Context: an optimization exercise on an open-source flow, tuned for small area. The choices shown serve that exercise and are no tape-out recipe. RTL that was checked went through simulation tests only; none was proved equivalent to the original. Some runs may be left out. An edit can pass the tests and still lose a function that they never use. Function not checked in runs 5 to 8: the RTL went through the layout flow alone.

**Run 1: supply network**

The bar under the picture is 100 um long. Pins as bars on the die edge.
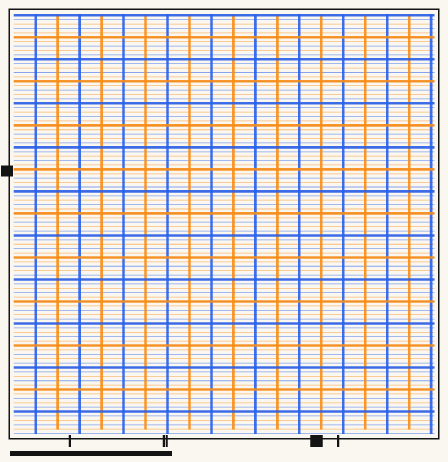
**Run 1: zoomed window**

The bar under the picture is 10 um long. Window x 120 to 145, y 67 to 92 um. Cells in gray, sequential cells in the stronger gray; small squares are vias.
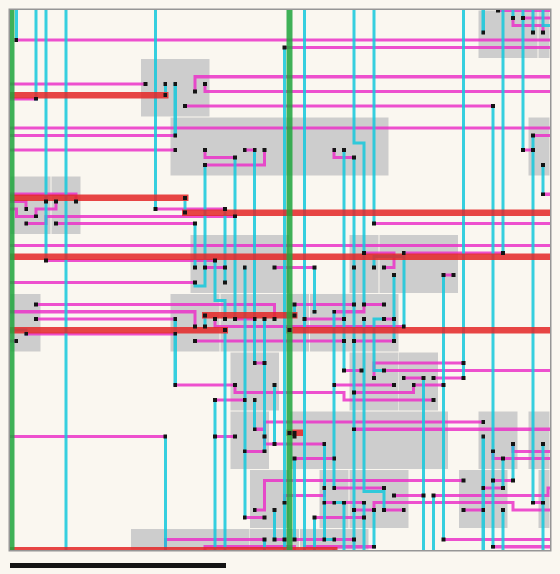
**Run 1: gate-type map**

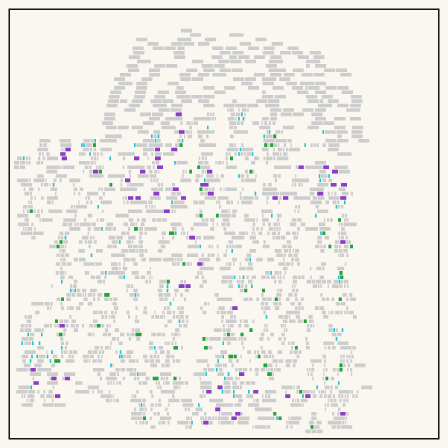
**Run 1: sequential cells colored by netlist name**

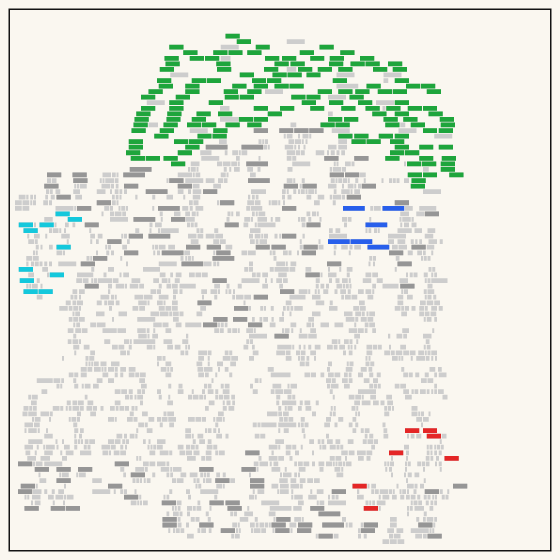
### flow/constraint.sdc
create_clock -name core_clock -period 12.0 [get_ports {clk}]
set_input_delay 2.4000 -clock core_clock [delete_from_list [all_inputs] [get_ports {clk}]]
set_output_delay 2.4000 -clock core_clock [all_outputs]
set_load 0.01 [all_outputs]
### flow/design.v
`timescale 1ns / 1ps
module maquina_estados(
	input clk,
	input rst,
	input arriba,
	input abajo,
	input izquierda,
	input derecha,
	input pausa,
	output hsync,
	output vsync,
	output [2:0] RED,
	output [2:0] GREEN,
	output [1:0] BLUE
	);
	reg [2:0] bp;
	wire anyb = arriba | abajo | izquierda | derecha | pausa;
	wire [2:0] code = arriba ? 3'd1 : abajo ? 3'd2 : izquierda ? 3'd3 : derecha ? 3'd4 : 3'd5;
	always @(posedge clk)
		if (rst | ~anyb) bp <= 3'd0;
		else if (bp == 3'd0) bp <= code;
	reg [10:0] cnt;        
	reg reset_r;           
	reg mover;
	reg [1:0] mode;        
	reg [1:0] dir;         
	reg [2:0] mem;         
	wire step = (cnt == 11'd1101) & ~rst & ~reset_r;
	always @(posedge clk) begin
		if (rst | reset_r) cnt <= 11'd0;
		else if (cnt == 11'd1101) cnt <= 11'd1;
		else cnt <= cnt + 11'd1;
		mover <= step;
		if (rst | reset_r) begin
			mode <= 2'd0;
			mem <= 3'd0;
		end else if (step) begin
			mem <= bp;
			case (mode)
				2'd0: if (mem >= 3'd1 && mem <= 3'd4) begin mode <= 2'd1; dir <= mem[1:0] - 2'd1; end
				2'd1: if (mem == 3'd5) mode <= 2'd2;
				      else if (~dir[1] && (mem == 3'd3 || mem == 3'd4)) dir <= mem[1:0] - 2'd1;
				      else if (dir[1] && (mem == 3'd1 || mem == 3'd2)) dir <= mem[1:0] - 2'd1;
				default: if (mem == 3'd5) mode <= 2'd1;
			endcase
		end
	end
	reg c50;
	wire pix_en = ~c50;
	reg [6:0] pq;               
	reg [3:0] pr;
	reg [6:0] vq;               
	reg [3:0] vr;
	reg vse;
	reg clrd;              
	wire p_last = (pq == 7'd85) && (pr == 4'd5);         
	wire p_1038 = (pq == 7'd85) && (pr == 4'd4);
	wire [6:0] pq_inc = pr == 4'd9 ? pq + 7'd1 : pq;
	wire [3:0] pr_inc = pr == 4'd9 ? 4'd0 : pr + 4'd1;
	wire [6:0] hq = clrd ? 7'd109 : p_last ? 7'd109 : pq_inc;   
	wire [3:0] hr = clrd ? 4'd6 : p_last ? 4'd6 : pr_inc;
	wire [6:0] vbq = clrd ? 7'd123 : vq;                           
	wire [3:0] vbr = clrd ? 4'd7 : vr;
	wire v_last = (vbq == 7'd62) && (vbr == 4'd2);
	wire [6:0] vq_inc = v_last ? 7'd123 : (vbr == 4'd9 ? vbq + 7'd1 : vbq);
	wire [3:0] vr_inc = v_last ? 4'd7 : (vbr == 4'd9 ? 4'd0 : vbr + 4'd1);
	always @(posedge clk) begin
		if (rst) c50 <= 1'b0; else c50 <= ~c50;
		if (rst) begin
			pq <= 7'd85; pr <= 4'd5;
			vq <= 7'd123; vr <= 4'd7;
			vse <= 1'b0; clrd <= 1'b0;
		end else if (pix_en) begin
			pq <= hq; pr <= hr;
			clrd <= reset_r;
			if (reset_r) begin
				vq <= vbq; vr <= vbr;
			end else begin
				vse <= ~clrd & p_1038;
				if (vse) begin vq <= vq_inc; vr <= vr_inc; end
				else begin vq <= vbq; vr <= vbr; end
			end
		end
	end
	assign hsync = ~clrd & ~p_last & ((pq <= 7'd85) || (pq >= 7'd122) || (pq == 7'd121 && pr >= 4'd5));
	assign vsync = ~clrd & ((vq <= 7'd62) || (vq >= 7'd125) || (vq == 7'd124 && vr >= 4'd3));
	wire visx = (pq <= 7'd79) && !(pq == 7'd0 && pr == 4'd0);
	wire visy = (vq <= 7'd59) && !(vq == 7'd0 && vr == 4'd0);
	wire vis = visx & visy;
	wire [6:0] cx = vis ? pq : 7'd0;
	wire bx = vis & (pr == 4'd0);
	wire [6:0] cy = vis ? vq : 7'd0;
	wire by = vis & (vr == 4'd0);
	function inbox;
		input [6:0] kx;
		input [5:0] ky;
		input [6:0] cx_, cy_;
		input bx_, by_;
		begin
			inbox = ((kx == cx_) || (bx_ && (kx + 7'd1) == cx_)) &&
			        (({1'b0, ky} == cy_) || (by_ && ({1'b0, ky} + 7'd1) == cy_));
		end
	endfunction
	reg [4:0] mX, nY;      
	reg [4:0] fm, fn;      
	reg first;
	reg comer;
	wire [6:0] fx = (fm == 5'd0) ? 7'd0 : (fm >= 5'd16) ? 7'd79 : ({fm, 2'b00} + {2'b00, fm} - 7'd1);
	wire [5:0] fy = (fn == 5'd0) ? 6'd0 : (fn >= 5'd20) ? 6'd59 : ({fn, 1'b0} + {1'b0, fn} - 6'd1);
	always @(posedge clk) begin
		first <= rst;
		if (rst) begin
			mX <= 5'd0; nY <= 5'd1;
			fm <= 5'd8; fn <= 5'd10;
		end else begin
			mX <= (mX == 5'd17) ? 5'd0 : mX + 5'd1;
			nY <= (nY == 5'd21) ? 5'd0 : nY + 5'd1;
			if (comer | (reset_r & ~first)) begin
				fm <= mX; fn <= nY;
			end
		end
	end
	reg [6:0] hx;
	reg [5:0] hy;
	reg [6:0] tx;          
	reg [5:0] ty;
	reg tv;                
	reg [5:0] nl;          
	reg [5:0] kc;          
	reg pdrop, ppush;      
	reg pv;                
	reg [3:0] ll;          
	reg corner;            
	reg [3:0] nbf;         
	reg [6:0] ax;
	reg [5:0] ay;
	reg [159:0] ring;
	reg a1, a2, ch, chp;   
	wire domove = mover & (mode == 2'd1);
	wire [6:0] nhx = hx + {6'd0, dir == 2'd3} - {6'd0, dir == 2'd2};
	wire [5:0] nhy = hy + {5'd0, dir == 2'd1} - {5'd0, dir == 2'd0};
	wire outb = (dir == 2'd0 && hy == 6'd0) || (dir == 2'd1 && hy == 6'd59) ||
	            (dir == 2'd2 && hx == 7'd0) || (dir == 2'd3 && hx == 7'd79);
	wire eat = (hx == fx) && (hy == fy);
	wire tailhit = tv && (tx == nhx) && (ty == nhy);
	wire coll = nbf[dir] | (eat & tailhit) | outb;
	wire hz = (hx == 7'd0) && (hy == 6'd0);
	wire tz = (tx == 7'd0) && (ty == 6'd0);
	wire [1:0] rel = (dir == ll[3:2]) ? 2'd1 :
	                 (~ll[3] ? (dir == 2'd2 ? 2'd2 : 2'd3) : (dir == 2'd0 ? 2'd2 : 2'd3));
	wire [3:0] lk = ring[159:156];
	wire k0 = (kc == 6'd0);
	wire valid = (kc < nl);
	wire [6:0] axi = k0 ? tx : ax;
	wire [5:0] ayi = k0 ? ty : ay;
	wire vert = ~lk[3];
	wire two = (lk[1:0] == 2'd1);
	wire [6:0] ddx = vert ? ((lk[1:0] == 2'd2) ? 7'h7f : (lk[1:0] == 2'd3) ? 7'd1 : 7'd0)
	                      : (lk[2] ? (two ? 7'd2 : 7'd1) : (two ? 7'h7e : 7'h7f));
	wire [5:0] ddy = ~vert ? ((lk[1:0] == 2'd2) ? 6'h3f : (lk[1:0] == 2'd3) ? 6'd1 : 6'd0)
	                       : (lk[2] ? (two ? 6'd2 : 6'd1) : (two ? 6'h3e : 6'h3f));
	wire [6:0] ex = axi + ddx;
	wire [5:0] ey = ayi + ddy;
	wire resolve = pdrop & k0;
	wire wr = ppush & ~pdrop & (kc == nl);
	wire [3:0] nbhit;
	assign nbhit[0] = (ex == hx) && (ey == hy - 6'd1);
	assign nbhit[1] = (ex == hx) && (ey == hy + 6'd1);
	assign nbhit[2] = (ey == hy) && (ex == hx - 7'd1);
	assign nbhit[3] = (ey == hy) && (ex == hx + 7'd1);
	wire ym = ({1'b0, ey} == vq) || ((vr == 4'd0) && ({1'b0, ey} + 7'd1) == vq);
	wire m1 = valid & ym & (ex == pq + 7'd1);
	wire m2 = valid & ym & (ex == pq + 7'd2);
	wire shift = pix_en & ((pr == 4'd9) | p_last | clrd);
	wire [6:0] pbx = hx - {6'd0, dir == 2'd3} + {6'd0, dir == 2'd2};
	wire [5:0] pby = hy - {5'd0, dir == 2'd1} + {5'd0, dir == 2'd0};
	wire headb = inbox(hx, hy, cx, cy, bx, by);
	wire fruitb = inbox(fx, fy, cx, cy, bx, by);
	wire tailb = tv & ~pdrop & inbox(tx, ty, cx, cy, bx, by);
	wire pushb = pv & inbox(pbx, pby, cx, cy, bx, by);
	wire bodyw = vis ? (ch | (bx & chp)) : corner;
	wire body = bodyw | tailb | pushb;
	wire col_r = ~headb & (fruitb | ~body);
	wire col_b = headb | ~fruitb;
	reg colr, colb, ored, oblue;
	always @(posedge clk) begin
		ax <= ex;
		ay <= ey;
		ring <= {ring[155:0], wr ? ll : lk};
		if (rst) begin
			hx <= 7'd4; hy <= 6'd4;
			reset_r <= 1'b1;
			comer <= 1'b0;
			tv <= 1'b0; nl <= 6'd0; kc <= 6'd0;
			pdrop <= 1'b0; ppush <= 1'b0; pv <= 1'b0;
			corner <= 1'b0; nbf <= 4'd0;
			a1 <= 1'b0; a2 <= 1'b0; ch <= 1'b0; chp <= 1'b0;
		end else begin
			reset_r <= 1'b0;
			comer <= domove & eat;
			kc <= (resolve | kc == 6'd39) ? 6'd0 : kc + 6'd1;
			if (step) pv <= 1'b0;
			if (shift) begin
				chp <= ch; ch <= a1 | m1; a1 <= a2 | m2; a2 <= 1'b0;
			end else begin
				a1 <= a1 | m1; a2 <= a2 | m2;
			end
			if (resolve) begin
				tx <= ex; ty <= ey;
				nl <= nl - 6'd1;
				pdrop <= 1'b0;
				nbf <= 4'd0;
			end else begin
				if (valid) nbf <= nbf | nbhit;
			end
			if (wr) begin
				nl <= nl + 6'd1;
				ppush <= 1'b0;
				ll <= {dir, 2'b00};
			end
			if (domove) begin
				nbf <= 4'd0;
				if (coll) begin
					hx <= 7'd4; hy <= 6'd4;
					reset_r <= 1'b1;
					tv <= 1'b0; nl <= 6'd0;
					pdrop <= 1'b0; ppush <= 1'b0; pv <= 1'b0;
					corner <= 1'b0;
					a1 <= 1'b0; a2 <= 1'b0; ch <= 1'b0; chp <= 1'b0;
				end else begin
					hx <= nhx; hy <= nhy;
					if (eat) begin
						if (~tv) begin
							tx <= hx; ty <= hy; tv <= 1'b1;
							ll <= {dir, 2'b00}; pv <= 1'b1;
							corner <= corner | hz;
						end else if (nl != 6'd40) begin
							ppush <= 1'b1; pv <= 1'b1;
							corner <= corner | hz;
						end else begin
							ll <= {ll[3:2], rel}; pv <= 1'b0;
						end
					end else begin
						if (~tv) pv <= 1'b0;
						else if (nl == 6'd0) begin
							tx <= hx; ty <= hy;
							ll <= {dir, 2'b00}; pv <= 1'b1;
							corner <= (corner & ~tz) | hz;
						end else begin
							pdrop <= 1'b1; ppush <= 1'b1; pv <= 1'b1;
							corner <= (corner & ~tz) | hz;
						end
					end
				end
			end
		end
		if (pix_en) begin
			colr <= col_r;
			colb <= col_b;
		end
		if (rst) begin
			ored <= 1'b0; oblue <= 1'b0;
		end else if (pix_en) begin
			ored <= vis & colr;
			oblue <= vis & colb;
		end
	end
	assign RED = {3{ored}};
	assign GREEN = {3{ored & oblue}};
	assign BLUE = {2{oblue}};
endmodule
### flow/config.mk
export PLATFORM = sky130hd
export DESIGN_NAME = maquina_estados
export DESIGN_NICKNAME = maquina_estados
export VERILOG_FILES = /design/flow/design.v
export SDC_FILE = /design/flow/constraint.sdc
export NUM_CORES = 8
export LEC_CHECK = 0
export CAP_MARGIN = 20
export CORE_MARGIN = 2
export CORE_UTILIZATION = 25
export GPL_ROUTABILITY_DRIVEN = 1
export PLACE_DENSITY = 0.4
export SLEW_MARGIN = 20
### flow/run.sh
#!/bin/bash
# synth_recipe.tcl (not shown) runs the flow's synth.tcl, then flattens the netlist and writes it again
# the make line also repeats each setting of config.mk as NAME=value (left out here)
make -C /OpenROAD-flow-scripts/flow DESIGN_CONFIG=/design/flow/config.mk WORK_HOME=/design/flow/orfs CLKGATE_MAP_FILE= SYNTH_SCRIPT=/design/flow/synth_recipe.tcl finish
==> flow_results.xml, run 1 <==
<?xml version="1.0" encoding="UTF-8"?>
<metrics>
  <group name="outcome">
    <metric name="run_status" unit="">no timing/DRC/antenna violations</metric>
  </group>
  <group name="finish">
    <metric name="n_antenna_cell" unit="">0</metric>
    <metric name="layout.buffer.nonclock.area_share" unit="%">1.64</metric>
    <metric name="fillers" unit="">7004</metric>
    <metric name="final-clk-cell-share" unit="%">6.68</metric>
    <metric name="nNonClkInverters" unit="">103</metric>
    <metric name="largest_register_ffs" unit="">160</metric>
    <metric name="reg_top3" unit="">ring (160), cnt (11)</metric>
  </group>
  <group name="worst_setup_path">
    <metric name="worstReg2RegEnd" unit="">ch$_SDFF_PP0_</metric>
    <metric name="ff2ff_setup_slack" unit="ns">6.96</metric>
    <metric name="reg2regPathDepth" unit="">16</metric>
    <metric name="critPathKind" unit="">flop to output port</metric>
    <metric name="worstPathBufferInverterCount" unit="">2</metric>
    <metric name="worstSetupEndpointType" unit="">output port</metric>
    <metric name="startpoint" unit="">pq[1]$_SDFFE_PP0P_</metric>
  </group>
  <group name="sta">
    <metric name="max_slew.worst_pin.slew" unit="ns">1.10</metric>
    <metric name="period_needed" unit="ns">6.18</metric>
    <metric name="final-max-slew-violation-count" unit="">0</metric>
    <metric name="final.hold.worst_slack" unit="ns">0.314</metric>
    <metric name="finalHoldViolCount" unit="">0</metric>
    <metric name="fin_worst_skew" unit="ns">0.0289</metric>
    <metric name="period_share" unit="%">51.5</metric>
  </group>
  <group name="yosys">
    <metric name="synthMostInstantiatedCell" unit="">sky130_fd_sc_hd__dfxtp_1</metric>
    <metric name="synth_xor_area_share" unit="%">12.4</metric>
    <metric name="synth.cells.most_frequent" unit="">sky130_fd_sc_hd__dfxtp_1, sky130_fd_sc_hd__nor2_1, sky130_fd_sc_hd__xnor2_1</metric>
    <metric name="yosys.cell_types.count" unit="">97</metric>
  </group>
  <group name="grt">
    <metric name="use_met3" unit="%">2.29</metric>
    <metric name="grt_max_degree" unit="">38</metric>
    <metric name="first_global_vias" unit="">13000</metric>
    <metric name="grt_pass1_wl" unit="um">77200</metric>
    <metric name="gr-usage-met1" unit="%">19.7</metric>
  </group>
  <group name="placed_design">
    <metric name="place.port_buffers" unit="">16</metric>
    <metric name="place.detailed.instances" unit="">2706</metric>
  </group>
  <group name="clock_tree">
    <metric name="cts_max_path_buffers" unit="">3</metric>
    <metric name="clk_pin_slew" unit="ns">0.06</metric>
    <metric name="htree_num_levels" unit="">2</metric>
    <metric name="hold_buffers" unit="">0</metric>
    <metric name="cts_made_buffers" unit="">37</metric>
  </group>
  <group name="routing">
    <metric name="route.top_layer_used" unit="">met4</metric>
  </group>
  <group name="floorplan">
    <metric name="num_tap_cells" unit="">873</metric>
  </group>
  <group name="hold_path">
    <metric name="hold_path_class" unit="">flop to flop</metric>
  </group>
</metrics>
Back to the opening pictures, 'supply network':
Key: orange = VDD; blue = VSS
96 met1 rails follow the rows. 19 straps on met5. 19 straps on met4. 17 signal pins sit on the boundary. The core has 95 rows.
placeable core area: 67,200 um2
floorplan die height: 264 um
Chip Width: 264 um

Back to the opening pictures, 'zoomed window':
Key: cyan = M2; magenta = M1; green = M4; red = M3
Most frequent: o22ai_1 (3). 22 logic cells have their middle in the window. Sequential cells in the window: 0.

Back to the opening pictures, 'gate-type map':
Key: green = and/or cells [cells 61, most used and3_1]; cyan = inv cells [cells 103, most used inv_1]; purple = mux cells [cells 54, most used mux2i_1]
fraction of area in multi-input gates: 51.2%
most common library cell in the layout ignoring fill and taps: sky130_fd_sc_hd__dfxtp_1
Final Non-Filler Cells: 2,772

Back to the opening pictures, 'sequential cells colored by netlist name':
Key: green = ring [flops 160]; cyan = cnt [flops 11, where west]; red = vq [flops 7, where south-east]; blue = ty [flops 6]
Another 118 sequential cells are not colored.
fraction of area in registers: 32.7%
combined flip-flop and latch cell area: 6260 um2
end-of-flow core utilization: 28.5%

## Run 2: what changed since run 1
--- a/flow/design.v
+++ b/flow/design.v
@@ -38,10 +38,17 @@
 			mem <= bp;
-			case (mode)
-				2'd0: if (mem >= 3'd1 && mem <= 3'd4) begin mode <= 2'd1; dir <= mem[1:0] - 2'd1; end
-				2'd1: if (mem == 3'd5) mode <= 2'd2;
-				      else if (~dir[1] && (mem == 3'd3 || mem == 3'd4)) dir <= mem[1:0] - 2'd1;
-				      else if (dir[1] && (mem == 3'd1 || mem == 3'd2)) dir <= mem[1:0] - 2'd1;
-				default: if (mem == 3'd5) mode <= 2'd1;
-			endcase
-		end
+			mode <= nmode;
+			dir <= ndir;
+		end
+	end
+	reg [1:0] nmode, ndir;
+	always @(*) begin
+		nmode = mode;
+		ndir = dir;
+		case (mode)
+			2'd0: if (mem >= 3'd1 && mem <= 3'd4) begin nmode = 2'd1; ndir = mem[1:0] - 2'd1; end
+			2'd1: if (mem == 3'd5) nmode = 2'd2;
+			      else if (~dir[1] && (mem == 3'd3 || mem == 3'd4)) ndir = mem[1:0] - 2'd1;
+			      else if (dir[1] && (mem == 3'd1 || mem == 3'd2)) ndir = mem[1:0] - 2'd1;
+			default: if (mem == 3'd5) nmode = 2'd1;
+		endcase
 	end
@@ -89,6 +96,10 @@
 	wire vis = visx & visy;
-	wire [6:0] cx = vis ? pq : 7'd0;
-	wire bx = vis & (pr == 4'd0);
-	wire [6:0] cy = vis ? vq : 7'd0;
-	wire by = vis & (vr == 4'd0);
+	wire [6:0] cx = pq;
+	wire bx = (pr == 4'd0);
+	wire [6:0] cy = vq;
+	wire by = (vr == 4'd0);
+	wire [6:0] pqm1 = pq - 7'd1;
+	wire [6:0] vqm1 = vq - 7'd1;
+	wire [6:0] cxm1 = pqm1;
+	wire [6:0] cym1 = vqm1;
 	function inbox;
@@ -96,7 +107,7 @@
 		input [5:0] ky;
-		input [6:0] cx_, cy_;
+		input [6:0] cx_, cxm1_, cy_, cym1_;
 		input bx_, by_;
 		begin
-			inbox = ((kx == cx_) || (bx_ && (kx + 7'd1) == cx_)) &&
-			        (({1'b0, ky} == cy_) || (by_ && ({1'b0, ky} + 7'd1) == cy_));
+			inbox = ((kx == cx_) || (bx_ && kx == cxm1_)) &&
+			        (({1'b0, ky} == cy_) || (by_ && {1'b0, ky} == cym1_));
 		end
@@ -133,3 +144,3 @@
 	reg corner;            
-	reg [3:0] nbf;         
+	reg hitb, hitt;        
 	reg [6:0] ax;
@@ -137,6 +148,8 @@
 	reg [159:0] ring;
-	reg a1, a2, ch, chp;   
+	reg a0, a1, d0, d1, dp;   
 	wire domove = mover & (mode == 2'd1);
-	wire [6:0] nhx = hx + {6'd0, dir == 2'd3} - {6'd0, dir == 2'd2};
-	wire [5:0] nhy = hy + {5'd0, dir == 2'd1} - {5'd0, dir == 2'd0};
+	wire [6:0] hxp = hx + 7'd1, hxm = hx - 7'd1;
+	wire [5:0] hyp = hy + 6'd1, hym = hy - 6'd1;
+	wire [6:0] nhx = (dir == 2'd3) ? hxp : (dir == 2'd2) ? hxm : hx;
+	wire [5:0] nhy = (dir == 2'd1) ? hyp : (dir == 2'd0) ? hym : hy;
 	wire outb = (dir == 2'd0 && hy == 6'd0) || (dir == 2'd1 && hy == 6'd59) ||
@@ -144,4 +157,4 @@
 	wire eat = (hx == fx) && (hy == fy);
-	wire tailhit = tv && (tx == nhx) && (ty == nhy);
-	wire coll = nbf[dir] | (eat & tailhit) | outb;
+	wire rev = tv && (ll[1:0] == 2'd0) && (dir == {ll[3], ~ll[2]});
+	wire coll = hitb | (eat & hitt) | (rev & ((nl != 6'd0) | eat)) | outb;
 	wire hz = (hx == 7'd0) && (hy == 6'd0);
@@ -165,21 +178,25 @@
 	wire wr = ppush & ~pdrop & (kc == nl);
-	wire [3:0] nbhit;
-	assign nbhit[0] = (ex == hx) && (ey == hy - 6'd1);
-	assign nbhit[1] = (ex == hx) && (ey == hy + 6'd1);
-	assign nbhit[2] = (ey == hy) && (ex == hx - 7'd1);
-	assign nbhit[3] = (ey == hy) && (ex == hx + 7'd1);
-	wire ym = ({1'b0, ey} == vq) || ((vr == 4'd0) && ({1'b0, ey} + 7'd1) == vq);
-	wire m1 = valid & ym & (ex == pq + 7'd1);
-	wire m2 = valid & ym & (ex == pq + 7'd2);
-	wire shift = pix_en & ((pr == 4'd9) | p_last | clrd);
-	wire [6:0] pbx = hx - {6'd0, dir == 2'd3} + {6'd0, dir == 2'd2};
-	wire [5:0] pby = hy - {5'd0, dir == 2'd1} + {5'd0, dir == 2'd0};
-	wire headb = inbox(hx, hy, cx, cy, bx, by);
-	wire fruitb = inbox(fx, fy, cx, cy, bx, by);
-	wire tailb = tv & ~pdrop & inbox(tx, ty, cx, cy, bx, by);
-	wire pushb = pv & inbox(pbx, pby, cx, cy, bx, by);
-	wire bodyw = vis ? (ch | (bx & chp)) : corner;
-	wire body = bodyw | tailb | pushb;
-	wire col_r = ~headb & (fruitb | ~body);
-	wire col_b = headb | ~fruitb;
+	wire [6:0] pnx = (ndir == 2'd3) ? hxp : (ndir == 2'd2) ? hxm : hx;
+	wire [5:0] pny = (ndir == 2'd1) ? hyp : (ndir == 2'd0) ? hym : hy;
+	wire pnhit = valid && (axi == pnx) && (ayi == pny);
+	wire ym = ({1'b0, ey} == vq) || ((vr == 4'd0) && {1'b0, ey} == vqm1);
+	wire [5:0] tpair = pq[6:1] + 6'd1;
+	wire mp = valid & ym & (ex[6:1] == tpair);
+	wire m0 = mp & ~ex[0];
+	wire m1 = mp & ex[0];
+	wire shift = pix_en & (pr == 4'd9) & pq[0];
+	wire [6:0] pbx = (dir == 2'd3) ? hxm : (dir == 2'd2) ? hxp : hx;
+	wire [5:0] pby = (dir == 2'd1) ? hym : (dir == 2'd0) ? hyp : hy;
+	wire headb = inbox(hx, hy, cx, cxm1, cy, cym1, bx, by);
+	wire fruitb = inbox(fx, fy, cx, cxm1, cy, cym1, bx, by);
+	wire tailb = tv & ~pdrop & inbox(tx, ty, cx, cxm1, cy, cym1, bx, by);
+	wire pushb = pv & inbox(pbx, pby, cx, cxm1, cy, cym1, bx, by);
+	wire hcur = pq[0] ? d1 : d0;
+	wire hprev = pq[0] ? d0 : dp;
+	wire f00 = (fm == 5'd0) && (fn == 5'd0);
+	wire headc = vis ? headb : hz;
+	wire fruitc = vis ? fruitb : f00;
+	wire body = vis ? (hcur | (bx & hprev) | tailb | pushb) : corner;
+	wire col_r = ~headc & (fruitc | ~body);
+	wire col_b = headc | ~fruitc;
 	reg colr, colb, ored, oblue;
@@ -195,4 +212,4 @@
 			pdrop <= 1'b0; ppush <= 1'b0; pv <= 1'b0;
-			corner <= 1'b0; nbf <= 4'd0;
-			a1 <= 1'b0; a2 <= 1'b0; ch <= 1'b0; chp <= 1'b0;
+			corner <= 1'b0; hitb <= 1'b0; hitt <= 1'b0;
+			a0 <= 1'b0; a1 <= 1'b0; d0 <= 1'b0; d1 <= 1'b0; dp <= 1'b0;
 		end else begin
@@ -203,5 +220,5 @@
 			if (shift) begin
-				chp <= ch; ch <= a1 | m1; a1 <= a2 | m2; a2 <= 1'b0;
+				dp <= d1; d0 <= a0 | m0; d1 <= a1 | m1; a0 <= 1'b0; a1 <= 1'b0;
 			end else begin
-				a1 <= a1 | m1; a2 <= a2 | m2;
+				a0 <= a0 | m0; a1 <= a1 | m1;
 			end
@@ -211,5 +228,8 @@
 				pdrop <= 1'b0;
-				nbf <= 4'd0;
-			end else begin
-				if (valid) nbf <= nbf | nbhit;
+				hitb <= 1'b0; hitt <= 1'b0;
+			end else if (pnhit) begin
+				if (k0) hitt <= 1'b1; else hitb <= 1'b1;
+			end
+			if (mover) begin
+				hitb <= 1'b0; hitt <= 1'b0;
 			end
@@ -221,3 +241,2 @@
 			if (domove) begin
-				nbf <= 4'd0;
 				if (coll) begin
@@ -228,3 +247,3 @@
 					corner <= 1'b0;
-					a1 <= 1'b0; a2 <= 1'b0; ch <= 1'b0; chp <= 1'b0;
+					a0 <= 1'b0; a1 <= 1'b0; d0 <= 1'b0; d1 <= 1'b0; dp <= 1'b0;
 				end else begin
--- a/flow/config.mk
+++ b/flow/config.mk
@@ -9,5 +9,6 @@
 export CORE_MARGIN = 2
-export CORE_UTILIZATION = 25
+export CORE_UTILIZATION = 70
+export CTS_BUF_LIST = sky130_fd_sc_hd__clkbuf_4
 export GPL_ROUTABILITY_DRIVEN = 1
-export PLACE_DENSITY = 0.4
+export PLACE_DENSITY = 0.75
 export SLEW_MARGIN = 20
**Run 2: supply network**

The bar under the picture is 50 um long. Pins as bars on the die edge.
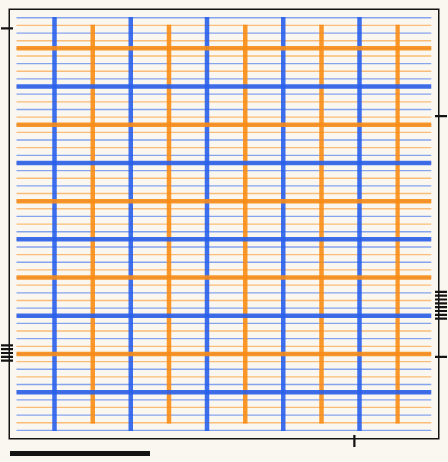
Key: orange = VDD; blue = VSS
55 met1 rails follow the rows. 10 straps on met4.
Chip Width: 152 um
placeable core area: 21,700 um2
floorplan die height: 152 um

==> run 2 against run 1 <==
Against the previous run: global-route usage increased by 20 points; first-iteration DRC count rose by 14%; sequential cell count fell by 1; register-to-register slack better by 0.35 ns; synthesized cell count decreased by 10%; largest cell class unchanged.
==> flow_results.xml, run 2 <==
<?xml version="1.0" encoding="UTF-8"?>
<metrics>
  <group name="clock_tree">
    <metric name="htree_num_levels" unit="">3</metric>
    <metric name="clk_pin_slew" unit="ns">0.08</metric>
    <metric name="cts_max_path_buffers" unit="">3</metric>
    <metric name="cts_made_buffers" unit="">75</metric>
  </group>
  <group name="grt">
    <metric name="grt_pass1_wl" unit="um">65100</metric>
    <metric name="gr-usage-met1" unit="%">44.6</metric>
    <metric name="grt_max_degree" unit="">44</metric>
    <metric name="use_met3" unit="%">6.48</metric>
    <metric name="first_global_vias" unit="">12600</metric>
  </group>
  <group name="hold_path">
    <metric name="hold_path_class" unit="">flop to flop</metric>
  </group>
  <group name="finish">
    <metric name="fraction_of_area_in_multi_input_gates" unit="%">51.0</metric>
    <metric name="seq_share" unit="%">37.4</metric>
    <metric name="layout.cells.most_common" unit="">sky130_fd_sc_hd__dfxtp_1</metric>
    <metric name="instances_no_fill" unit="">2077</metric>
    <metric name="fillers" unit="">1603</metric>
    <metric name="final-clk-cell-share" unit="%">5.99</metric>
    <metric name="n_antenna_cell" unit="">1</metric>
    <metric name="reg_top3" unit="">ring (160), cnt (11)</metric>
    <metric name="largest_register_ffs" unit="">160</metric>
    <metric name="seq_area" unit="um2">6240</metric>
    <metric name="nNonClkInverters" unit="">88</metric>
  </group>
  <group name="sta">
    <metric name="period_needed" unit="ns">5.76</metric>
    <metric name="fin_worst_skew" unit="ns">0.0420</metric>
    <metric name="final-max-slew-violation-count" unit="">0</metric>
    <metric name="final.hold.worst_slack" unit="ns">0.288</metric>
    <metric name="finalHoldViolCount" unit="">0</metric>
    <metric name="max_slew.worst_pin.slew" unit="ns">1.01</metric>
  </group>
  <group name="worst_setup_path">
    <metric name="worstSetupEndpointType" unit="">output port</metric>
    <metric name="reg2regPathDepth" unit="">16</metric>
    <metric name="worstReg2RegEnd" unit="">d0$_SDFF_PP0_</metric>
    <metric name="ff2ff_setup_slack" unit="ns">7.31</metric>
    <metric name="critPathKind" unit="">flop to output port</metric>
  </group>
  <group name="outcome">
    <metric name="run_status" unit="">no timing/DRC/antenna violations</metric>
  </group>
  <group name="yosys">
    <metric name="synth.cells.most_frequent" unit="">sky130_fd_sc_hd__dfxtp_1, sky130_fd_sc_hd__nor2_1, sky130_fd_sc_hd__xnor2_1</metric>
    <metric name="synthMostInstantiatedCell" unit="">sky130_fd_sc_hd__dfxtp_1</metric>
    <metric name="synth_area" unit="um2">15400</metric>
    <metric name="synth_xor_area_share" unit="%">11.1</metric>
  </group>
  <group name="placed_design">
    <metric name="place.port_buffers" unit="">16</metric>
  </group>
</metrics>
**Run 2: zoomed window**

The bar under the picture is 10 um long. Window x 64 to 89, y 33 to 58 um. Cells in gray, sequential cells in the stronger gray; small squares are vias.
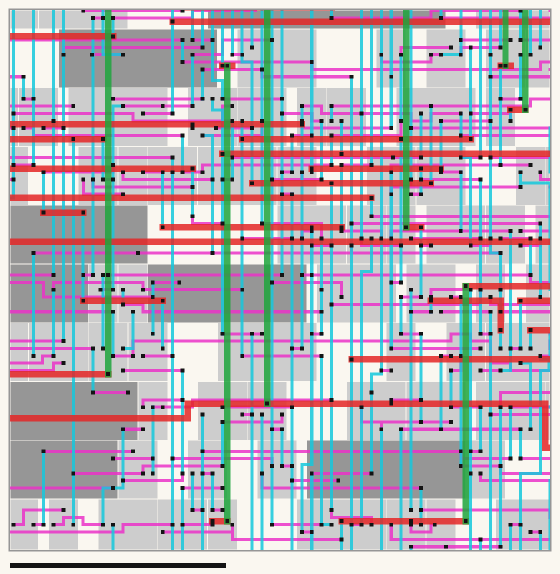
Key: green = M4; cyan = M2; magenta = M1; red = M3
Most frequent: o21ai_0 (8), nor2_1 (6), nand2_1 (5). Sequential cells in the window: 6. Netlist names of flops here include hy (3), dir (2). 62 logic cells have their middle in the window.

## Run 3: what changed since run 2
--- a/flow/config.mk
+++ b/flow/config.mk
@@ -9,6 +9,5 @@
 export CORE_MARGIN = 2
-export CORE_UTILIZATION = 70
-export CTS_BUF_LIST = sky130_fd_sc_hd__clkbuf_4
+export CORE_UTILIZATION = 25
 export GPL_ROUTABILITY_DRIVEN = 1
-export PLACE_DENSITY = 0.75
+export PLACE_DENSITY = 0.4
 export SLEW_MARGIN = 20
**Run 3: sequential cells colored by netlist name**

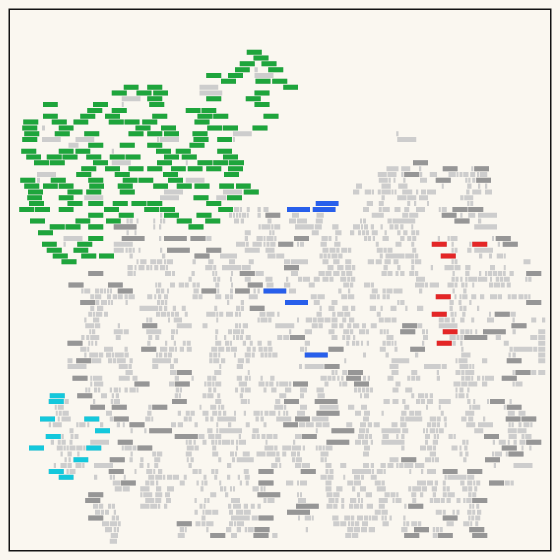
Key: green = ring [flops 160]; red = vq [flops 7, where east]; cyan = cnt [flops 11, where south-west]; blue = ty [flops 6, where center]
combined flip-flop and latch cell area: 6240 um2
end-of-flow core utilization: 28.8%

==> run 3 against run 2 <==
Against the previous run: largest cell class unchanged; die area grew to 2.7 times the previous value; non-clock buffer count rose by 9; still clean on timing, DRC and antenna; final area is 6.0% higher; worst hold slack improved by 0.028 ns; core utilization down 48 points.
==> flow_results.xml, run 3 <==
<?xml version="1.0" encoding="UTF-8"?>
<metrics>
  <group name="outcome">
    <metric name="run_status" unit="">no timing/DRC/antenna violations</metric>
  </group>
  <group name="sta">
    <metric name="max_slew.worst_pin.slew" unit="ns">0.921</metric>
    <metric name="period_share" unit="%">46.9</metric>
    <metric name="final-max-slew-violation-count" unit="">0</metric>
    <metric name="period_needed" unit="ns">5.63</metric>
    <metric name="fin_worst_skew" unit="ns">0.0264</metric>
  </group>
  <group name="finish">
    <metric name="layout.buffer.nonclock.area_share" unit="%">1.80</metric>
    <metric name="nNonClkInverters" unit="">88</metric>
    <metric name="final-clk-cell-share" unit="%">7.31</metric>
    <metric name="fillers" unit="">6455</metric>
    <metric name="largest_register_ffs" unit="">160</metric>
    <metric name="fraction_of_area_in_multi_input_gates" unit="%">48.1</metric>
    <metric name="instances_no_fill" unit="">2531</metric>
  </group>
  <group name="clock_tree">
    <metric name="cts_max_path_buffers" unit="">3</metric>
    <metric name="hold_buffers" unit="">0</metric>
    <metric name="htree_num_levels" unit="">2</metric>
  </group>
  <group name="grt">
    <metric name="use_met3" unit="%">2.31</metric>
    <metric name="first_global_vias" unit="">12000</metric>
    <metric name="grt_pass1_wl" unit="um">70700</metric>
  </group>
  <group name="worst_setup_path">
    <metric name="worstPathBufferInverterCount" unit="">2</metric>
    <metric name="startpoint" unit="">pq[1]$_SDFFE_PP0P_</metric>
    <metric name="critPathKind" unit="">flop to output port</metric>
    <metric name="worstSetupEndpointType" unit="">output port</metric>
    <metric name="ff2ff_setup_slack" unit="ns">7.33</metric>
  </group>
  <group name="floorplan">
    <metric name="num_tap_cells" unit="">790</metric>
  </group>
  <group name="yosys">
    <metric name="synth_xor_area_share" unit="%">11.1</metric>
    <metric name="synth_area" unit="um2">15400</metric>
    <metric name="synth.cells.most_frequent" unit="">sky130_fd_sc_hd__dfxtp_1, sky130_fd_sc_hd__nor2_1, sky130_fd_sc_hd__xnor2_1</metric>
    <metric name="synthMostInstantiatedCell" unit="">sky130_fd_sc_hd__dfxtp_1</metric>
  </group>
  <group name="hold_path">
    <metric name="hold_path_class" unit="">flop to flop</metric>
  </group>
  <group name="placed_design">
    <metric name="place.detailed.instances" unit="">2460</metric>
  </group>
</metrics>
**Run 3: supply network**

The bar under the picture is 100 um long. Pins as bars on the die edge.
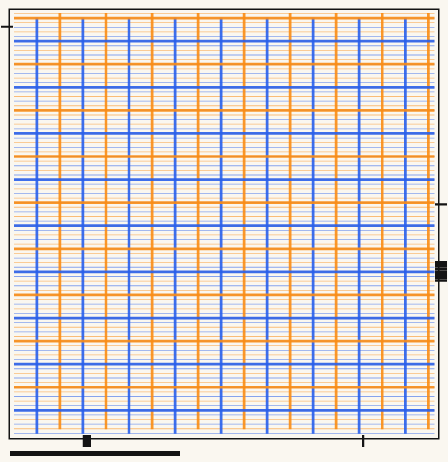
Key: blue = VSS; orange = VDD
The core has 91 rows. 92 met1 rails follow the rows. 18 straps on met4.
floorplan die height: 252 um
Chip Width: 252 um
placeable core area: 61,400 um2

## Run 4: what changed since run 3
--- a/flow/config.mk
+++ b/flow/config.mk
@@ -9,5 +9,7 @@
 export CORE_MARGIN = 2
-export CORE_UTILIZATION = 25
+export CORE_UTILIZATION = 50
+export CTS_BUF_LIST = sky130_fd_sc_hd__clkbuf_2 sky130_fd_sc_hd__clkbuf_4
+export CTS_CLUSTER_SIZE = 30
 export GPL_ROUTABILITY_DRIVEN = 1
-export PLACE_DENSITY = 0.4
+export PLACE_DENSITY = 0.6
 export SLEW_MARGIN = 20
**Run 4: gate-type map**

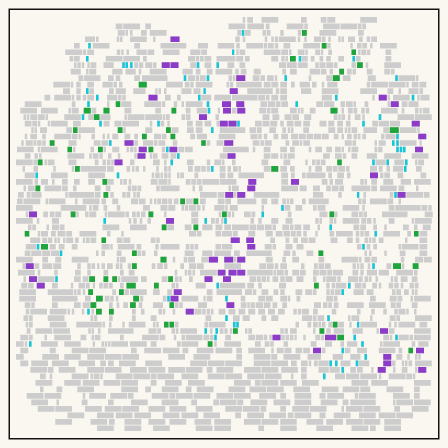
Key: green = and/or cells [cells 74, most used and3_1]; cyan = inv cells [cells 88, most used inv_1, where spread over the die]; purple = mux cells [cells 61, most used mux2i_1]
fraction of area in multi-input gates: 50.5%
Final Non-Filler Cells: 2,201

==> run 4 against run 3 <==
Against the previous run: still clean on timing, DRC and antenna; non-clock buffer count down 7; global-route usage is 11 points higher; first-iteration DRC count up 1.2%; maximum frequency decreased by 1.6%; die area is 49% lower; via count up 2.3%; worst hold slack got worse by 0.059 ns; sequential share of layout area grew 1.8 points; clock-buffer cell count grew 55; largest cell class unchanged.
==> flow_results.xml, run 4 <==
<?xml version="1.0" encoding="UTF-8"?>
<metrics>
  <group name="outcome">
    <metric name="run_status" unit="">no timing/DRC/antenna violations</metric>
  </group>
  <group name="worst_setup_path">
    <metric name="reg2regPathDepth" unit="">13</metric>
    <metric name="worstReg2RegEnd" unit="">d1$_SDFF_PP0_</metric>
    <metric name="ff2ff_setup_slack" unit="ns">7.46</metric>
    <metric name="worstPathBufferInverterCount" unit="">2</metric>
    <metric name="worstSetupEndpointType" unit="">output port</metric>
  </group>
  <group name="sta">
    <metric name="fin_worst_skew" unit="ns">0.0825</metric>
    <metric name="final.hold.worst_slack" unit="ns">0.257</metric>
    <metric name="max_slew.worst_pin.slew" unit="ns">1.08</metric>
    <metric name="period_needed" unit="ns">5.72</metric>
    <metric name="final-max-slew-violation-count" unit="">0</metric>
  </group>
  <group name="grt">
    <metric name="grt_pass1_wl" unit="um">64700</metric>
    <metric name="grt_max_degree" unit="">42</metric>
    <metric name="gr-usage-met1" unit="%">34.0</metric>
  </group>
  <group name="finish">
    <metric name="reg_top3" unit="">ring (160), cnt (11)</metric>
    <metric name="n_antenna_cell" unit="">3</metric>
    <metric name="layout.cells.most_common" unit="">sky130_fd_sc_hd__dfxtp_1</metric>
    <metric name="fillers" unit="">2846</metric>
  </group>
  <group name="clock_tree">
    <metric name="htree_num_levels" unit="">3</metric>
    <metric name="clk_pin_slew" unit="ns">0.06</metric>
  </group>
  <group name="placed_design">
    <metric name="place.detailed.instances" unit="">2060</metric>
    <metric name="place.port_buffers" unit="">16</metric>
  </group>
  <group name="floorplan">
    <metric name="die_w" unit="um">180</metric>
    <metric name="num_tap_cells" unit="">396</metric>
    <metric name="fp.coreArea" unit="um2">30500</metric>
    <metric name="die_h" unit="um">180</metric>
  </group>
  <group name="routing">
    <metric name="route.top_layer_used" unit="">met4</metric>
  </group>
  <group name="yosys">
    <metric name="synth_xor_area_share" unit="%">11.1</metric>
    <metric name="yosys.cell_types.count" unit="">90</metric>
  </group>
  <group name="hold_path">
    <metric name="hold_path_class" unit="">flop to flop</metric>
  </group>
</metrics>
**Run 4: sequential cells colored by netlist name**

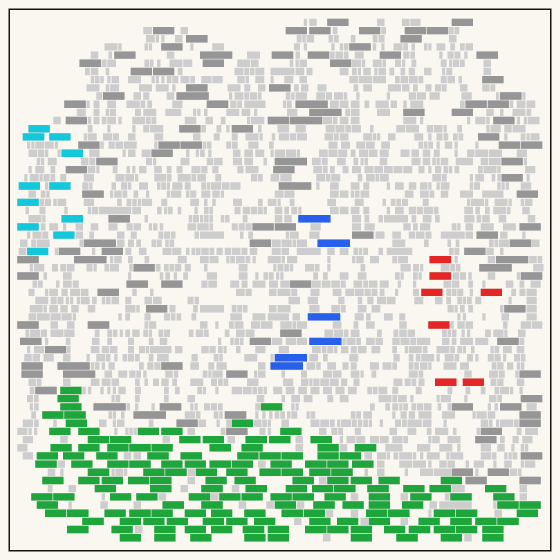
Key: red = vq [flops 7, where east]; green = ring [flops 160, where a horizontal strip, bottom]; cyan = cnt [flops 11]; blue = ty [flops 6, where center]
Another 117 sequential cells are not colored.
fraction of area in registers: 37.1%

## Run 5: what changed since run 4
--- a/flow/design.v
+++ b/flow/design.v
@@ -115,7 +115,8 @@
 	reg [4:0] mX, nY;      
-	reg [4:0] fm, fn;      
+	reg [6:0] fx;          
+	reg [5:0] fy;
 	reg first;
 	reg comer;
-	wire [6:0] fx = (fm == 5'd0) ? 7'd0 : (fm >= 5'd16) ? 7'd79 : ({fm, 2'b00} + {2'b00, fm} - 7'd1);
-	wire [5:0] fy = (fn == 5'd0) ? 6'd0 : (fn >= 5'd20) ? 6'd59 : ({fn, 1'b0} + {1'b0, fn} - 6'd1);
+	wire [6:0] rx = (mX == 5'd0) ? 7'd0 : (mX >= 5'd16) ? 7'd79 : ({mX, 2'b00} + {2'b00, mX} - 7'd1);
+	wire [5:0] ry = (nY == 5'd0) ? 6'd0 : (nY >= 5'd20) ? 6'd59 : ({nY, 1'b0} + {1'b0, nY} - 6'd1);
 	always @(posedge clk) begin
@@ -124,3 +125,3 @@
 			mX <= 5'd0; nY <= 5'd1;
-			fm <= 5'd8; fn <= 5'd10;
+			fx <= 7'd39; fy <= 6'd29;
 		end else begin
@@ -129,3 +130,3 @@
 			if (comer | (reset_r & ~first)) begin
-				fm <= mX; fn <= nY;
+				fx <= rx; fy <= ry;
 			end
@@ -141,3 +142,2 @@
 	reg pdrop, ppush;      
-	reg pv;                
 	reg [3:0] ll;          
@@ -163,5 +163,7 @@
 	                 (~ll[3] ? (dir == 2'd2 ? 2'd2 : 2'd3) : (dir == 2'd0 ? 2'd2 : 2'd3));
-	wire [3:0] lk = ring[159:156];
+	wire [3:0] lr = ring[159:156];
+	wire wr;
+	wire [3:0] lk = wr ? ll : lr;       
 	wire k0 = (kc == 6'd0);
-	wire valid = (kc < nl);
+	wire valid = (kc < nl) | wr;
 	wire [6:0] axi = k0 ? tx : ax;
@@ -177,3 +179,3 @@
 	wire resolve = pdrop & k0;
-	wire wr = ppush & ~pdrop & (kc == nl);
+	assign wr = ppush & (kc == nl);
 	wire [6:0] pnx = (ndir == 2'd3) ? hxp : (ndir == 2'd2) ? hxm : hx;
@@ -187,14 +189,26 @@
 	wire shift = pix_en & (pr == 4'd9) & pq[0];
-	wire [6:0] pbx = (dir == 2'd3) ? hxm : (dir == 2'd2) ? hxp : hx;
-	wire [5:0] pby = (dir == 2'd1) ? hym : (dir == 2'd0) ? hyp : hy;
-	wire headb = inbox(hx, hy, cx, cxm1, cy, cym1, bx, by);
+	wire push = domove & ~coll & (eat ? (~tv | (nl != 6'd40)) : tv);
+	wire ph = push & hrow;
+	wire hxa = (hx[6:1] == tpair);
+	wire pd0 = ph & hxe & ~hx[0];
+	wire pd1 = ph & hxe & hx[0];
+	wire pdp = ph & hxb;
+	wire pa0 = ph & hxa & ~hx[0];
+	wire pa1 = ph & hxa & hx[0];
+	wire hxn = (hx[6:1] == pq[6:1] + 6'd2);
+	wire pn0 = ph & hxn & ~hx[0];
+	wire pn1 = ph & hxn & hx[0];
+	reg q0, q1;            
+	wire hrow = ({1'b0, hy} == cy) || (by && {1'b0, hy} == cym1);
+	wire hxe = (hx[6:1] == pq[6:1]);
+	wire hxb = (hx == pqm1);
+	wire headb = hrow && ((hxe && hx[0] == pq[0]) || (bx && hxb));
 	wire fruitb = inbox(fx, fy, cx, cxm1, cy, cym1, bx, by);
 	wire tailb = tv & ~pdrop & inbox(tx, ty, cx, cxm1, cy, cym1, bx, by);
-	wire pushb = pv & inbox(pbx, pby, cx, cxm1, cy, cym1, bx, by);
 	wire hcur = pq[0] ? d1 : d0;
 	wire hprev = pq[0] ? d0 : dp;
-	wire f00 = (fm == 5'd0) && (fn == 5'd0);
+	wire f00 = (fx == 7'd0) && (fy == 6'd0);
 	wire headc = vis ? headb : hz;
 	wire fruitc = vis ? fruitb : f00;
-	wire body = vis ? (hcur | (bx & hprev) | tailb | pushb) : corner;
+	wire body = vis ? (hcur | (bx & hprev) | tailb) : corner;
 	wire col_r = ~headc & (fruitc | ~body);
@@ -205,3 +219,3 @@
 		ay <= ey;
-		ring <= {ring[155:0], wr ? ll : lk};
+		ring <= {ring[155:0], lk};
 		if (rst) begin
@@ -211,5 +225,5 @@
 			tv <= 1'b0; nl <= 6'd0; kc <= 6'd0;
-			pdrop <= 1'b0; ppush <= 1'b0; pv <= 1'b0;
+			pdrop <= 1'b0; ppush <= 1'b0;
 			corner <= 1'b0; hitb <= 1'b0; hitt <= 1'b0;
-			a0 <= 1'b0; a1 <= 1'b0; d0 <= 1'b0; d1 <= 1'b0; dp <= 1'b0;
+			a0 <= 1'b0; a1 <= 1'b0; d0 <= 1'b0; d1 <= 1'b0; dp <= 1'b0; q0 <= 1'b0; q1 <= 1'b0;
 		end else begin
@@ -218,7 +232,9 @@
 			kc <= (resolve | kc == 6'd39) ? 6'd0 : kc + 6'd1;
-			if (step) pv <= 1'b0;
 			if (shift) begin
-				dp <= d1; d0 <= a0 | m0; d1 <= a1 | m1; a0 <= 1'b0; a1 <= 1'b0;
+				dp <= d1 | pd1; d0 <= a0 | m0 | pa0; d1 <= a1 | m1 | pa1;
+				a0 <= q0 | pn0; a1 <= q1 | pn1; q0 <= 1'b0; q1 <= 1'b0;
 			end else begin
-				a0 <= a0 | m0; a1 <= a1 | m1;
+				dp <= dp | pdp; d0 <= d0 | pd0; d1 <= d1 | pd1;
+				a0 <= a0 | m0 | pa0; a1 <= a1 | m1 | pa1;
+				q0 <= q0 | pn0; q1 <= q1 | pn1;
 			end
@@ -245,5 +261,5 @@
 					tv <= 1'b0; nl <= 6'd0;
-					pdrop <= 1'b0; ppush <= 1'b0; pv <= 1'b0;
+					pdrop <= 1'b0; ppush <= 1'b0;
 					corner <= 1'b0;
-					a0 <= 1'b0; a1 <= 1'b0; d0 <= 1'b0; d1 <= 1'b0; dp <= 1'b0;
+					a0 <= 1'b0; a1 <= 1'b0; d0 <= 1'b0; d1 <= 1'b0; dp <= 1'b0; q0 <= 1'b0; q1 <= 1'b0;
 				end else begin
@@ -253,18 +269,18 @@
 							tx <= hx; ty <= hy; tv <= 1'b1;
-							ll <= {dir, 2'b00}; pv <= 1'b1;
+							ll <= {dir, 2'b00};
 							corner <= corner | hz;
 						end else if (nl != 6'd40) begin
-							ppush <= 1'b1; pv <= 1'b1;
+							ppush <= 1'b1;
 							corner <= corner | hz;
 						end else begin
-							ll <= {ll[3:2], rel}; pv <= 1'b0;
+							ll <= {ll[3:2], rel};
 						end
 					end else begin
-						if (~tv) pv <= 1'b0;
+						if (~tv) begin end
 						else if (nl == 6'd0) begin
 							tx <= hx; ty <= hy;
-							ll <= {dir, 2'b00}; pv <= 1'b1;
+							ll <= {dir, 2'b00};
 							corner <= (corner & ~tz) | hz;
 						end else begin
-							pdrop <= 1'b1; ppush <= 1'b1; pv <= 1'b1;
+							pdrop <= 1'b1; ppush <= 1'b1;
 							corner <= (corner & ~tz) | hz;
--- a/flow/config.mk
+++ b/flow/config.mk
@@ -9,7 +9,8 @@
 export CORE_MARGIN = 2
-export CORE_UTILIZATION = 50
-export CTS_BUF_LIST = sky130_fd_sc_hd__clkbuf_2 sky130_fd_sc_hd__clkbuf_4
-export CTS_CLUSTER_SIZE = 30
+export CORE_UTILIZATION = 70
+export CTS_BUF_LIST = sky130_fd_sc_hd__clkbuf_8
+export CTS_CLUSTER_DIAMETER = 50
+export CTS_CLUSTER_SIZE = 16
 export GPL_ROUTABILITY_DRIVEN = 1
-export PLACE_DENSITY = 0.6
+export PLACE_DENSITY = 0.75
 export SLEW_MARGIN = 20
**Run 5: zoomed window**

The bar under the picture is 10 um long. Window x 61 to 86, y 32 to 57 um. Cells in gray, sequential cells in the stronger gray; small squares are vias.
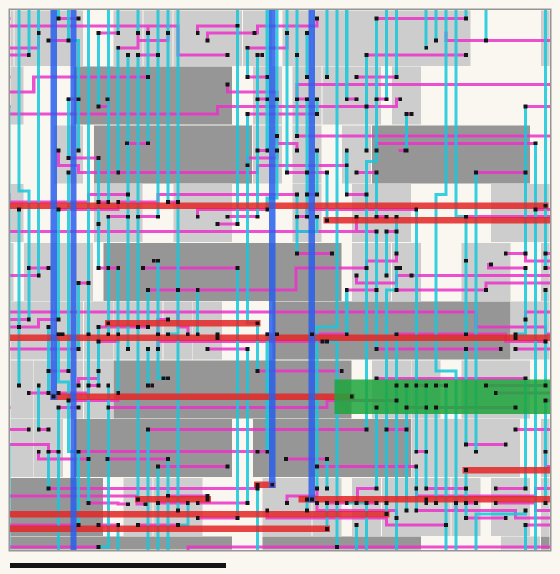
Key: cyan = M2; magenta = M1; blue = M4; red = M3; green = M5
55 logic cells have their middle in the window. Sequential cells in the window: 9. Netlist names of flops here include ay (3), ty (3), ring (2). Most frequent: nand2_1 (15), dfxtp_1 (6), nor2_1 (5).

==> run 5 against run 4 <==
Against the previous run: still clean; sequential share of layout area is 4.4 points higher; worst setup slack better by 0.21 ns; synthesized cell count decreased by 9.2%; core utilization rose by 20 points; maximum frequency up 3.8%; area after synthesis decreased by 6.2%; non-clock buffer count unchanged; critical endpoint unchanged; largest cell class unchanged; highest routed layer is now met5.
==> flow_results.xml, run 5 <==
<?xml version="1.0" encoding="UTF-8"?>
<metrics>
  <group name="yosys">
    <metric name="yosys.cell_types.count" unit="">92</metric>
    <metric name="synth_xor_area_share" unit="%">11.8</metric>
    <metric name="synth.cells.most_frequent" unit="">sky130_fd_sc_hd__dfxtp_1, sky130_fd_sc_hd__nand2_1, sky130_fd_sc_hd__nor2_1</metric>
    <metric name="synthMostInstantiatedCell" unit="">sky130_fd_sc_hd__dfxtp_1</metric>
    <metric name="synth_area" unit="um2">14500</metric>
  </group>
  <group name="outcome">
    <metric name="run_status" unit="">no timing/DRC/antenna violations</metric>
  </group>
  <group name="floorplan">
    <metric name="fp.coreArea" unit="um2">20200</metric>
    <metric name="die-area" unit="um2">21800</metric>
    <metric name="num_tap_cells" unit="">270</metric>
    <metric name="die_h" unit="um">148</metric>
  </group>
  <group name="finish">
    <metric name="nNonClkInverters" unit="">79</metric>
    <metric name="reg_top3" unit="">ring (160), cnt (11)</metric>
    <metric name="layout.buffer.nonclock.area_share" unit="%">1.76</metric>
    <metric name="final-clk-cell-share" unit="%">3.66</metric>
    <metric name="final_nets" unit="">1623</metric>
    <metric name="instances_no_fill" unit="">1824</metric>
    <metric name="largest_register_ffs" unit="">160</metric>
    <metric name="n_antenna_cell" unit="">0</metric>
  </group>
  <group name="clock_tree">
    <metric name="cts_made_buffers" unit="">27</metric>
    <metric name="hold_buffers" unit="">0</metric>
    <metric name="htree_num_levels" unit="">1</metric>
  </group>
  <group name="sta">
    <metric name="finalHoldViolCount" unit="">0</metric>
    <metric name="fin_worst_skew" unit="ns">0.0365</metric>
    <metric name="period_needed" unit="ns">5.52</metric>
    <metric name="final.hold.worst_slack" unit="ns">0.327</metric>
    <metric name="period_share" unit="%">46.0</metric>
  </group>
  <group name="worst_setup_path">
    <metric name="worstSetupEndpointType" unit="">output port</metric>
    <metric name="reg2regPathDepth" unit="">17</metric>
    <metric name="critPathKind" unit="">flop to output port</metric>
    <metric name="endpoint" unit="">hsync</metric>
    <metric name="startpoint" unit="">pq[1]$_SDFFE_PP0P_</metric>
  </group>
  <group name="grt">
    <metric name="use_met3" unit="%">4.07</metric>
    <metric name="grt_pass1_wl" unit="um">55300</metric>
    <metric name="gr-usage-met1" unit="%">40.2</metric>
    <metric name="grt_max_degree" unit="">35</metric>
  </group>
  <group name="placed_design">
    <metric name="place.port_buffers" unit="">16</metric>
    <metric name="place.detailed.instances" unit="">1778</metric>
  </group>
  <group name="hold_path">
    <metric name="hold_path_class" unit="">flop to flop</metric>
  </group>
</metrics>
**Run 5: sequential cells colored by netlist name**

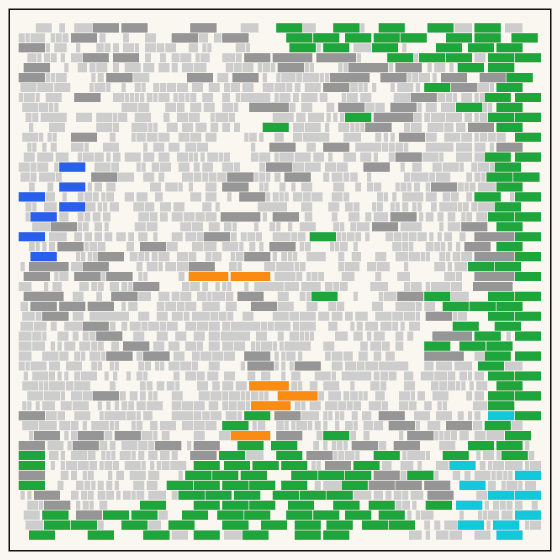
Key: orange = ty [flops 6]; green = ring [flops 160, where spread over the die]; cyan = cnt [flops 11, where south-east]; blue = fx [flops 7]
end-of-flow core utilization: 75.3%
fraction of area in registers: 41.5%
combined flip-flop and latch cell area: 6320 um2

## Run 6: what changed since run 5
--- a/flow/design.v
+++ b/flow/design.v
@@ -21,3 +21,3 @@
 		else if (bp == 3'd0) bp <= code;
-	reg [10:0] cnt;        
+	reg [10:0] cnt;
 	reg reset_r;           
@@ -27,7 +27,8 @@
 	reg [2:0] mem;         
-	wire step = (cnt == 11'd1101) & ~rst & ~reset_r;
+	wire cnt_end = (cnt == 11'h33c);
+	wire step = cnt_end & ~rst & ~reset_r;
 	always @(posedge clk) begin
-		if (rst | reset_r) cnt <= 11'd0;
-		else if (cnt == 11'd1101) cnt <= 11'd1;
-		else cnt <= cnt + 11'd1;
+		if (rst | reset_r) cnt <= 11'h001;
+		else if (cnt_end) cnt <= 11'h002;
+		else cnt <= {cnt[9:0], cnt[10] ^ cnt[8]};
 		mover <= step;
@@ -114,3 +115,5 @@
 	endfunction
-	reg [4:0] mX, nY;      
+	reg [6:0] rx;
+	reg [5:0] ry;
+	reg rx2, ry2;
 	reg [6:0] fx;          
@@ -119,4 +122,2 @@
 	reg comer;
-	wire [6:0] rx = (mX == 5'd0) ? 7'd0 : (mX >= 5'd16) ? 7'd79 : ({mX, 2'b00} + {2'b00, mX} - 7'd1);
-	wire [5:0] ry = (nY == 5'd0) ? 6'd0 : (nY >= 5'd20) ? 6'd59 : ({nY, 1'b0} + {1'b0, nY} - 6'd1);
 	always @(posedge clk) begin
@@ -124,7 +125,10 @@
 		if (rst) begin
-			mX <= 5'd0; nY <= 5'd1;
+			rx <= 7'd0; rx2 <= 1'b0;
+			ry <= 6'd2; ry2 <= 1'b0;
 			fx <= 7'd39; fy <= 6'd29;
 		end else begin
-			mX <= (mX == 5'd17) ? 5'd0 : mX + 5'd1;
-			nY <= (nY == 5'd21) ? 5'd0 : nY + 5'd1;
+			rx2 <= (rx == 7'd79) & ~rx2;
+			rx <= rx2 ? 7'd0 : (rx == 7'd79) ? 7'd79 : (rx == 7'd0) ? 7'd4 : rx + 7'd5;
+			ry2 <= (ry == 6'd59) & ~ry2;
+			ry <= ry2 ? 6'd0 : (ry == 6'd59) ? 6'd59 : (ry == 6'd0) ? 6'd2 : ry + 6'd3;
 			if (comer | (reset_r & ~first)) begin
**Run 6: sequential cells colored by netlist name**

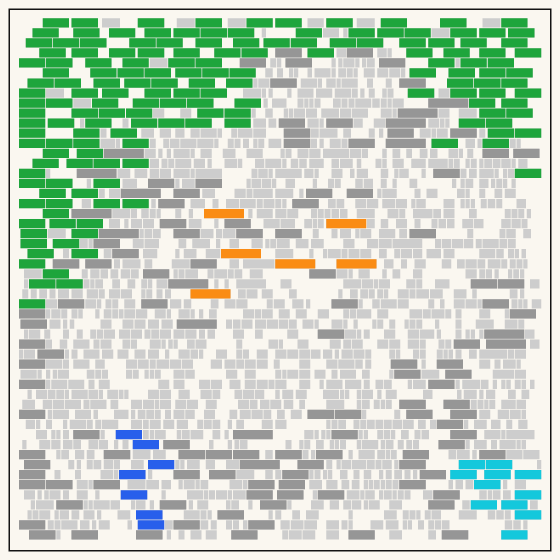
Key: green = ring [flops 160]; orange = ty [flops 6, where center]; cyan = cnt [flops 11, where south-east]; blue = fx [flops 7, where south-west]
Another 126 sequential cells are not colored.
fraction of area in registers: 43.2%
combined flip-flop and latch cell area: 6420 um2
end-of-flow core utilization: 74.2%

==> run 6 against run 5 <==
Against the previous run: global-route usage down 0.67 points; worst hold slack lost 0.0038 ns; critical path type unchanged; core utilization down 1.1 points; first-iteration DRC count grew 0.80%; worst setup slack better by 0.11 ns; sequential share of layout area increased by 1.7 points; still clean; routed wire length fell by 4.9%; critical path depth did not move; clock skew shrank 0.0022 ns; clock-buffer cell count increased by 1.
==> flow_results.xml, run 6 <==
<?xml version="1.0" encoding="UTF-8"?>
<metrics>
  <group name="clock_tree">
    <metric name="cts_made_buffers" unit="">28</metric>
    <metric name="htree_num_levels" unit="">1</metric>
    <metric name="hold_buffers" unit="">0</metric>
    <metric name="clk_pin_slew" unit="ns">0.09</metric>
    <metric name="cts_max_path_buffers" unit="">3</metric>
  </group>
  <group name="finish">
    <metric name="nNonClkInverters" unit="">72</metric>
    <metric name="reg_top3" unit="">ring (160), cnt (11)</metric>
    <metric name="largest_register_ffs" unit="">160</metric>
    <metric name="final_nets" unit="">1536</metric>
    <metric name="n_antenna_cell" unit="">0</metric>
    <metric name="instances_no_fill" unit="">1763</metric>
    <metric name="layout.buffer.nonclock.area_share" unit="%">1.75</metric>
    <metric name="fillers" unit="">1525</metric>
    <metric name="fraction_of_area_in_multi_input_gates" unit="%">47.3</metric>
    <metric name="final-clk-cell-share" unit="%">3.74</metric>
  </group>
  <group name="sta">
    <metric name="final.hold.worst_slack" unit="ns">0.323</metric>
    <metric name="fin_worst_skew" unit="ns">0.0344</metric>
    <metric name="finalHoldViolCount" unit="">0</metric>
    <metric name="period_needed" unit="ns">5.41</metric>
    <metric name="max_slew.worst_pin.slew" unit="ns">0.960</metric>
    <metric name="period_share" unit="%">45.1</metric>
    <metric name="final-max-slew-violation-count" unit="">0</metric>
  </group>
  <group name="floorplan">
    <metric name="die_h" unit="um">146</metric>
    <metric name="die_w" unit="um">146</metric>
    <metric name="die-area" unit="um2">21400</metric>
    <metric name="fp.coreArea" unit="um2">20000</metric>
  </group>
  <group name="worst_setup_path">
    <metric name="startpoint" unit="">pq[3]$_SDFFE_PP0P_</metric>
    <metric name="worstReg2RegEnd" unit="">a0$_SDFF_PP0_</metric>
    <metric name="worstSetupEndpointType" unit="">output port</metric>
    <metric name="critPathKind" unit="">flop to output port</metric>
    <metric name="reg2regPathDepth" unit="">16</metric>
  </group>
  <group name="placed_design">
    <metric name="postPlaceCellArea" unit="um2">14300</metric>
    <metric name="place.detailed.instances" unit="">1715</metric>
    <metric name="place_worst_setup_slack" unit="ns">7.05</metric>
    <metric name="place.port_buffers" unit="">16</metric>
  </group>
  <group name="grt">
    <metric name="gr-usage-met1" unit="%">43.9</metric>
    <metric name="grt_max_degree" unit="">45</metric>
    <metric name="grt_pass1_wl" unit="um">53500</metric>
    <metric name="use_met3" unit="%">5.59</metric>
    <metric name="first_global_vias" unit="">10300</metric>
  </group>
  <group name="yosys">
    <metric name="yosys_most_used_dff" unit="">sky130_fd_sc_hd__dfxtp_1</metric>
    <metric name="synthMostInstantiatedCell" unit="">sky130_fd_sc_hd__dfxtp_1</metric>
    <metric name="synth_area" unit="um2">14200</metric>
    <metric name="yosys.cell_types.count" unit="">85</metric>
    <metric name="synth_xor_area_share" unit="%">10.6</metric>
  </group>
  <group name="hold_path">
    <metric name="hold_path_class" unit="">flop to flop</metric>
  </group>
  <group name="routing">
    <metric name="ratio_of_routed_vias_to_standard_cells" unit="">6.08</metric>
    <metric name="route.top_layer_used" unit="">met4</metric>
  </group>
  <group name="outcome">
    <metric name="run_status" unit="">no timing/DRC/antenna violations</metric>
  </group>
</metrics>
**Run 6: zoomed window**

The bar under the picture is 10 um long. Window x 61 to 86, y 31 to 56 um. Cells in gray, sequential cells in the stronger gray; small squares are vias.
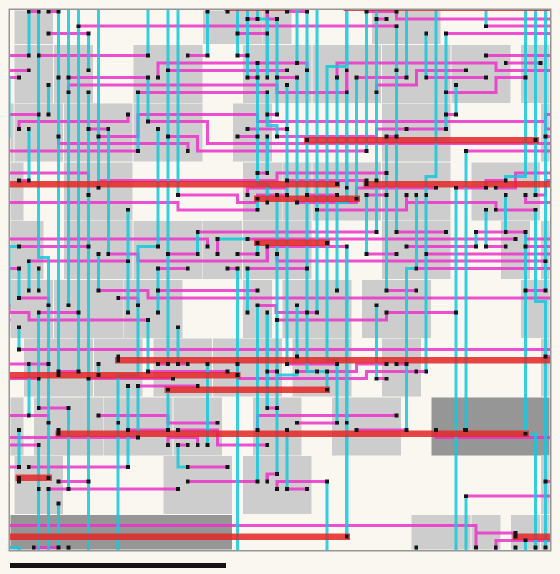
Key: cyan = M2; red = M3; magenta = M1
53 logic cells have their middle in the window. Netlist names of flops here include colr (1), reset_r (1). Sequential cells in the window: 2. Most frequent: xnor2_1 (18), xor2_1 (5).

## Run 7: what changed since run 6
==> flow/flow/run.sh (new file) <==
#!/bin/bash
# Layout flow: the standard flow (standard.sh), except that synthesis maps the
# combinational logic with an area-oriented ABC script (flow/abc_area.script) in place
# of ORFS's abc_speed.script. Registers, synthesis passes, flattening and renaming are
# the standard ones (same synth_recipe.tcl); only the ABC mapping script differs.
set -euo pipefail
here=$(pwd)
rm -rf "$here/scripts_area"
cp -r "$FLOW_HOME/scripts" "$here/scripts_area"
cp "$here/flow/abc_area.script" "$here/scripts_area/abc_speed.script"
# standard.sh's make command, with SCRIPTS_DIR pointing at the copy, for synthesis only
sed "s#^make -C #make SCRIPTS_DIR=$here/scripts_area -C #" standard.sh > std_area.sh
grep -q "SCRIPTS_DIR=$here/scripts_area" std_area.sh
bash std_area.sh synth > synth.log 2>&1
# the rest of the layout, unchanged
bash standard.sh > layout.log 2>&1
==> flow/flow/abc_area.script (new file) <==
&get -n
&st
&dch -f
&nf -a -R 1000
&st
&syn2
&dch -f
&nf -a -R 1000
&st
&syn2
&dch -f
&nf -a -R 1000
&put
topo
stime -c
dnsize -c
==> flow/standard.sh (new file) <==
#!/bin/bash
# synth_recipe.tcl (not shown) runs the flow's synth.tcl, then flattens the netlist and writes it again
# the make line also repeats each setting of config.mk as NAME=value (left out here)
make -C /OpenROAD-flow-scripts/flow DESIGN_CONFIG=/design/flow/config.mk WORK_HOME=/design/flow/orfs CLKGATE_MAP_FILE= SYNTH_SCRIPT=/design/flow/synth_recipe.tcl "${@:-finish}"
removed: flow/run.sh
**Run 7: zoomed window**

The bar under the picture is 10 um long. Window x 58 to 83, y 30 to 55 um. Cells in gray, sequential cells in the stronger gray; small squares are vias.
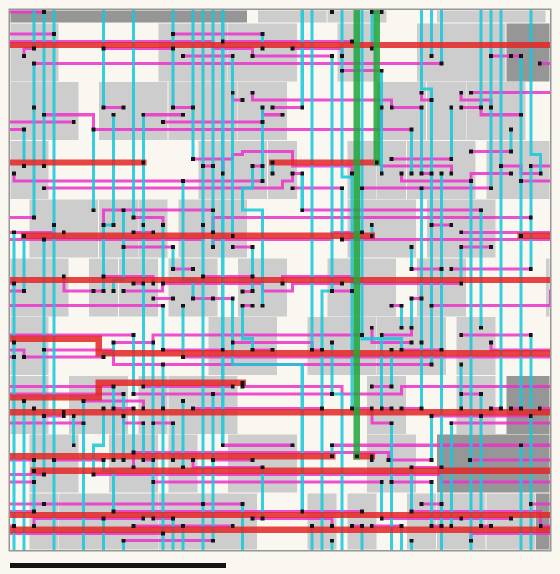
Key: red = M3; green = M4; magenta = M1; cyan = M2
56 logic cells have their middle in the window. Most frequent: xnor2_1 (9), xor2_1 (8), nand2_1 (7). Sequential cells in the window: 1. Netlist names of flops here include reset_r (1).

==> run 7 against run 6 <==
Against the previous run: core utilization rose by 3.2 points; final area down 5.9%; clock-buffer cell count is the same; via count fell by 5.0%; register-to-register slack lost 0.58 ns; sequential share of layout area increased by 2.7 points; die area is 7.9% lower; worst hold slack improved by 0.0052 ns; global-route usage increased by 0.093 points; still clean.
==> flow_results.xml, run 7 <==
<?xml version="1.0" encoding="UTF-8"?>
<metrics>
  <group name="outcome">
    <metric name="run_status" unit="">no timing/DRC/antenna violations</metric>
  </group>
  <group name="finish">
    <metric name="largest_register_ffs" unit="">160</metric>
    <metric name="reg_top3" unit="">ring (160), cnt (11)</metric>
    <metric name="final_nets" unit="">1496</metric>
    <metric name="layout.buffer.nonclock.area_share" unit="%">1.32</metric>
    <metric name="fillers" unit="">1267</metric>
    <metric name="fraction_of_area_in_multi_input_gates" unit="%">45.1</metric>
    <metric name="instances_no_fill" unit="">1680</metric>
    <metric name="nNonClkInverters" unit="">65</metric>
    <metric name="layout.cells.most_common" unit="">sky130_fd_sc_hd__dfxtp_1</metric>
    <metric name="post_route_cells_drive_above_1_share" unit="%">3.17</metric>
    <metric name="seq_area" unit="um2">6420</metric>
    <metric name="n_antenna_cell" unit="">1</metric>
  </group>
  <group name="floorplan">
    <metric name="fp.coreArea" unit="um2">18100</metric>
    <metric name="die-area" unit="um2">19700</metric>
    <metric name="die_w" unit="um">140</metric>
    <metric name="die_h" unit="um">140</metric>
  </group>
  <group name="sta">
    <metric name="period_share" unit="%">46.3</metric>
    <metric name="fin_worst_skew" unit="ns">0.0211</metric>
    <metric name="finalHoldViolCount" unit="">0</metric>
    <metric name="period_needed" unit="ns">5.55</metric>
    <metric name="final.hold.worst_slack" unit="ns">0.328</metric>
    <metric name="max_slew.worst_pin.slew" unit="ns">0.940</metric>
  </group>
  <group name="routing">
    <metric name="route.top_layer_used" unit="">met4</metric>
    <metric name="ratio_of_routed_vias_to_standard_cells" unit="">6.06</metric>
  </group>
  <group name="grt">
    <metric name="grt_pass1_wl" unit="um">49100</metric>
    <metric name="gr-usage-met1" unit="%">43.4</metric>
    <metric name="grt_max_degree" unit="">52</metric>
    <metric name="first_global_vias" unit="">9591</metric>
  </group>
  <group name="worst_setup_path">
    <metric name="endpoint" unit="">a1$_SDFF_PP0_</metric>
    <metric name="startpoint" unit="">nl[2]$_SDFF_PP0_</metric>
    <metric name="worstSetupEndpointType" unit="">flop</metric>
    <metric name="ff2ff_setup_slack" unit="ns">6.45</metric>
    <metric name="reg2regPathDepth" unit="">22</metric>
    <metric name="critPathKind" unit="">flop to flop</metric>
    <metric name="worstPathBufferInverterCount" unit="">3</metric>
    <metric name="worstReg2RegEnd" unit="">a1$_SDFF_PP0_</metric>
  </group>
  <group name="yosys">
    <metric name="synth_xor_area_share" unit="%">11.3</metric>
    <metric name="synth.cells.most_frequent" unit="">sky130_fd_sc_hd__dfxtp_1, sky130_fd_sc_hd__nand2_1, sky130_fd_sc_hd__nor2_1</metric>
    <metric name="yosys.cell_types.count" unit="">55</metric>
    <metric name="synthMostInstantiatedCell" unit="">sky130_fd_sc_hd__dfxtp_1</metric>
    <metric name="yosys_most_used_dff" unit="">sky130_fd_sc_hd__dfxtp_1</metric>
  </group>
  <group name="placed_design">
    <metric name="place.port_buffers" unit="">16</metric>
    <metric name="place.detailed.instances" unit="">1634</metric>
    <metric name="postPlaceCellArea" unit="um2">13400</metric>
    <metric name="place_worst_setup_slack" unit="ns">6.57</metric>
  </group>
  <group name="clock_tree">
    <metric name="cts_max_path_buffers" unit="">3</metric>
    <metric name="cts_made_buffers" unit="">28</metric>
    <metric name="clk_pin_slew" unit="ns">0.09</metric>
    <metric name="hold_buffers" unit="">0</metric>
  </group>
  <group name="hold_path">
    <metric name="hold_path_class" unit="">flop to flop</metric>
  </group>
</metrics>
**Run 7: sequential cells colored by netlist name**

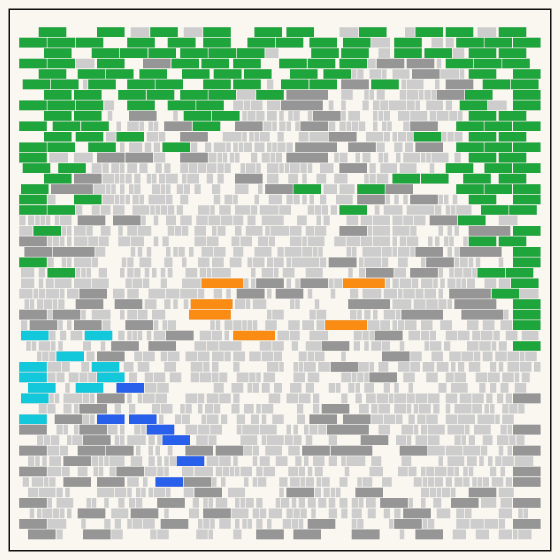
Key: orange = ty [flops 6, where center]; green = ring [flops 160]; cyan = cnt [flops 11]; blue = fx [flops 7, where south-west]
Another 126 sequential cells are not colored.
fraction of area in registers: 45.8%
end-of-flow core utilization: 77.4%

## Run 8: what changed since run 7
==> flow/flow/abc_area.script (replaced) <==
&get -n
&st
&deepsyn -T 60
&dch -f
&nf -a -R 1000
&put
topo
stime -c
dnsize -c
**Run 8: gate-type map**

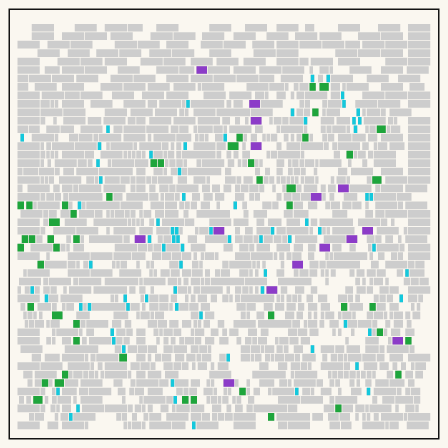
Key: green = and/or cells [cells 48, most used and2_0]; purple = mux cells [cells 15, most used mux2i_1]; cyan = inv cells [cells 73, most used clkinv_1, where spread over the die]
fraction of area in multi-input gates: 42.6%
Final Non-Filler Cells: 1,568

==> run 8 against run 7 <==
Against the previous run: sequential share of layout area increased by 1.5 points; synthesized cell count down 8.0%; non-clock buffer count grew 3; global-route usage grew 0.95 points; worst setup slack improved by 0.096 ns; register-to-register slack improved by 0.18 ns; via count fell by 5.1%; clock skew rose by 0.0017 ns; sequential cell count did not move; critical path depth decreased by 16; largest cell class unchanged; highest routed layer unchanged.
==> flow_results.xml, run 8 <==
<?xml version="1.0" encoding="UTF-8"?>
<metrics>
  <group name="outcome">
    <metric name="run_status" unit="">no timing/DRC/antenna violations</metric>
  </group>
  <group name="grt">
    <metric name="use_met3" unit="%">6.33</metric>
    <metric name="grt_max_degree" unit="">24</metric>
    <metric name="gr-usage-met1" unit="%">44.4</metric>
  </group>
  <group name="finish">
    <metric name="fillers" unit="">1188</metric>
    <metric name="layout.buffer.nonclock.area_share" unit="%">1.57</metric>
    <metric name="reg_top3" unit="">ring (160), cnt (11)</metric>
    <metric name="end_of_flow_core_utilization" unit="%">78.1</metric>
    <metric name="post_route_cells_drive_above_1_share" unit="%">3.95</metric>
    <metric name="layout.cells.most_common" unit="">sky130_fd_sc_hd__dfxtp_1</metric>
    <metric name="final_nets" unit="">1388</metric>
    <metric name="nNonClkInverters" unit="">73</metric>
    <metric name="seq_area" unit="um2">6420</metric>
    <metric name="largest_register_ffs" unit="">160</metric>
    <metric name="n_antenna_cell" unit="">0</metric>
    <metric name="layout.clock_buffers" unit="">29</metric>
  </group>
  <group name="clock_tree">
    <metric name="hold_buffers" unit="">0</metric>
    <metric name="htree_num_levels" unit="">1</metric>
    <metric name="cts_made_buffers" unit="">28</metric>
    <metric name="cts_max_path_buffers" unit="">3</metric>
    <metric name="clk_pin_slew" unit="ns">0.09</metric>
  </group>
  <group name="worst_setup_path">
    <metric name="endpoint" unit="">hsync</metric>
    <metric name="worstReg2RegEnd" unit="">d0$_SDFF_PP0_</metric>
    <metric name="startpoint" unit="">pq[1]$_SDFFE_PP0P_</metric>
    <metric name="critPathKind" unit="">flop to output port</metric>
    <metric name="worstPathBufferInverterCount" unit="">2</metric>
    <metric name="reg2regPathDepth" unit="">22</metric>
    <metric name="ff2ff_setup_slack" unit="ns">6.63</metric>
    <metric name="worstSetupEndpointType" unit="">output port</metric>
  </group>
  <group name="placed_design">
    <metric name="place_worst_setup_slack" unit="ns">6.75</metric>
    <metric name="place.port_buffers" unit="">16</metric>
  </group>
  <group name="sta">
    <metric name="max_slew.worst_pin.slew" unit="ns">0.864</metric>
    <metric name="period_share" unit="%">45.5</metric>
    <metric name="final-max-slew-violation-count" unit="">0</metric>
    <metric name="final.hold.worst_slack" unit="ns">0.327</metric>
    <metric name="fin_worst_skew" unit="ns">0.0228</metric>
  </group>
  <group name="yosys">
    <metric name="yosys.cell_types.count" unit="">62</metric>
    <metric name="yosys_most_used_dff" unit="">sky130_fd_sc_hd__dfxtp_1</metric>
    <metric name="synth_area" unit="um2">12500</metric>
    <metric name="synthMostInstantiatedCell" unit="">sky130_fd_sc_hd__dfxtp_1</metric>
    <metric name="synth.cells.most_frequent" unit="">sky130_fd_sc_hd__dfxtp_1, sky130_fd_sc_hd__nor2_1, sky130_fd_sc_hd__nand2_1</metric>
  </group>
  <group name="routing">
    <metric name="ratio_of_routed_vias_to_standard_cells" unit="">6.17</metric>
  </group>
  <group name="hold_path">
    <metric name="worst_hold_path_startpoint" unit="">ring[19]$_DFF_P_</metric>
  </group>
  <group name="floorplan">
    <metric name="num_tap_cells" unit="">225</metric>
  </group>
</metrics>
**Run 8: supply network**

The bar under the picture is 50 um long. Pins as bars on the die edge.
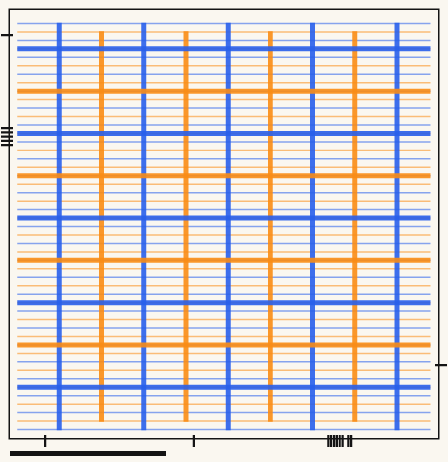
Key: blue = VSS; orange = VDD
9 straps on met5. 49 met1 rails follow the rows.
floorplan die height: 138 um
Chip Width: 138 um
placeable core area: 17,400 um2

## Run 9: what changed since run 8
--- a/flow/design.v
+++ b/flow/design.v
@@ -120,6 +120,4 @@
 	reg [5:0] fy;
-	reg first;
 	reg comer;
 	always @(posedge clk) begin
-		first <= rst;
 		if (rst) begin
@@ -133,3 +131,3 @@
 			ry <= ry2 ? 6'd0 : (ry == 6'd59) ? 6'd59 : (ry == 6'd0) ? 6'd2 : ry + 6'd3;
-			if (comer | (reset_r & ~first)) begin
+			if (comer | (reset_r & (cnt != 11'h001))) begin
 				fx <= rx; fy <= ry;
@@ -148,3 +146,3 @@
 	reg corner;            
-	reg hitb, hitt;        
+	reg hit;               
 	reg [6:0] ax;
@@ -162,3 +160,3 @@
 	wire rev = tv && (ll[1:0] == 2'd0) && (dir == {ll[3], ~ll[2]});
-	wire coll = hitb | (eat & hitt) | (rev & ((nl != 6'd0) | eat)) | outb;
+	wire coll = hit | (rev & ((nl != 6'd0) | eat)) | outb;
 	wire hz = (hx == 7'd0) && (hy == 6'd0);
@@ -230,3 +228,3 @@
 			pdrop <= 1'b0; ppush <= 1'b0;
-			corner <= 1'b0; hitb <= 1'b0; hitt <= 1'b0;
+			corner <= 1'b0; hit <= 1'b0;
 			a0 <= 1'b0; a1 <= 1'b0; d0 <= 1'b0; d1 <= 1'b0; dp <= 1'b0; q0 <= 1'b0; q1 <= 1'b0;
@@ -248,8 +246,8 @@
 				pdrop <= 1'b0;
-				hitb <= 1'b0; hitt <= 1'b0;
-			end else if (pnhit) begin
-				if (k0) hitt <= 1'b1; else hitb <= 1'b1;
+				hit <= 1'b0;
+			end else if (pnhit & (~k0 | eat)) begin
+				hit <= 1'b1;
 			end
-			if (mover) begin
-				hitb <= 1'b0; hitt <= 1'b0;
+			if (mover | comer) begin
+				hit <= 1'b0;
 			end
==> flow/flow/run.sh (replaced) <==
#!/bin/bash
# Layout flow: the standard flow (standard.sh) with two changes:
#  - synthesis maps the combinational logic with an area-oriented ABC script
#    (flow/abc_area.script) in place of ORFS's abc_speed.script; registers, synthesis
#    passes, flattening and renaming stay the standard ones (same synth_recipe.tcl);
#  - clock tree synthesis runs without dummy loads (flow/cts_args).
# Each step's output goes to its own log in this folder (synth.log, layout.log).
set -euo pipefail
here=$(pwd)
rm -rf "$here/scripts_area"
cp -r "$FLOW_HOME/scripts" "$here/scripts_area"
cp "$here/flow/abc_area.script" "$here/scripts_area/abc_speed.script"
cts=$(tr '\n' ' ' < "$here/flow/cts_args")
sed "s#^make -C #make SCRIPTS_DIR=$here/scripts_area CTS_ARGS='$cts' -C #" standard.sh > std_mod.sh
grep -q "SCRIPTS_DIR=$here/scripts_area CTS_ARGS=" std_mod.sh
bash std_mod.sh synth > synth.log 2>&1
bash std_mod.sh > layout.log 2>&1
==> flow/flow/cts_args (new file) <==
-sink_clustering_enable -repair_clock_nets -dont_use_dummy_load -sink_clustering_size 16 -sink_clustering_max_diameter 50 -buf_list sky130_fd_sc_hd__clkbuf_8
--- a/flow/config.mk
+++ b/flow/config.mk
@@ -10,5 +10,2 @@
 export CORE_UTILIZATION = 70
-export CTS_BUF_LIST = sky130_fd_sc_hd__clkbuf_8
-export CTS_CLUSTER_DIAMETER = 50
-export CTS_CLUSTER_SIZE = 16
 export GPL_ROUTABILITY_DRIVEN = 1
**Run 9: supply network**

The bar under the picture is 50 um long. Pins as bars on the die edge.
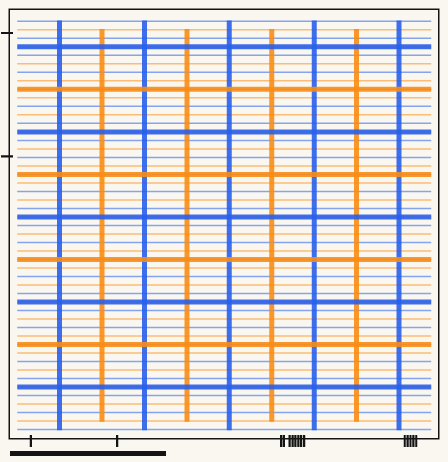
Key: blue = VSS; orange = VDD
9 straps on met4. 49 met1 rails follow the rows. 17 signal pins sit on the boundary.
floorplan die height: 137 um
Chip Width: 137 um

==> run 9 against run 8 <==
Against the previous run: still clean on timing, DRC and antenna; synthesized cell count fell by 0.70%; non-clock buffer count rose by 4; clock-buffer cell count fell by 2; largest cell class unchanged.
==> flow_results.xml, run 9 <==
<?xml version="1.0" encoding="UTF-8"?>
<metrics>
  <group name="outcome">
    <metric name="run_status" unit="">no timing/DRC/antenna violations</metric>
  </group>
  <group name="worst_setup_path">
    <metric name="endpoint" unit="">d0$_SDFF_PP0_</metric>
    <metric name="startpoint" unit="">nl[2]$_SDFF_PP0_</metric>
    <metric name="reg2regPathDepth" unit="">18</metric>
    <metric name="worstReg2RegEnd" unit="">d0$_SDFF_PP0_</metric>
    <metric name="worstSetupEndpointType" unit="">flop</metric>
  </group>
  <group name="placed_design">
    <metric name="place_worst_setup_slack" unit="ns">6.06</metric>
    <metric name="place.port_buffers" unit="">16</metric>
  </group>
  <group name="yosys">
    <metric name="yosys.cell_types.count" unit="">58</metric>
    <metric name="yosys_most_used_dff" unit="">sky130_fd_sc_hd__dfxtp_1</metric>
    <metric name="synth_area" unit="um2">12400</metric>
    <metric name="synth.cells.most_frequent" unit="">sky130_fd_sc_hd__dfxtp_1, sky130_fd_sc_hd__nor2_1, sky130_fd_sc_hd__nand2_1</metric>
  </group>
  <group name="sta">
    <metric name="period_needed" unit="ns">6.08</metric>
    <metric name="final.hold.worst_slack" unit="ns">0.307</metric>
    <metric name="fin_worst_skew" unit="ns">0.0797</metric>
    <metric name="period_share" unit="%">50.7</metric>
    <metric name="final-max-slew-violation-count" unit="">0</metric>
  </group>
  <group name="finish">
    <metric name="layout.buffer.nonclock.area_share" unit="%">1.84</metric>
    <metric name="post_route_cells_drive_above_1_share" unit="%">2.88</metric>
    <metric name="seq_area" unit="um2">6380</metric>
    <metric name="reg_top3" unit="">ring (160), cnt (11)</metric>
    <metric name="final_nets" unit="">1382</metric>
    <metric name="fillers" unit="">1251</metric>
    <metric name="largest_register_ffs" unit="">160</metric>
    <metric name="n_antenna_cell" unit="">1</metric>
    <metric name="fraction_of_area_in_multi_input_gates" unit="%">43.1</metric>
  </group>
  <group name="grt">
    <metric name="grt_pass1_wl" unit="um">47200</metric>
    <metric name="gr-usage-met1" unit="%">43.7</metric>
    <metric name="grt_max_degree" unit="">29</metric>
  </group>
  <group name="routing">
    <metric name="route.top_layer_used" unit="">met4</metric>
    <metric name="ratio_of_routed_vias_to_standard_cells" unit="">6.15</metric>
  </group>
  <group name="clock_tree">
    <metric name="clk_pin_slew" unit="ns">0.09</metric>
    <metric name="hold_buffers" unit="">0</metric>
    <metric name="cts_made_buffers" unit="">27</metric>
  </group>
  <group name="hold_path">
    <metric name="worst_hold_path_startpoint" unit="">ring[3]$_DFF_P_</metric>
  </group>
  <group name="floorplan">
    <metric name="fp.coreArea" unit="um2">17300</metric>
  </group>
</metrics>
**Run 9: sequential cells colored by netlist name**

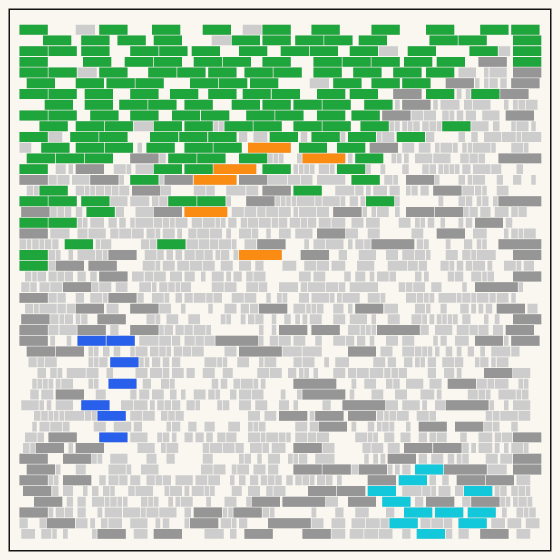
Key: cyan = cnt [flops 11, where south-east]; orange = ty [flops 6]; blue = fx [flops 7]; green = ring [flops 160]
Another 124 sequential cells are not colored.
end-of-flow core utilization: 76.4%
fraction of area in registers: 48.3%

## Run 10: what changed since run 9
==> flow/flow/run.sh (replaced) <==
#!/bin/bash
# Layout flow: the standard flow (standard.sh) with three changes:
#  - synthesis maps the combinational logic with an area-oriented ABC script
#    (flow/abc_area.script) in place of ORFS's abc_speed.script; registers, synthesis
#    passes, flattening and renaming stay the standard ones (same synth_recipe.tcl);
#  - clock tree synthesis runs without dummy loads (flow/cts_args);
#  - every input and output port still gets its buffer, a buf_1 (flow/port_args).
# Each step's output goes to its own log in this folder (synth.log, layout.log).
set -euo pipefail
here=$(pwd)
rm -rf "$here/scripts_area"
cp -r "$FLOW_HOME/scripts" "$here/scripts_area"
cp "$here/flow/abc_area.script" "$here/scripts_area/abc_speed.script"
cts=$(tr '\n' ' ' < "$here/flow/cts_args")
ports=$(tr '\n' ' ' < "$here/flow/port_args")
sed "s#^make -C #make SCRIPTS_DIR=$here/scripts_area CTS_ARGS='$cts' BUFFER_PORTS_ARGS='$ports' -C #" standard.sh > std_mod.sh
grep -q "SCRIPTS_DIR=$here/scripts_area CTS_ARGS=" std_mod.sh
bash std_mod.sh synth > synth.log 2>&1
bash std_mod.sh > layout.log 2>&1
==> flow/flow/port_args (new file) <==
-buffer_cell sky130_fd_sc_hd__buf_1
**Run 10: zoomed window**

The bar under the picture is 10 um long. Window x 56 to 81, y 29 to 54 um. Cells in gray, sequential cells in the stronger gray; small squares are vias.
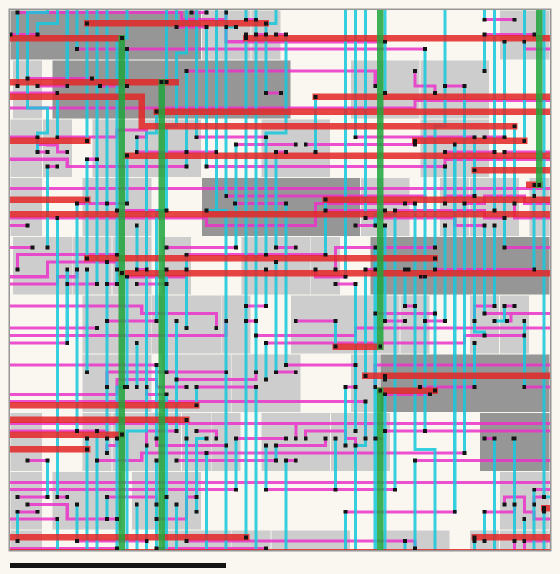
Key: red = M3; cyan = M2; green = M4; magenta = M1
Most frequent: nor2_1 (8), xnor2_1 (8), nand2_1 (7). Netlist names of flops here include tx (4), corner (1). 47 logic cells have their middle in the window. Sequential cells in the window: 5.

==> run 10 against run 9 <==
Against the previous run: highest routed layer unchanged; non-clock buffer count is the same; critical endpoint unchanged; via count down 0.55%.
==> flow_results.xml, run 10 <==
<?xml version="1.0" encoding="UTF-8"?>
<metrics>
  <group name="outcome">
    <metric name="run_status" unit="">no timing/DRC/antenna violations</metric>
  </group>
  <group name="placed_design">
    <metric name="place.detailed.instances" unit="">1517</metric>
    <metric name="place.port_buffers" unit="">16</metric>
    <metric name="postPlaceCellArea" unit="um2">12700</metric>
  </group>
  <group name="clock_tree">
    <metric name="hold_buffers" unit="">0</metric>
    <metric name="htree_num_levels" unit="">1</metric>
    <metric name="clk_pin_slew" unit="ns">0.09</metric>
  </group>
  <group name="floorplan">
    <metric name="fp.coreArea" unit="um2">17300</metric>
    <metric name="die-area" unit="um2">18700</metric>
    <metric name="die_h" unit="um">137</metric>
    <metric name="die_w" unit="um">137</metric>
    <metric name="num_tap_cells" unit="">225</metric>
  </group>
  <group name="finish">
    <metric name="layout.cells.most_common" unit="">sky130_fd_sc_hd__dfxtp_1</metric>
    <metric name="instances_no_fill" unit="">1546</metric>
    <metric name="final_nets" unit="">1384</metric>
    <metric name="reg_top3" unit="">ring (160), cnt (11)</metric>
    <metric name="layout.clock_buffers" unit="">29</metric>
    <metric name="largest_register_ffs" unit="">160</metric>
    <metric name="nNonClkInverters" unit="">66</metric>
    <metric name="end_of_flow_core_utilization" unit="%">75.9</metric>
    <metric name="n_antenna_cell" unit="">0</metric>
    <metric name="layout.buffer.nonclock.area_share" unit="%">1.09</metric>
    <metric name="fraction_of_area_in_multi_input_gates" unit="%">43.3</metric>
    <metric name="final-clk-cell-share" unit="%">3.04</metric>
    <metric name="fillers" unit="">1238</metric>
    <metric name="seq_share" unit="%">48.5</metric>
    <metric name="post_route_cells_drive_above_1_share" unit="%">3.03</metric>
  </group>
  <group name="worst_setup_path">
    <metric name="reg2regPathDepth" unit="">18</metric>
    <metric name="ff2ff_setup_slack" unit="ns">5.98</metric>
    <metric name="worstPathBufferInverterCount" unit="">1</metric>
    <metric name="worstSetupEndpointType" unit="">flop</metric>
    <metric name="endpoint" unit="">d0$_SDFF_PP0_</metric>
    <metric name="worstReg2RegEnd" unit="">d0$_SDFF_PP0_</metric>
  </group>
  <group name="sta">
    <metric name="final.hold.worst_slack" unit="ns">0.302</metric>
    <metric name="period_needed" unit="ns">6.02</metric>
    <metric name="final-max-slew-violation-count" unit="">0</metric>
    <metric name="finalHoldViolCount" unit="">0</metric>
    <metric name="period_share" unit="%">50.2</metric>
  </group>
  <group name="grt">
    <metric name="first_global_vias" unit="">8977</metric>
    <metric name="grt_pass1_wl" unit="um">46300</metric>
    <metric name="gr-usage-met1" unit="%">43.3</metric>
  </group>
  <group name="yosys">
    <metric name="synth.cells.most_frequent" unit="">sky130_fd_sc_hd__dfxtp_1, sky130_fd_sc_hd__nor2_1, sky130_fd_sc_hd__nand2_1</metric>
    <metric name="yosys.cell_types.count" unit="">58</metric>
    <metric name="synth_xor_area_share" unit="%">9.85</metric>
    <metric name="synthMostInstantiatedCell" unit="">sky130_fd_sc_hd__dfxtp_1</metric>
  </group>
  <group name="hold_path">
    <metric name="worst_hold_path_startpoint" unit="">ring[7]$_DFF_P_</metric>
  </group>
</metrics>
**Run 10: clock wiring as the flow saved it**

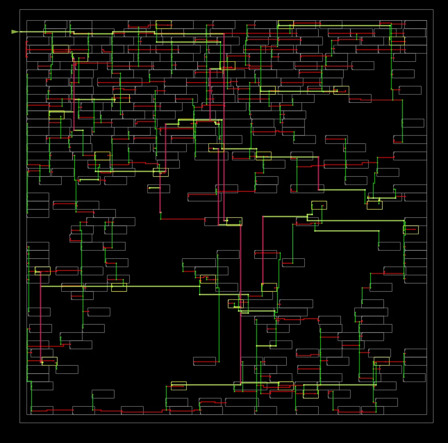
final clock skew: 0.0775 ns
Seq Cell Count: 308
clk latency of the worst-skew pair: 0.60 ns
CTS buffer count: 29
number of sinks on the clock net: 308

## Run 11: what changed since run 10
==> flow/flow/cts_args (replaced) <==
-sink_clustering_enable -repair_clock_nets -dont_use_dummy_load -sink_clustering_size 10 -sink_clustering_max_diameter 40 -buf_list sky130_fd_sc_hd__clkbuf_4
**Run 11: clock wiring as the flow saved it**

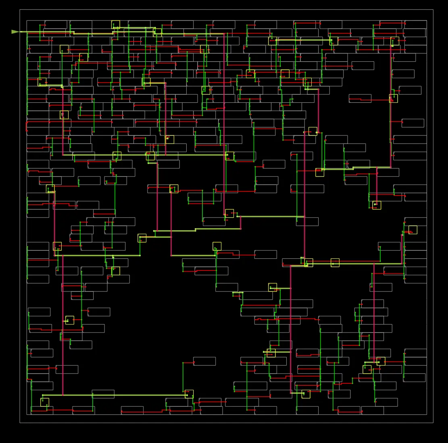
final clock skew: 0.0973 ns
clk_buf instances: 41
clk latency of the worst-skew pair: 0.66 ns

==> run 11 against run 10 <==
Against the previous run: clock skew is 0.020 ns higher; global-route usage is 0.56 points higher; critical endpoint is now a1$_SDFF_PP0_; final area down 0.68%; first-iteration DRC count shrank 8.2%; clock-buffer cell count is 12 higher; maximum frequency fell by 1.1%.
==> flow_results.xml, run 11 <==
<?xml version="1.0" encoding="UTF-8"?>
<metrics>
  <group name="placed_design">
    <metric name="place_worst_setup_slack" unit="ns">6.13</metric>
    <metric name="place.detailed.instances" unit="">1517</metric>
    <metric name="postPlaceCellArea" unit="um2">12700</metric>
  </group>
  <group name="outcome">
    <metric name="run_status" unit="">no timing/DRC/antenna violations</metric>
  </group>
  <group name="sta">
    <metric name="final.hold.worst_slack" unit="ns">0.305</metric>
    <metric name="period_share" unit="%">50.7</metric>
    <metric name="period_needed" unit="ns">6.08</metric>
    <metric name="max_slew.worst_pin.slew" unit="ns">0.939</metric>
    <metric name="finalHoldViolCount" unit="">0</metric>
  </group>
  <group name="finish">
    <metric name="reg_top3" unit="">ring (160), cnt (11)</metric>
    <metric name="final_nets" unit="">1396</metric>
    <metric name="final-clk-cell-share" unit="%">2.36</metric>
    <metric name="largest_register_ffs" unit="">160</metric>
    <metric name="layout.buffer.nonclock.area_share" unit="%">1.09</metric>
    <metric name="layout.cells.most_common" unit="">sky130_fd_sc_hd__dfxtp_1</metric>
    <metric name="fillers" unit="">1274</metric>
    <metric name="fraction_of_area_in_multi_input_gates" unit="%">43.6</metric>
  </group>
  <group name="yosys">
    <metric name="synthMostInstantiatedCell" unit="">sky130_fd_sc_hd__dfxtp_1</metric>
    <metric name="synth.cells.most_frequent" unit="">sky130_fd_sc_hd__dfxtp_1, sky130_fd_sc_hd__nor2_1, sky130_fd_sc_hd__nand2_1</metric>
    <metric name="synth_area" unit="um2">12400</metric>
    <metric name="yosys.cell_types.count" unit="">58</metric>
    <metric name="synth_xor_area_share" unit="%">9.85</metric>
    <metric name="yosys_most_used_dff" unit="">sky130_fd_sc_hd__dfxtp_1</metric>
  </group>
  <group name="floorplan">
    <metric name="die_w" unit="um">137</metric>
    <metric name="fp.coreArea" unit="um2">17300</metric>
    <metric name="die-area" unit="um2">18700</metric>
    <metric name="num_tap_cells" unit="">225</metric>
  </group>
  <group name="worst_setup_path">
    <metric name="critPathKind" unit="">flop to flop</metric>
    <metric name="ff2ff_setup_slack" unit="ns">5.92</metric>
    <metric name="reg2regPathDepth" unit="">18</metric>
    <metric name="startpoint" unit="">nl[2]$_SDFF_PP0_</metric>
    <metric name="endpoint" unit="">a1$_SDFF_PP0_</metric>
    <metric name="worstReg2RegEnd" unit="">a1$_SDFF_PP0_</metric>
  </group>
  <group name="grt">
    <metric name="use_met3" unit="%">6.41</metric>
    <metric name="grt_pass1_wl" unit="um">46900</metric>
  </group>
  <group name="routing">
    <metric name="route.top_layer_used" unit="">met4</metric>
    <metric name="ratio_of_routed_vias_to_standard_cells" unit="">6.10</metric>
  </group>
  <group name="clock_tree">
    <metric name="cts_max_path_buffers" unit="">3</metric>
    <metric name="clock-sinks" unit="">308</metric>
    <metric name="hold_buffers" unit="">0</metric>
  </group>
  <group name="hold_path">
    <metric name="hold_path_class" unit="">flop to flop</metric>
  </group>
</metrics>
**Run 11: sequential cells colored by netlist name**

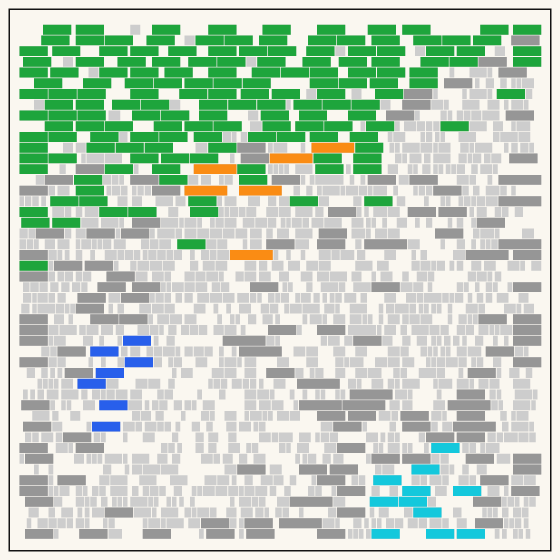
Key: blue = fx [flops 7]; cyan = cnt [flops 11, where south-east]; orange = ty [flops 6]; green = ring [flops 160]
combined flip-flop and latch cell area: 6380 um2
fraction of area in registers: 48.9%
end-of-flow core utilization: 75.4%

## Run 12: what changed since run 11
==> flow/flow/cts_args (replaced) <==
-sink_clustering_enable -repair_clock_nets -dont_use_dummy_load -sink_clustering_size 8 -sink_clustering_max_diameter 35 -buf_list sky130_fd_sc_hd__clkbuf_4
**Run 12: clock wiring as the flow saved it**

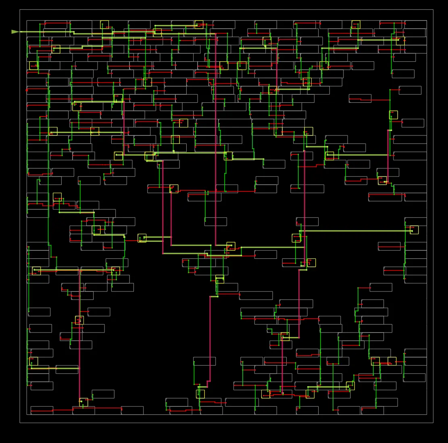
clk latency of the worst-skew pair: 0.68 ns
clk_buf instances: 49
CTS buffer count: 49
final clock skew: 0.115 ns

==> run 12 against run 11 <==
Against the previous run: maximum frequency up 1.7%; area after synthesis did not move; critical endpoint unchanged; still clean; critical path type unchanged; worst hold slack worse by 0.0087 ns; core utilization up 0.35 points; highest routed layer is now met5; routed wire length up 0.45%; final area grew 0.46%; die area unchanged; largest cell class unchanged; critical path depth did not move; register-to-register slack gained 0.10 ns.
==> flow_results.xml, run 12 <==
<?xml version="1.0" encoding="UTF-8"?>
<metrics>
  <group name="floorplan">
    <metric name="fp.coreArea" unit="um2">17300</metric>
    <metric name="die_h" unit="um">137</metric>
    <metric name="num_tap_cells" unit="">225</metric>
  </group>
  <group name="worst_setup_path">
    <metric name="worstPathBufferInverterCount" unit="">1</metric>
    <metric name="worstSetupEndpointType" unit="">flop</metric>
    <metric name="worstReg2RegEnd" unit="">a1$_SDFF_PP0_</metric>
    <metric name="reg2regPathDepth" unit="">18</metric>
    <metric name="ff2ff_setup_slack" unit="ns">6.02</metric>
  </group>
  <group name="finish">
    <metric name="layout.cells.most_common" unit="">sky130_fd_sc_hd__dfxtp_1</metric>
    <metric name="post_route_cells_drive_above_1_share" unit="%">4.47</metric>
    <metric name="final_nets" unit="">1404</metric>
    <metric name="layout.buffer.nonclock.area_share" unit="%">1.09</metric>
    <metric name="end_of_flow_core_utilization" unit="%">75.8</metric>
    <metric name="fillers" unit="">1259</metric>
    <metric name="fraction_of_area_in_multi_input_gates" unit="%">43.4</metric>
    <metric name="n_sequential_cell" unit="">308</metric>
    <metric name="largest_register_ffs" unit="">160</metric>
    <metric name="nNonClkInverters" unit="">66</metric>
    <metric name="seq_area" unit="um2">6380</metric>
    <metric name="seq_share" unit="%">48.6</metric>
    <metric name="final-clk-cell-share" unit="%">2.81</metric>
  </group>
  <group name="clock_tree">
    <metric name="htree_num_levels" unit="">2</metric>
    <metric name="cts_max_path_buffers" unit="">3</metric>
    <metric name="hold_buffers" unit="">0</metric>
    <metric name="clk_pin_slew" unit="ns">0.09</metric>
  </group>
  <group name="sta">
    <metric name="finalHoldViolCount" unit="">0</metric>
    <metric name="period_needed" unit="ns">5.98</metric>
    <metric name="final-max-slew-violation-count" unit="">0</metric>
    <metric name="final.hold.worst_slack" unit="ns">0.296</metric>
    <metric name="max_slew.worst_pin.slew" unit="ns">0.963</metric>
  </group>
  <group name="placed_design">
    <metric name="place.detailed.instances" unit="">1517</metric>
    <metric name="postPlaceCellArea" unit="um2">12700</metric>
  </group>
  <group name="yosys">
    <metric name="synthMostInstantiatedCell" unit="">sky130_fd_sc_hd__dfxtp_1</metric>
    <metric name="yosys_most_used_dff" unit="">sky130_fd_sc_hd__dfxtp_1</metric>
    <metric name="synth_area" unit="um2">12400</metric>
  </group>
  <group name="outcome">
    <metric name="run_status" unit="">no timing/DRC/antenna violations</metric>
  </group>
  <group name="grt">
    <metric name="grt_max_degree" unit="">29</metric>
  </group>
</metrics>
**Run 12: zoomed window**

The bar under the picture is 10 um long. Window x 56 to 81, y 29 to 54 um. Cells in gray, sequential cells in the stronger gray; small squares are vias.
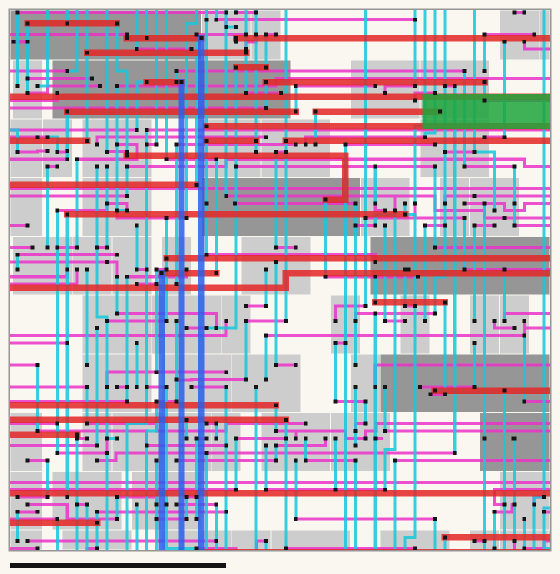
Key: cyan = M2; magenta = M1; blue = M4; red = M3; green = M5
Netlist names of flops here include tx (4), corner (1). 47 logic cells have their middle in the window. Most frequent: nor2_1 (8), xnor2_1 (8), nand2_1 (7). Sequential cells in the window: 5.

## Run 13: what changed since run 12
==> flow/flow/cts_args (replaced) <==
-sink_clustering_enable -repair_clock_nets -dont_use_dummy_load -sink_clustering_size 18 -sink_clustering_max_diameter 55 -buf_list sky130_fd_sc_hd__clkbuf_8
**Run 13: gate-type map**

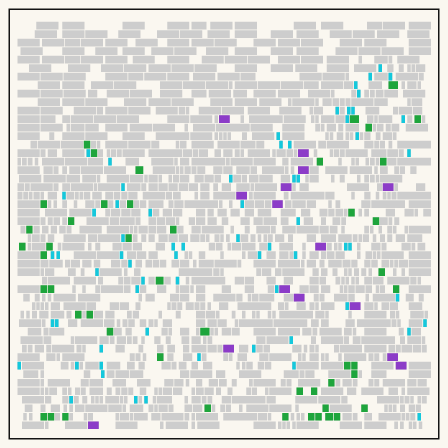
Key: purple = mux cells [cells 15, most used mux2i_1]; cyan = inv cells [cells 66, most used clkinv_1]; green = and/or cells [cells 48, most used and3_1, where spread over the die]
fraction of area in multi-input gates: 43.5%
Final Non-Filler Cells: 1,542

==> run 13 against run 12 <==
Against the previous run: clock-buffer cell count is 24 lower; global-route usage decreased by 0.46 points; register-to-register slack worse by 0.04 ns; critical endpoint is now d1$_SDFF_PP0_; largest cell class unchanged.
==> flow_results.xml, run 13 <==
<?xml version="1.0" encoding="UTF-8"?>
<metrics>
  <group name="finish">
    <metric name="nNonClkInverters" unit="">66</metric>
    <metric name="largest_register_ffs" unit="">160</metric>
    <metric name="n_antenna_cell" unit="">0</metric>
    <metric name="end_of_flow_core_utilization" unit="%">75.6</metric>
  </group>
  <group name="clock_tree">
    <metric name="hold_buffers" unit="">0</metric>
  </group>
  <group name="floorplan">
    <metric name="fp.coreArea" unit="um2">17300</metric>
    <metric name="die-area" unit="um2">18700</metric>
    <metric name="num_tap_cells" unit="">225</metric>
  </group>
  <group name="placed_design">
    <metric name="place.port_buffers" unit="">16</metric>
    <metric name="postPlaceCellArea" unit="um2">12700</metric>
    <metric name="place.detailed.instances" unit="">1517</metric>
  </group>
  <group name="worst_setup_path">
    <metric name="reg2regPathDepth" unit="">21</metric>
    <metric name="worstPathBufferInverterCount" unit="">2</metric>
    <metric name="worstReg2RegEnd" unit="">d1$_SDFF_PP0_</metric>
    <metric name="critPathKind" unit="">flop to flop</metric>
    <metric name="startpoint" unit="">nl[2]$_SDFF_PP0_</metric>
    <metric name="endpoint" unit="">d1$_SDFF_PP0_</metric>
  </group>
  <group name="yosys">
    <metric name="yosys_most_used_dff" unit="">sky130_fd_sc_hd__dfxtp_1</metric>
    <metric name="synth_area" unit="um2">12400</metric>
    <metric name="yosys.cell_types.count" unit="">58</metric>
    <metric name="synth_xor_area_share" unit="%">9.85</metric>
  </group>
  <group name="sta">
    <metric name="finalHoldViolCount" unit="">0</metric>
    <metric name="final.hold.worst_slack" unit="ns">0.311</metric>
  </group>
  <group name="grt">
    <metric name="grt_max_degree" unit="">29</metric>
  </group>
  <group name="outcome">
    <metric name="run_status" unit="">no timing/DRC/antenna violations</metric>
  </group>
  <group name="routing">
    <metric name="ratio_of_routed_vias_to_standard_cells" unit="">6.14</metric>
  </group>
</metrics>
**Run 13: zoomed window**

The bar under the picture is 10 um long. Window x 56 to 81, y 29 to 54 um. Cells in gray, sequential cells in the stronger gray; small squares are vias.
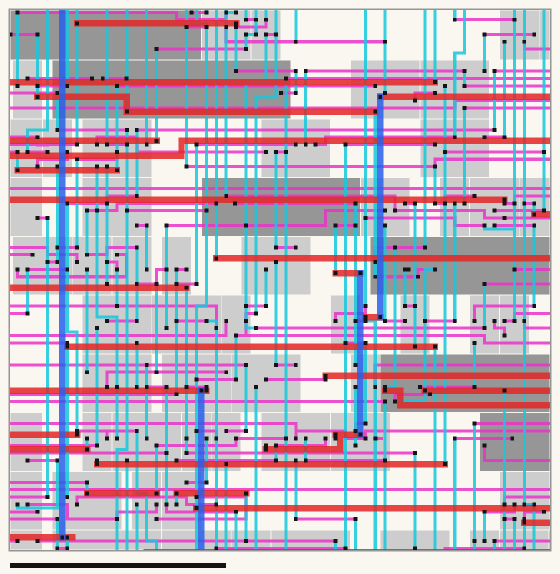
Key: cyan = M2; blue = M4; magenta = M1; red = M3
Netlist names of flops here include tx (4), corner (1). Sequential cells in the window: 5. 46 logic cells have their middle in the window. Most frequent: nor2_1 (8), xnor2_1 (8), nand2_1 (7).

## Run 14: what changed since run 13
--- a/flow/design.v
+++ b/flow/design.v
@@ -112,3 +112,3 @@
 			inbox = ((kx == cx_) || (bx_ && kx == cxm1_)) &&
-			        (({1'b0, ky} == cy_) || (by_ && {1'b0, ky} == cym1_));
+			        ((ky == cy_[5:0]) || (by_ && ky == cym1_[5:0]));
 		end
@@ -185,3 +185,3 @@
 	wire pnhit = valid && (axi == pnx) && (ayi == pny);
-	wire ym = ({1'b0, ey} == vq) || ((vr == 4'd0) && {1'b0, ey} == vqm1);
+	wire ym = (ey == vq[5:0]) || ((vr == 4'd0) && ey == vqm1[5:0]);
 	wire [5:0] tpair = pq[6:1] + 6'd1;
@@ -203,3 +203,3 @@
 	reg q0, q1;            
-	wire hrow = ({1'b0, hy} == cy) || (by && {1'b0, hy} == cym1);
+	wire hrow = (hy == cy[5:0]) || (by && hy == cym1[5:0]);
 	wire hxe = (hx[6:1] == pq[6:1]);
==> flow/flow/cts_args (replaced) <==
-sink_clustering_enable -repair_clock_nets -dont_use_dummy_load -sink_clustering_size 28 -sink_clustering_max_diameter 50 -buf_list sky130_fd_sc_hd__clkbuf_16
**Run 14: supply network**

The bar under the picture is 50 um long. Pins as bars on the die edge.
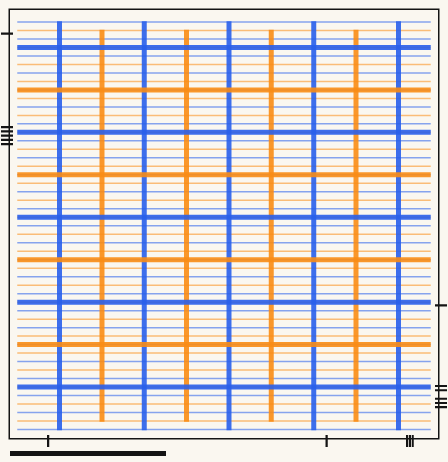
Key: orange = VDD; blue = VSS
17 signal pins sit on the boundary. 9 straps on met5. The core has 48 rows. 9 straps on met4. 49 met1 rails follow the rows.
placeable core area: 17,300 um2
floorplan die height: 137 um
Chip Width: 137 um

==> run 14 against run 13 <==
Against the previous run: register-to-register slack got worse by 0.13 ns; clock skew rose by 0.0097 ns; maximum frequency fell by 2.2%; sequential cell count did not move; still clean; area after synthesis rose by 0.32%; via count rose by 1.7%.
==> flow_results.xml, run 14 <==
<?xml version="1.0" encoding="UTF-8"?>
<metrics>
  <group name="outcome">
    <metric name="run_status" unit="">no timing/DRC/antenna violations</metric>
  </group>
  <group name="sta">
    <metric name="final.hold.worst_slack" unit="ns">0.296</metric>
    <metric name="period_share" unit="%">51.3</metric>
    <metric name="final-max-slew-violation-count" unit="">0</metric>
    <metric name="finalHoldViolCount" unit="">0</metric>
    <metric name="fin_worst_skew" unit="ns">0.0777</metric>
  </group>
  <group name="finish">
    <metric name="largest_register_ffs" unit="">160</metric>
    <metric name="reg_top3" unit="">ring (160), cnt (11)</metric>
    <metric name="n_antenna_cell" unit="">0</metric>
    <metric name="layout.buffer.nonclock.area_share" unit="%">0.839</metric>
    <metric name="final_nets" unit="">1383</metric>
    <metric name="layout.cells.most_common" unit="">sky130_fd_sc_hd__dfxtp_1</metric>
    <metric name="final-clk-cell-share" unit="%">5.03</metric>
    <metric name="seq_area" unit="um2">6380</metric>
    <metric name="seq_share" unit="%">47.5</metric>
  </group>
  <group name="hold_path">
    <metric name="worst_hold_path_startpoint" unit="">ring[0]$_DFF_P_</metric>
    <metric name="hold_path_class" unit="">flop to flop</metric>
  </group>
  <group name="placed_design">
    <metric name="place_worst_setup_slack" unit="ns">6.05</metric>
    <metric name="place.port_buffers" unit="">16</metric>
  </group>
  <group name="routing">
    <metric name="route.top_layer_used" unit="">met4</metric>
  </group>
  <group name="worst_setup_path">
    <metric name="endpoint" unit="">d1$_SDFF_PP0_</metric>
    <metric name="worstReg2RegEnd" unit="">d1$_SDFF_PP0_</metric>
    <metric name="worstSetupEndpointType" unit="">flop</metric>
  </group>
  <group name="yosys">
    <metric name="synth_area" unit="um2">12400</metric>
  </group>
  <group name="grt">
    <metric name="use_met3" unit="%">4.63</metric>
    <metric name="gr-usage-met1" unit="%">45.1</metric>
    <metric name="grt_max_degree" unit="">29</metric>
  </group>
  <group name="floorplan">
    <metric name="num_tap_cells" unit="">225</metric>
  </group>
  <group name="clock_tree">
    <metric name="cts_max_path_buffers" unit="">3</metric>
    <metric name="clk_pin_slew" unit="ns">0.08</metric>
    <metric name="hold_buffers" unit="">0</metric>
    <metric name="clock-sinks" unit="">308</metric>
  </group>
</metrics>
**Run 14: zoomed window**

The bar under the picture is 10 um long. Window x 56 to 81, y 29 to 54 um. Cells in gray, sequential cells in the stronger gray; small squares are vias.
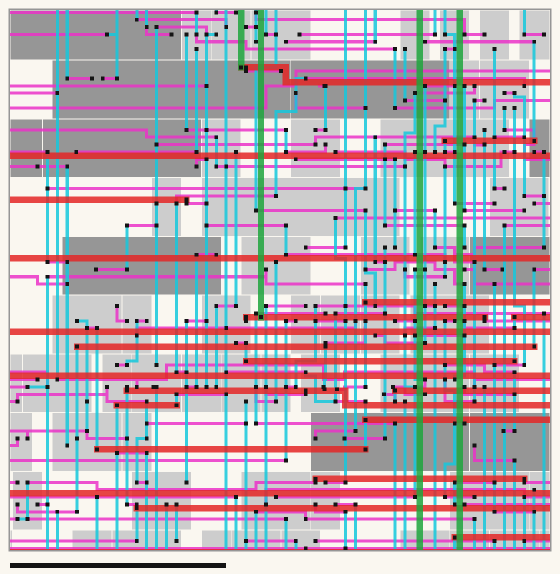
Key: cyan = M2; magenta = M1; green = M4; red = M3
Netlist names of flops here include tx (2). Most frequent: a21oi_1 (7). 53 logic cells have their middle in the window. Sequential cells in the window: 8.

## Run 15: what changed since run 14
==> flow/flow/cts_args (replaced) <==
-sink_clustering_enable -repair_clock_nets -dont_use_dummy_load -sink_clustering_size 9 -sink_clustering_max_diameter 30 -buf_list sky130_fd_sc_hd__clkbuf_4
**Run 15: clock wiring as the flow saved it**

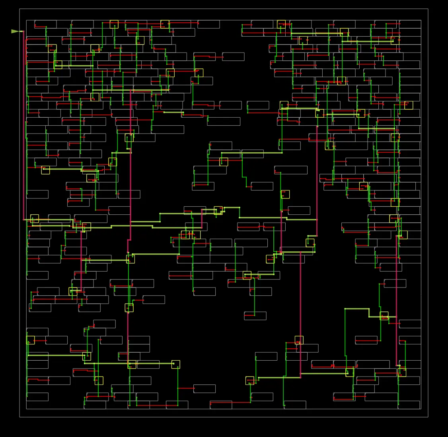
clk latency of the worst-skew pair: 0.67 ns

==> run 15 against run 14 <==
Against the previous run: critical path depth is the same; via count grew 1.5%; clock skew shrank 0.024 ns; cell count grew 1.6%; worst setup slack gained 0.10 ns; core utilization shrank 1.7 points.
==> flow_results.xml, run 15 <==
<?xml version="1.0" encoding="UTF-8"?>
<metrics>
  <group name="routing">
    <metric name="ratio_of_routed_vias_to_standard_cells" unit="">6.22</metric>
    <metric name="dr.pass1.iters" unit="">6</metric>
    <metric name="route.top_layer_used" unit="">met4</metric>
  </group>
  <group name="finish">
    <metric name="reg_top3" unit="">ring (160), cnt (11)</metric>
    <metric name="seq_area" unit="um2">6380</metric>
    <metric name="n_antenna_cell" unit="">1</metric>
    <metric name="post_route_cells_drive_above_1_share" unit="%">4.32</metric>
    <metric name="largest_register_ffs" unit="">160</metric>
    <metric name="final_nets" unit="">1407</metric>
    <metric name="layout.buffer.nonclock.area_share" unit="%">0.858</metric>
    <metric name="layout.cells.most_common" unit="">sky130_fd_sc_hd__dfxtp_1</metric>
    <metric name="nNonClkInverters" unit="">73</metric>
    <metric name="fillers" unit="">1268</metric>
    <metric name="n_sequential_cell" unit="">308</metric>
    <metric name="layout.clock_buffers" unit="">51</metric>
    <metric name="seq_share" unit="%">48.6</metric>
    <metric name="end_of_flow_core_utilization" unit="%">75.9</metric>
    <metric name="final-clk-cell-share" unit="%">2.92</metric>
  </group>
  <group name="sta">
    <metric name="finalHoldViolCount" unit="">0</metric>
    <metric name="period_share" unit="%">50.5</metric>
    <metric name="final-max-slew-violation-count" unit="">0</metric>
    <metric name="max_slew.worst_pin.slew" unit="ns">1.04</metric>
  </group>
  <group name="grt">
    <metric name="grt_pass1_wl" unit="um">46300</metric>
    <metric name="first_global_vias" unit="">9271</metric>
    <metric name="gr-usage-met1" unit="%">43.5</metric>
    <metric name="use_met3" unit="%">6.70</metric>
  </group>
  <group name="hold_path">
    <metric name="hold_path_class" unit="">flop to flop</metric>
  </group>
  <group name="yosys">
    <metric name="synth_area" unit="um2">12400</metric>
    <metric name="synth_xor_area_share" unit="%">9.39</metric>
    <metric name="yosys.cell_types.count" unit="">57</metric>
    <metric name="synthMostInstantiatedCell" unit="">sky130_fd_sc_hd__dfxtp_1</metric>
  </group>
  <group name="placed_design">
    <metric name="place.detailed.instances" unit="">1518</metric>
    <metric name="place_worst_setup_slack" unit="ns">6.05</metric>
    <metric name="place.port_buffers" unit="">16</metric>
    <metric name="postPlaceCellArea" unit="um2">12700</metric>
  </group>
  <group name="clock_tree">
    <metric name="tritoncts" unit="">done</metric>
    <metric name="hold_buffers" unit="">0</metric>
    <metric name="clk_pin_slew" unit="ns">0.08</metric>
    <metric name="cts_made_buffers" unit="">51</metric>
    <metric name="htree_num_levels" unit="">2</metric>
    <metric name="clock-sinks" unit="">308</metric>
  </group>
  <group name="worst_setup_path">
    <metric name="worstSetupEndpointType" unit="">flop</metric>
    <metric name="ff2ff_setup_slack" unit="ns">5.94</metric>
    <metric name="reg2reg_from" unit="">nl[3]$_SDFF_PP0_</metric>
    <metric name="startpoint" unit="">nl[3]$_SDFF_PP0_</metric>
    <metric name="endpoint" unit="">d1$_SDFF_PP0_</metric>
    <metric name="worstPathBufferInverterCount" unit="">3</metric>
    <metric name="worst-path-stages" unit="">23</metric>
    <metric name="worstReg2RegEnd" unit="">d1$_SDFF_PP0_</metric>
    <metric name="reg2regPathDepth" unit="">23</metric>
  </group>
  <group name="floorplan">
    <metric name="fp.coreArea" unit="um2">17300</metric>
    <metric name="num_tap_cells" unit="">225</metric>
  </group>
  <group name="outcome">
    <metric name="run_status" unit="">no timing/DRC/antenna violations</metric>
  </group>
</metrics>
**Run 15: gate-type map**

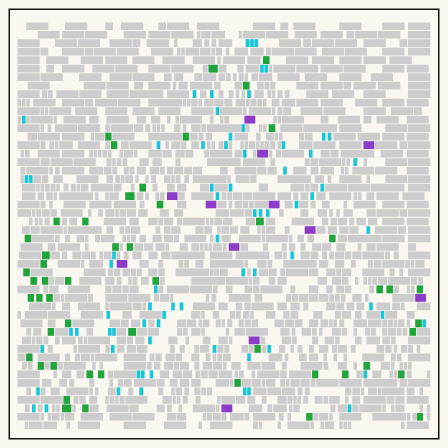
Key: purple = mux cells [cells 12, most used mux2i_1]; cyan = inv cells [cells 73, most used clkinv_1]; green = and/or cells [cells 51, most used and3_1]
fraction of area in multi-input gates: 43.4%
Final Non-Filler Cells: 1,570

## Run 16: what changed since run 15
==> flow/flow/cts_args (replaced) <==
-sink_clustering_enable -repair_clock_nets -dont_use_dummy_load -sink_clustering_size 10 -sink_clustering_max_diameter 40 -buf_list sky130_fd_sc_hd__clkbuf_4
**Run 16: clock wiring as the flow saved it**

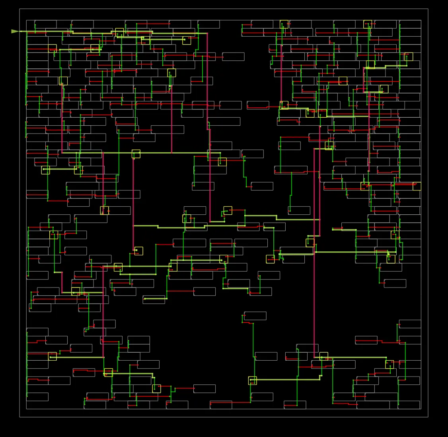
clk_buf instances: 42
final clock skew: 0.0753 ns

==> run 16 against run 15 <==
Against the previous run: die area unchanged; routed wire length decreased by 0.13%; core utilization decreased by 0.39 points; worst setup slack improved by 0.028 ns; critical path type unchanged; synthesized cell count unchanged; critical path depth unchanged; non-clock buffer count unchanged; cell count decreased by 0.57%.
==> flow_results.xml, run 16 <==
<?xml version="1.0" encoding="UTF-8"?>
<metrics>
  <group name="routing">
    <metric name="route.top_layer_used" unit="">met4</metric>
    <metric name="ratio_of_routed_vias_to_standard_cells" unit="">6.22</metric>
    <metric name="dr.pass1.iters" unit="">10</metric>
  </group>
  <group name="finish">
    <metric name="n_antenna_cell" unit="">1</metric>
    <metric name="instances_no_fill" unit="">1561</metric>
    <metric name="nNonClkInverters" unit="">73</metric>
    <metric name="final_nets" unit="">1398</metric>
    <metric name="post_route_cells_drive_above_1_share" unit="%">3.67</metric>
    <metric name="end_of_flow_core_utilization" unit="%">75.5</metric>
    <metric name="fillers" unit="">1277</metric>
    <metric name="fraction_of_area_in_multi_input_gates" unit="%">43.6</metric>
    <metric name="layout.cells.most_common" unit="">sky130_fd_sc_hd__dfxtp_1</metric>
    <metric name="seq_area" unit="um2">6380</metric>
  </group>
  <group name="placed_design">
    <metric name="place.port_buffers" unit="">16</metric>
    <metric name="place.detailed.instances" unit="">1518</metric>
  </group>
  <group name="clock_tree">
    <metric name="htree_num_levels" unit="">2</metric>
    <metric name="clk_pin_slew" unit="ns">0.11</metric>
    <metric name="cts_max_path_buffers" unit="">3</metric>
    <metric name="tritoncts" unit="">done</metric>
    <metric name="clock-sinks" unit="">308</metric>
    <metric name="clkLatencyLatePin" unit="ns">0.66</metric>
    <metric name="hold_buffers" unit="">0</metric>
  </group>
  <group name="worst_setup_path">
    <metric name="worstPathBufferInverterCount" unit="">3</metric>
    <metric name="ff2ff_setup_slack" unit="ns">5.97</metric>
    <metric name="worstSetupEndpointType" unit="">flop</metric>
    <metric name="endpoint" unit="">d1$_SDFF_PP0_</metric>
    <metric name="worst-path-stages" unit="">23</metric>
    <metric name="critPathKind" unit="">flop to flop</metric>
  </group>
  <group name="floorplan">
    <metric name="num_tap_cells" unit="">225</metric>
    <metric name="die_w" unit="um">137</metric>
    <metric name="fp.coreArea" unit="um2">17300</metric>
    <metric name="die_h" unit="um">137</metric>
  </group>
  <group name="yosys">
    <metric name="yosys.cell_types.count" unit="">57</metric>
    <metric name="yosys_most_used_dff" unit="">sky130_fd_sc_hd__dfxtp_1</metric>
    <metric name="synthMostInstantiatedCell" unit="">sky130_fd_sc_hd__dfxtp_1</metric>
    <metric name="synth_xor_area_share" unit="%">9.39</metric>
  </group>
  <group name="hold_path">
    <metric name="hold_path_class" unit="">flop to flop</metric>
  </group>
  <group name="sta">
    <metric name="final.hold.worst_slack" unit="ns">0.292</metric>
    <metric name="final-max-slew-violation-count" unit="">0</metric>
    <metric name="max_slew.worst_pin.slew" unit="ns">1.01</metric>
  </group>
  <group name="grt">
    <metric name="gr-usage-met1" unit="%">44.0</metric>
    <metric name="grt_pass1_wl" unit="um">46100</metric>
  </group>
  <group name="outcome">
    <metric name="run_status" unit="">no timing/DRC/antenna violations</metric>
  </group>
</metrics>
**Run 16: sequential cells colored by netlist name**

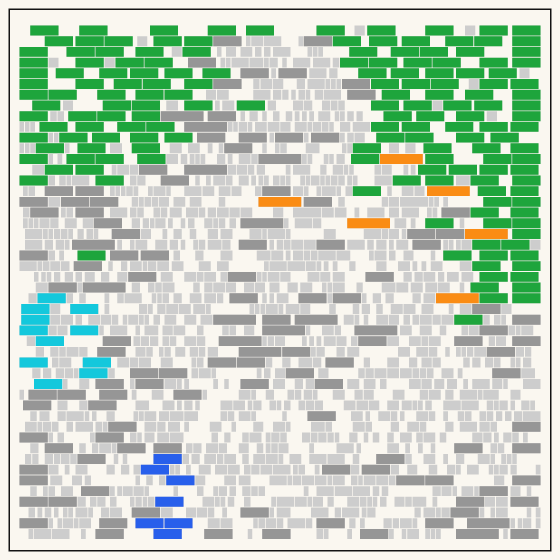
Key: orange = ty [flops 6]; cyan = cnt [flops 11, where west]; blue = fx [flops 7]; green = ring [flops 160]
fraction of area in registers: 48.8%

-- re-timing with driven ports --
Ports are ideal in the flow. The routed layouts listed here were re-timed in OpenROAD. Step 1 sets driving cells, clkbuf_16 on the clock port and buf_2 on the other inputs (assumed; they add their load-dependent delay and slew). Step 2 moves the port delays by t, midway between the first and last clock arrival at a register: inputs arrive t later, outputs are due t later. That takes back most of the time a late clock gives input paths. Three values: ideal ports, drivers, drivers and shift; two values: the first two.
| run | shift t [ns] | setup WS [ns] | latest minus earliest clock arrival (ns) |
|---|---|---|---|
| run 1 | 0.617 | 5.817 / 5.762 / 6.379 | 0.030 / 0.030 |
| run 2 | 0.740 | 6.244 / 6.204 / 6.943 | 0.057 / 0.057 |
| run 3 | 0.616 | 6.367 / 6.307 / 6.923 | 0.030 / 0.030 |
| run 4 | 0.794 | 6.278 / 6.230 / 7.024 | 0.088 / 0.088 |
| run 5 | 0.619 | 6.485 / 6.441 / 7.012 | 0.038 / 0.037 |
| run 6 | 0.612 | 6.590 / 6.549 / 7.033 | 0.036 / 0.036 |
| run 7 | 0.617 | 6.445 / 6.445 / 6.445 | 0.023 / 0.024 |
| run 8 | 0.623 | 6.541 / 6.500 / 6.632 | 0.023 / 0.023 |
| run 9 | 0.589 | 5.916 / 5.916 / 5.916 | 0.080 / 0.080 |
| run 10 | 0.602 | 5.982 / 5.982 / 5.982 | 0.079 / 0.079 |
| run 11 | 0.654 | 5.916 / 5.916 / 5.916 | 0.097 / 0.098 |
| run 12 | 0.674 | 6.020 / 6.020 / 6.020 | 0.131 / 0.131 |
| run 13 | 0.596 | 5.975 / 5.975 / 5.975 | 0.068 / 0.068 |
| run 14 | 0.566 | 5.842 / 5.842 / 5.842 | 0.079 / 0.079 |
| run 15 | 0.681 | 5.943 / 5.943 / 5.943 | 0.055 / 0.055 |
| run 16 | 0.666 | 5.971 / 5.971 / 5.971 | 0.075 / 0.075 |
After both steps every run listed still meets setup and hold.
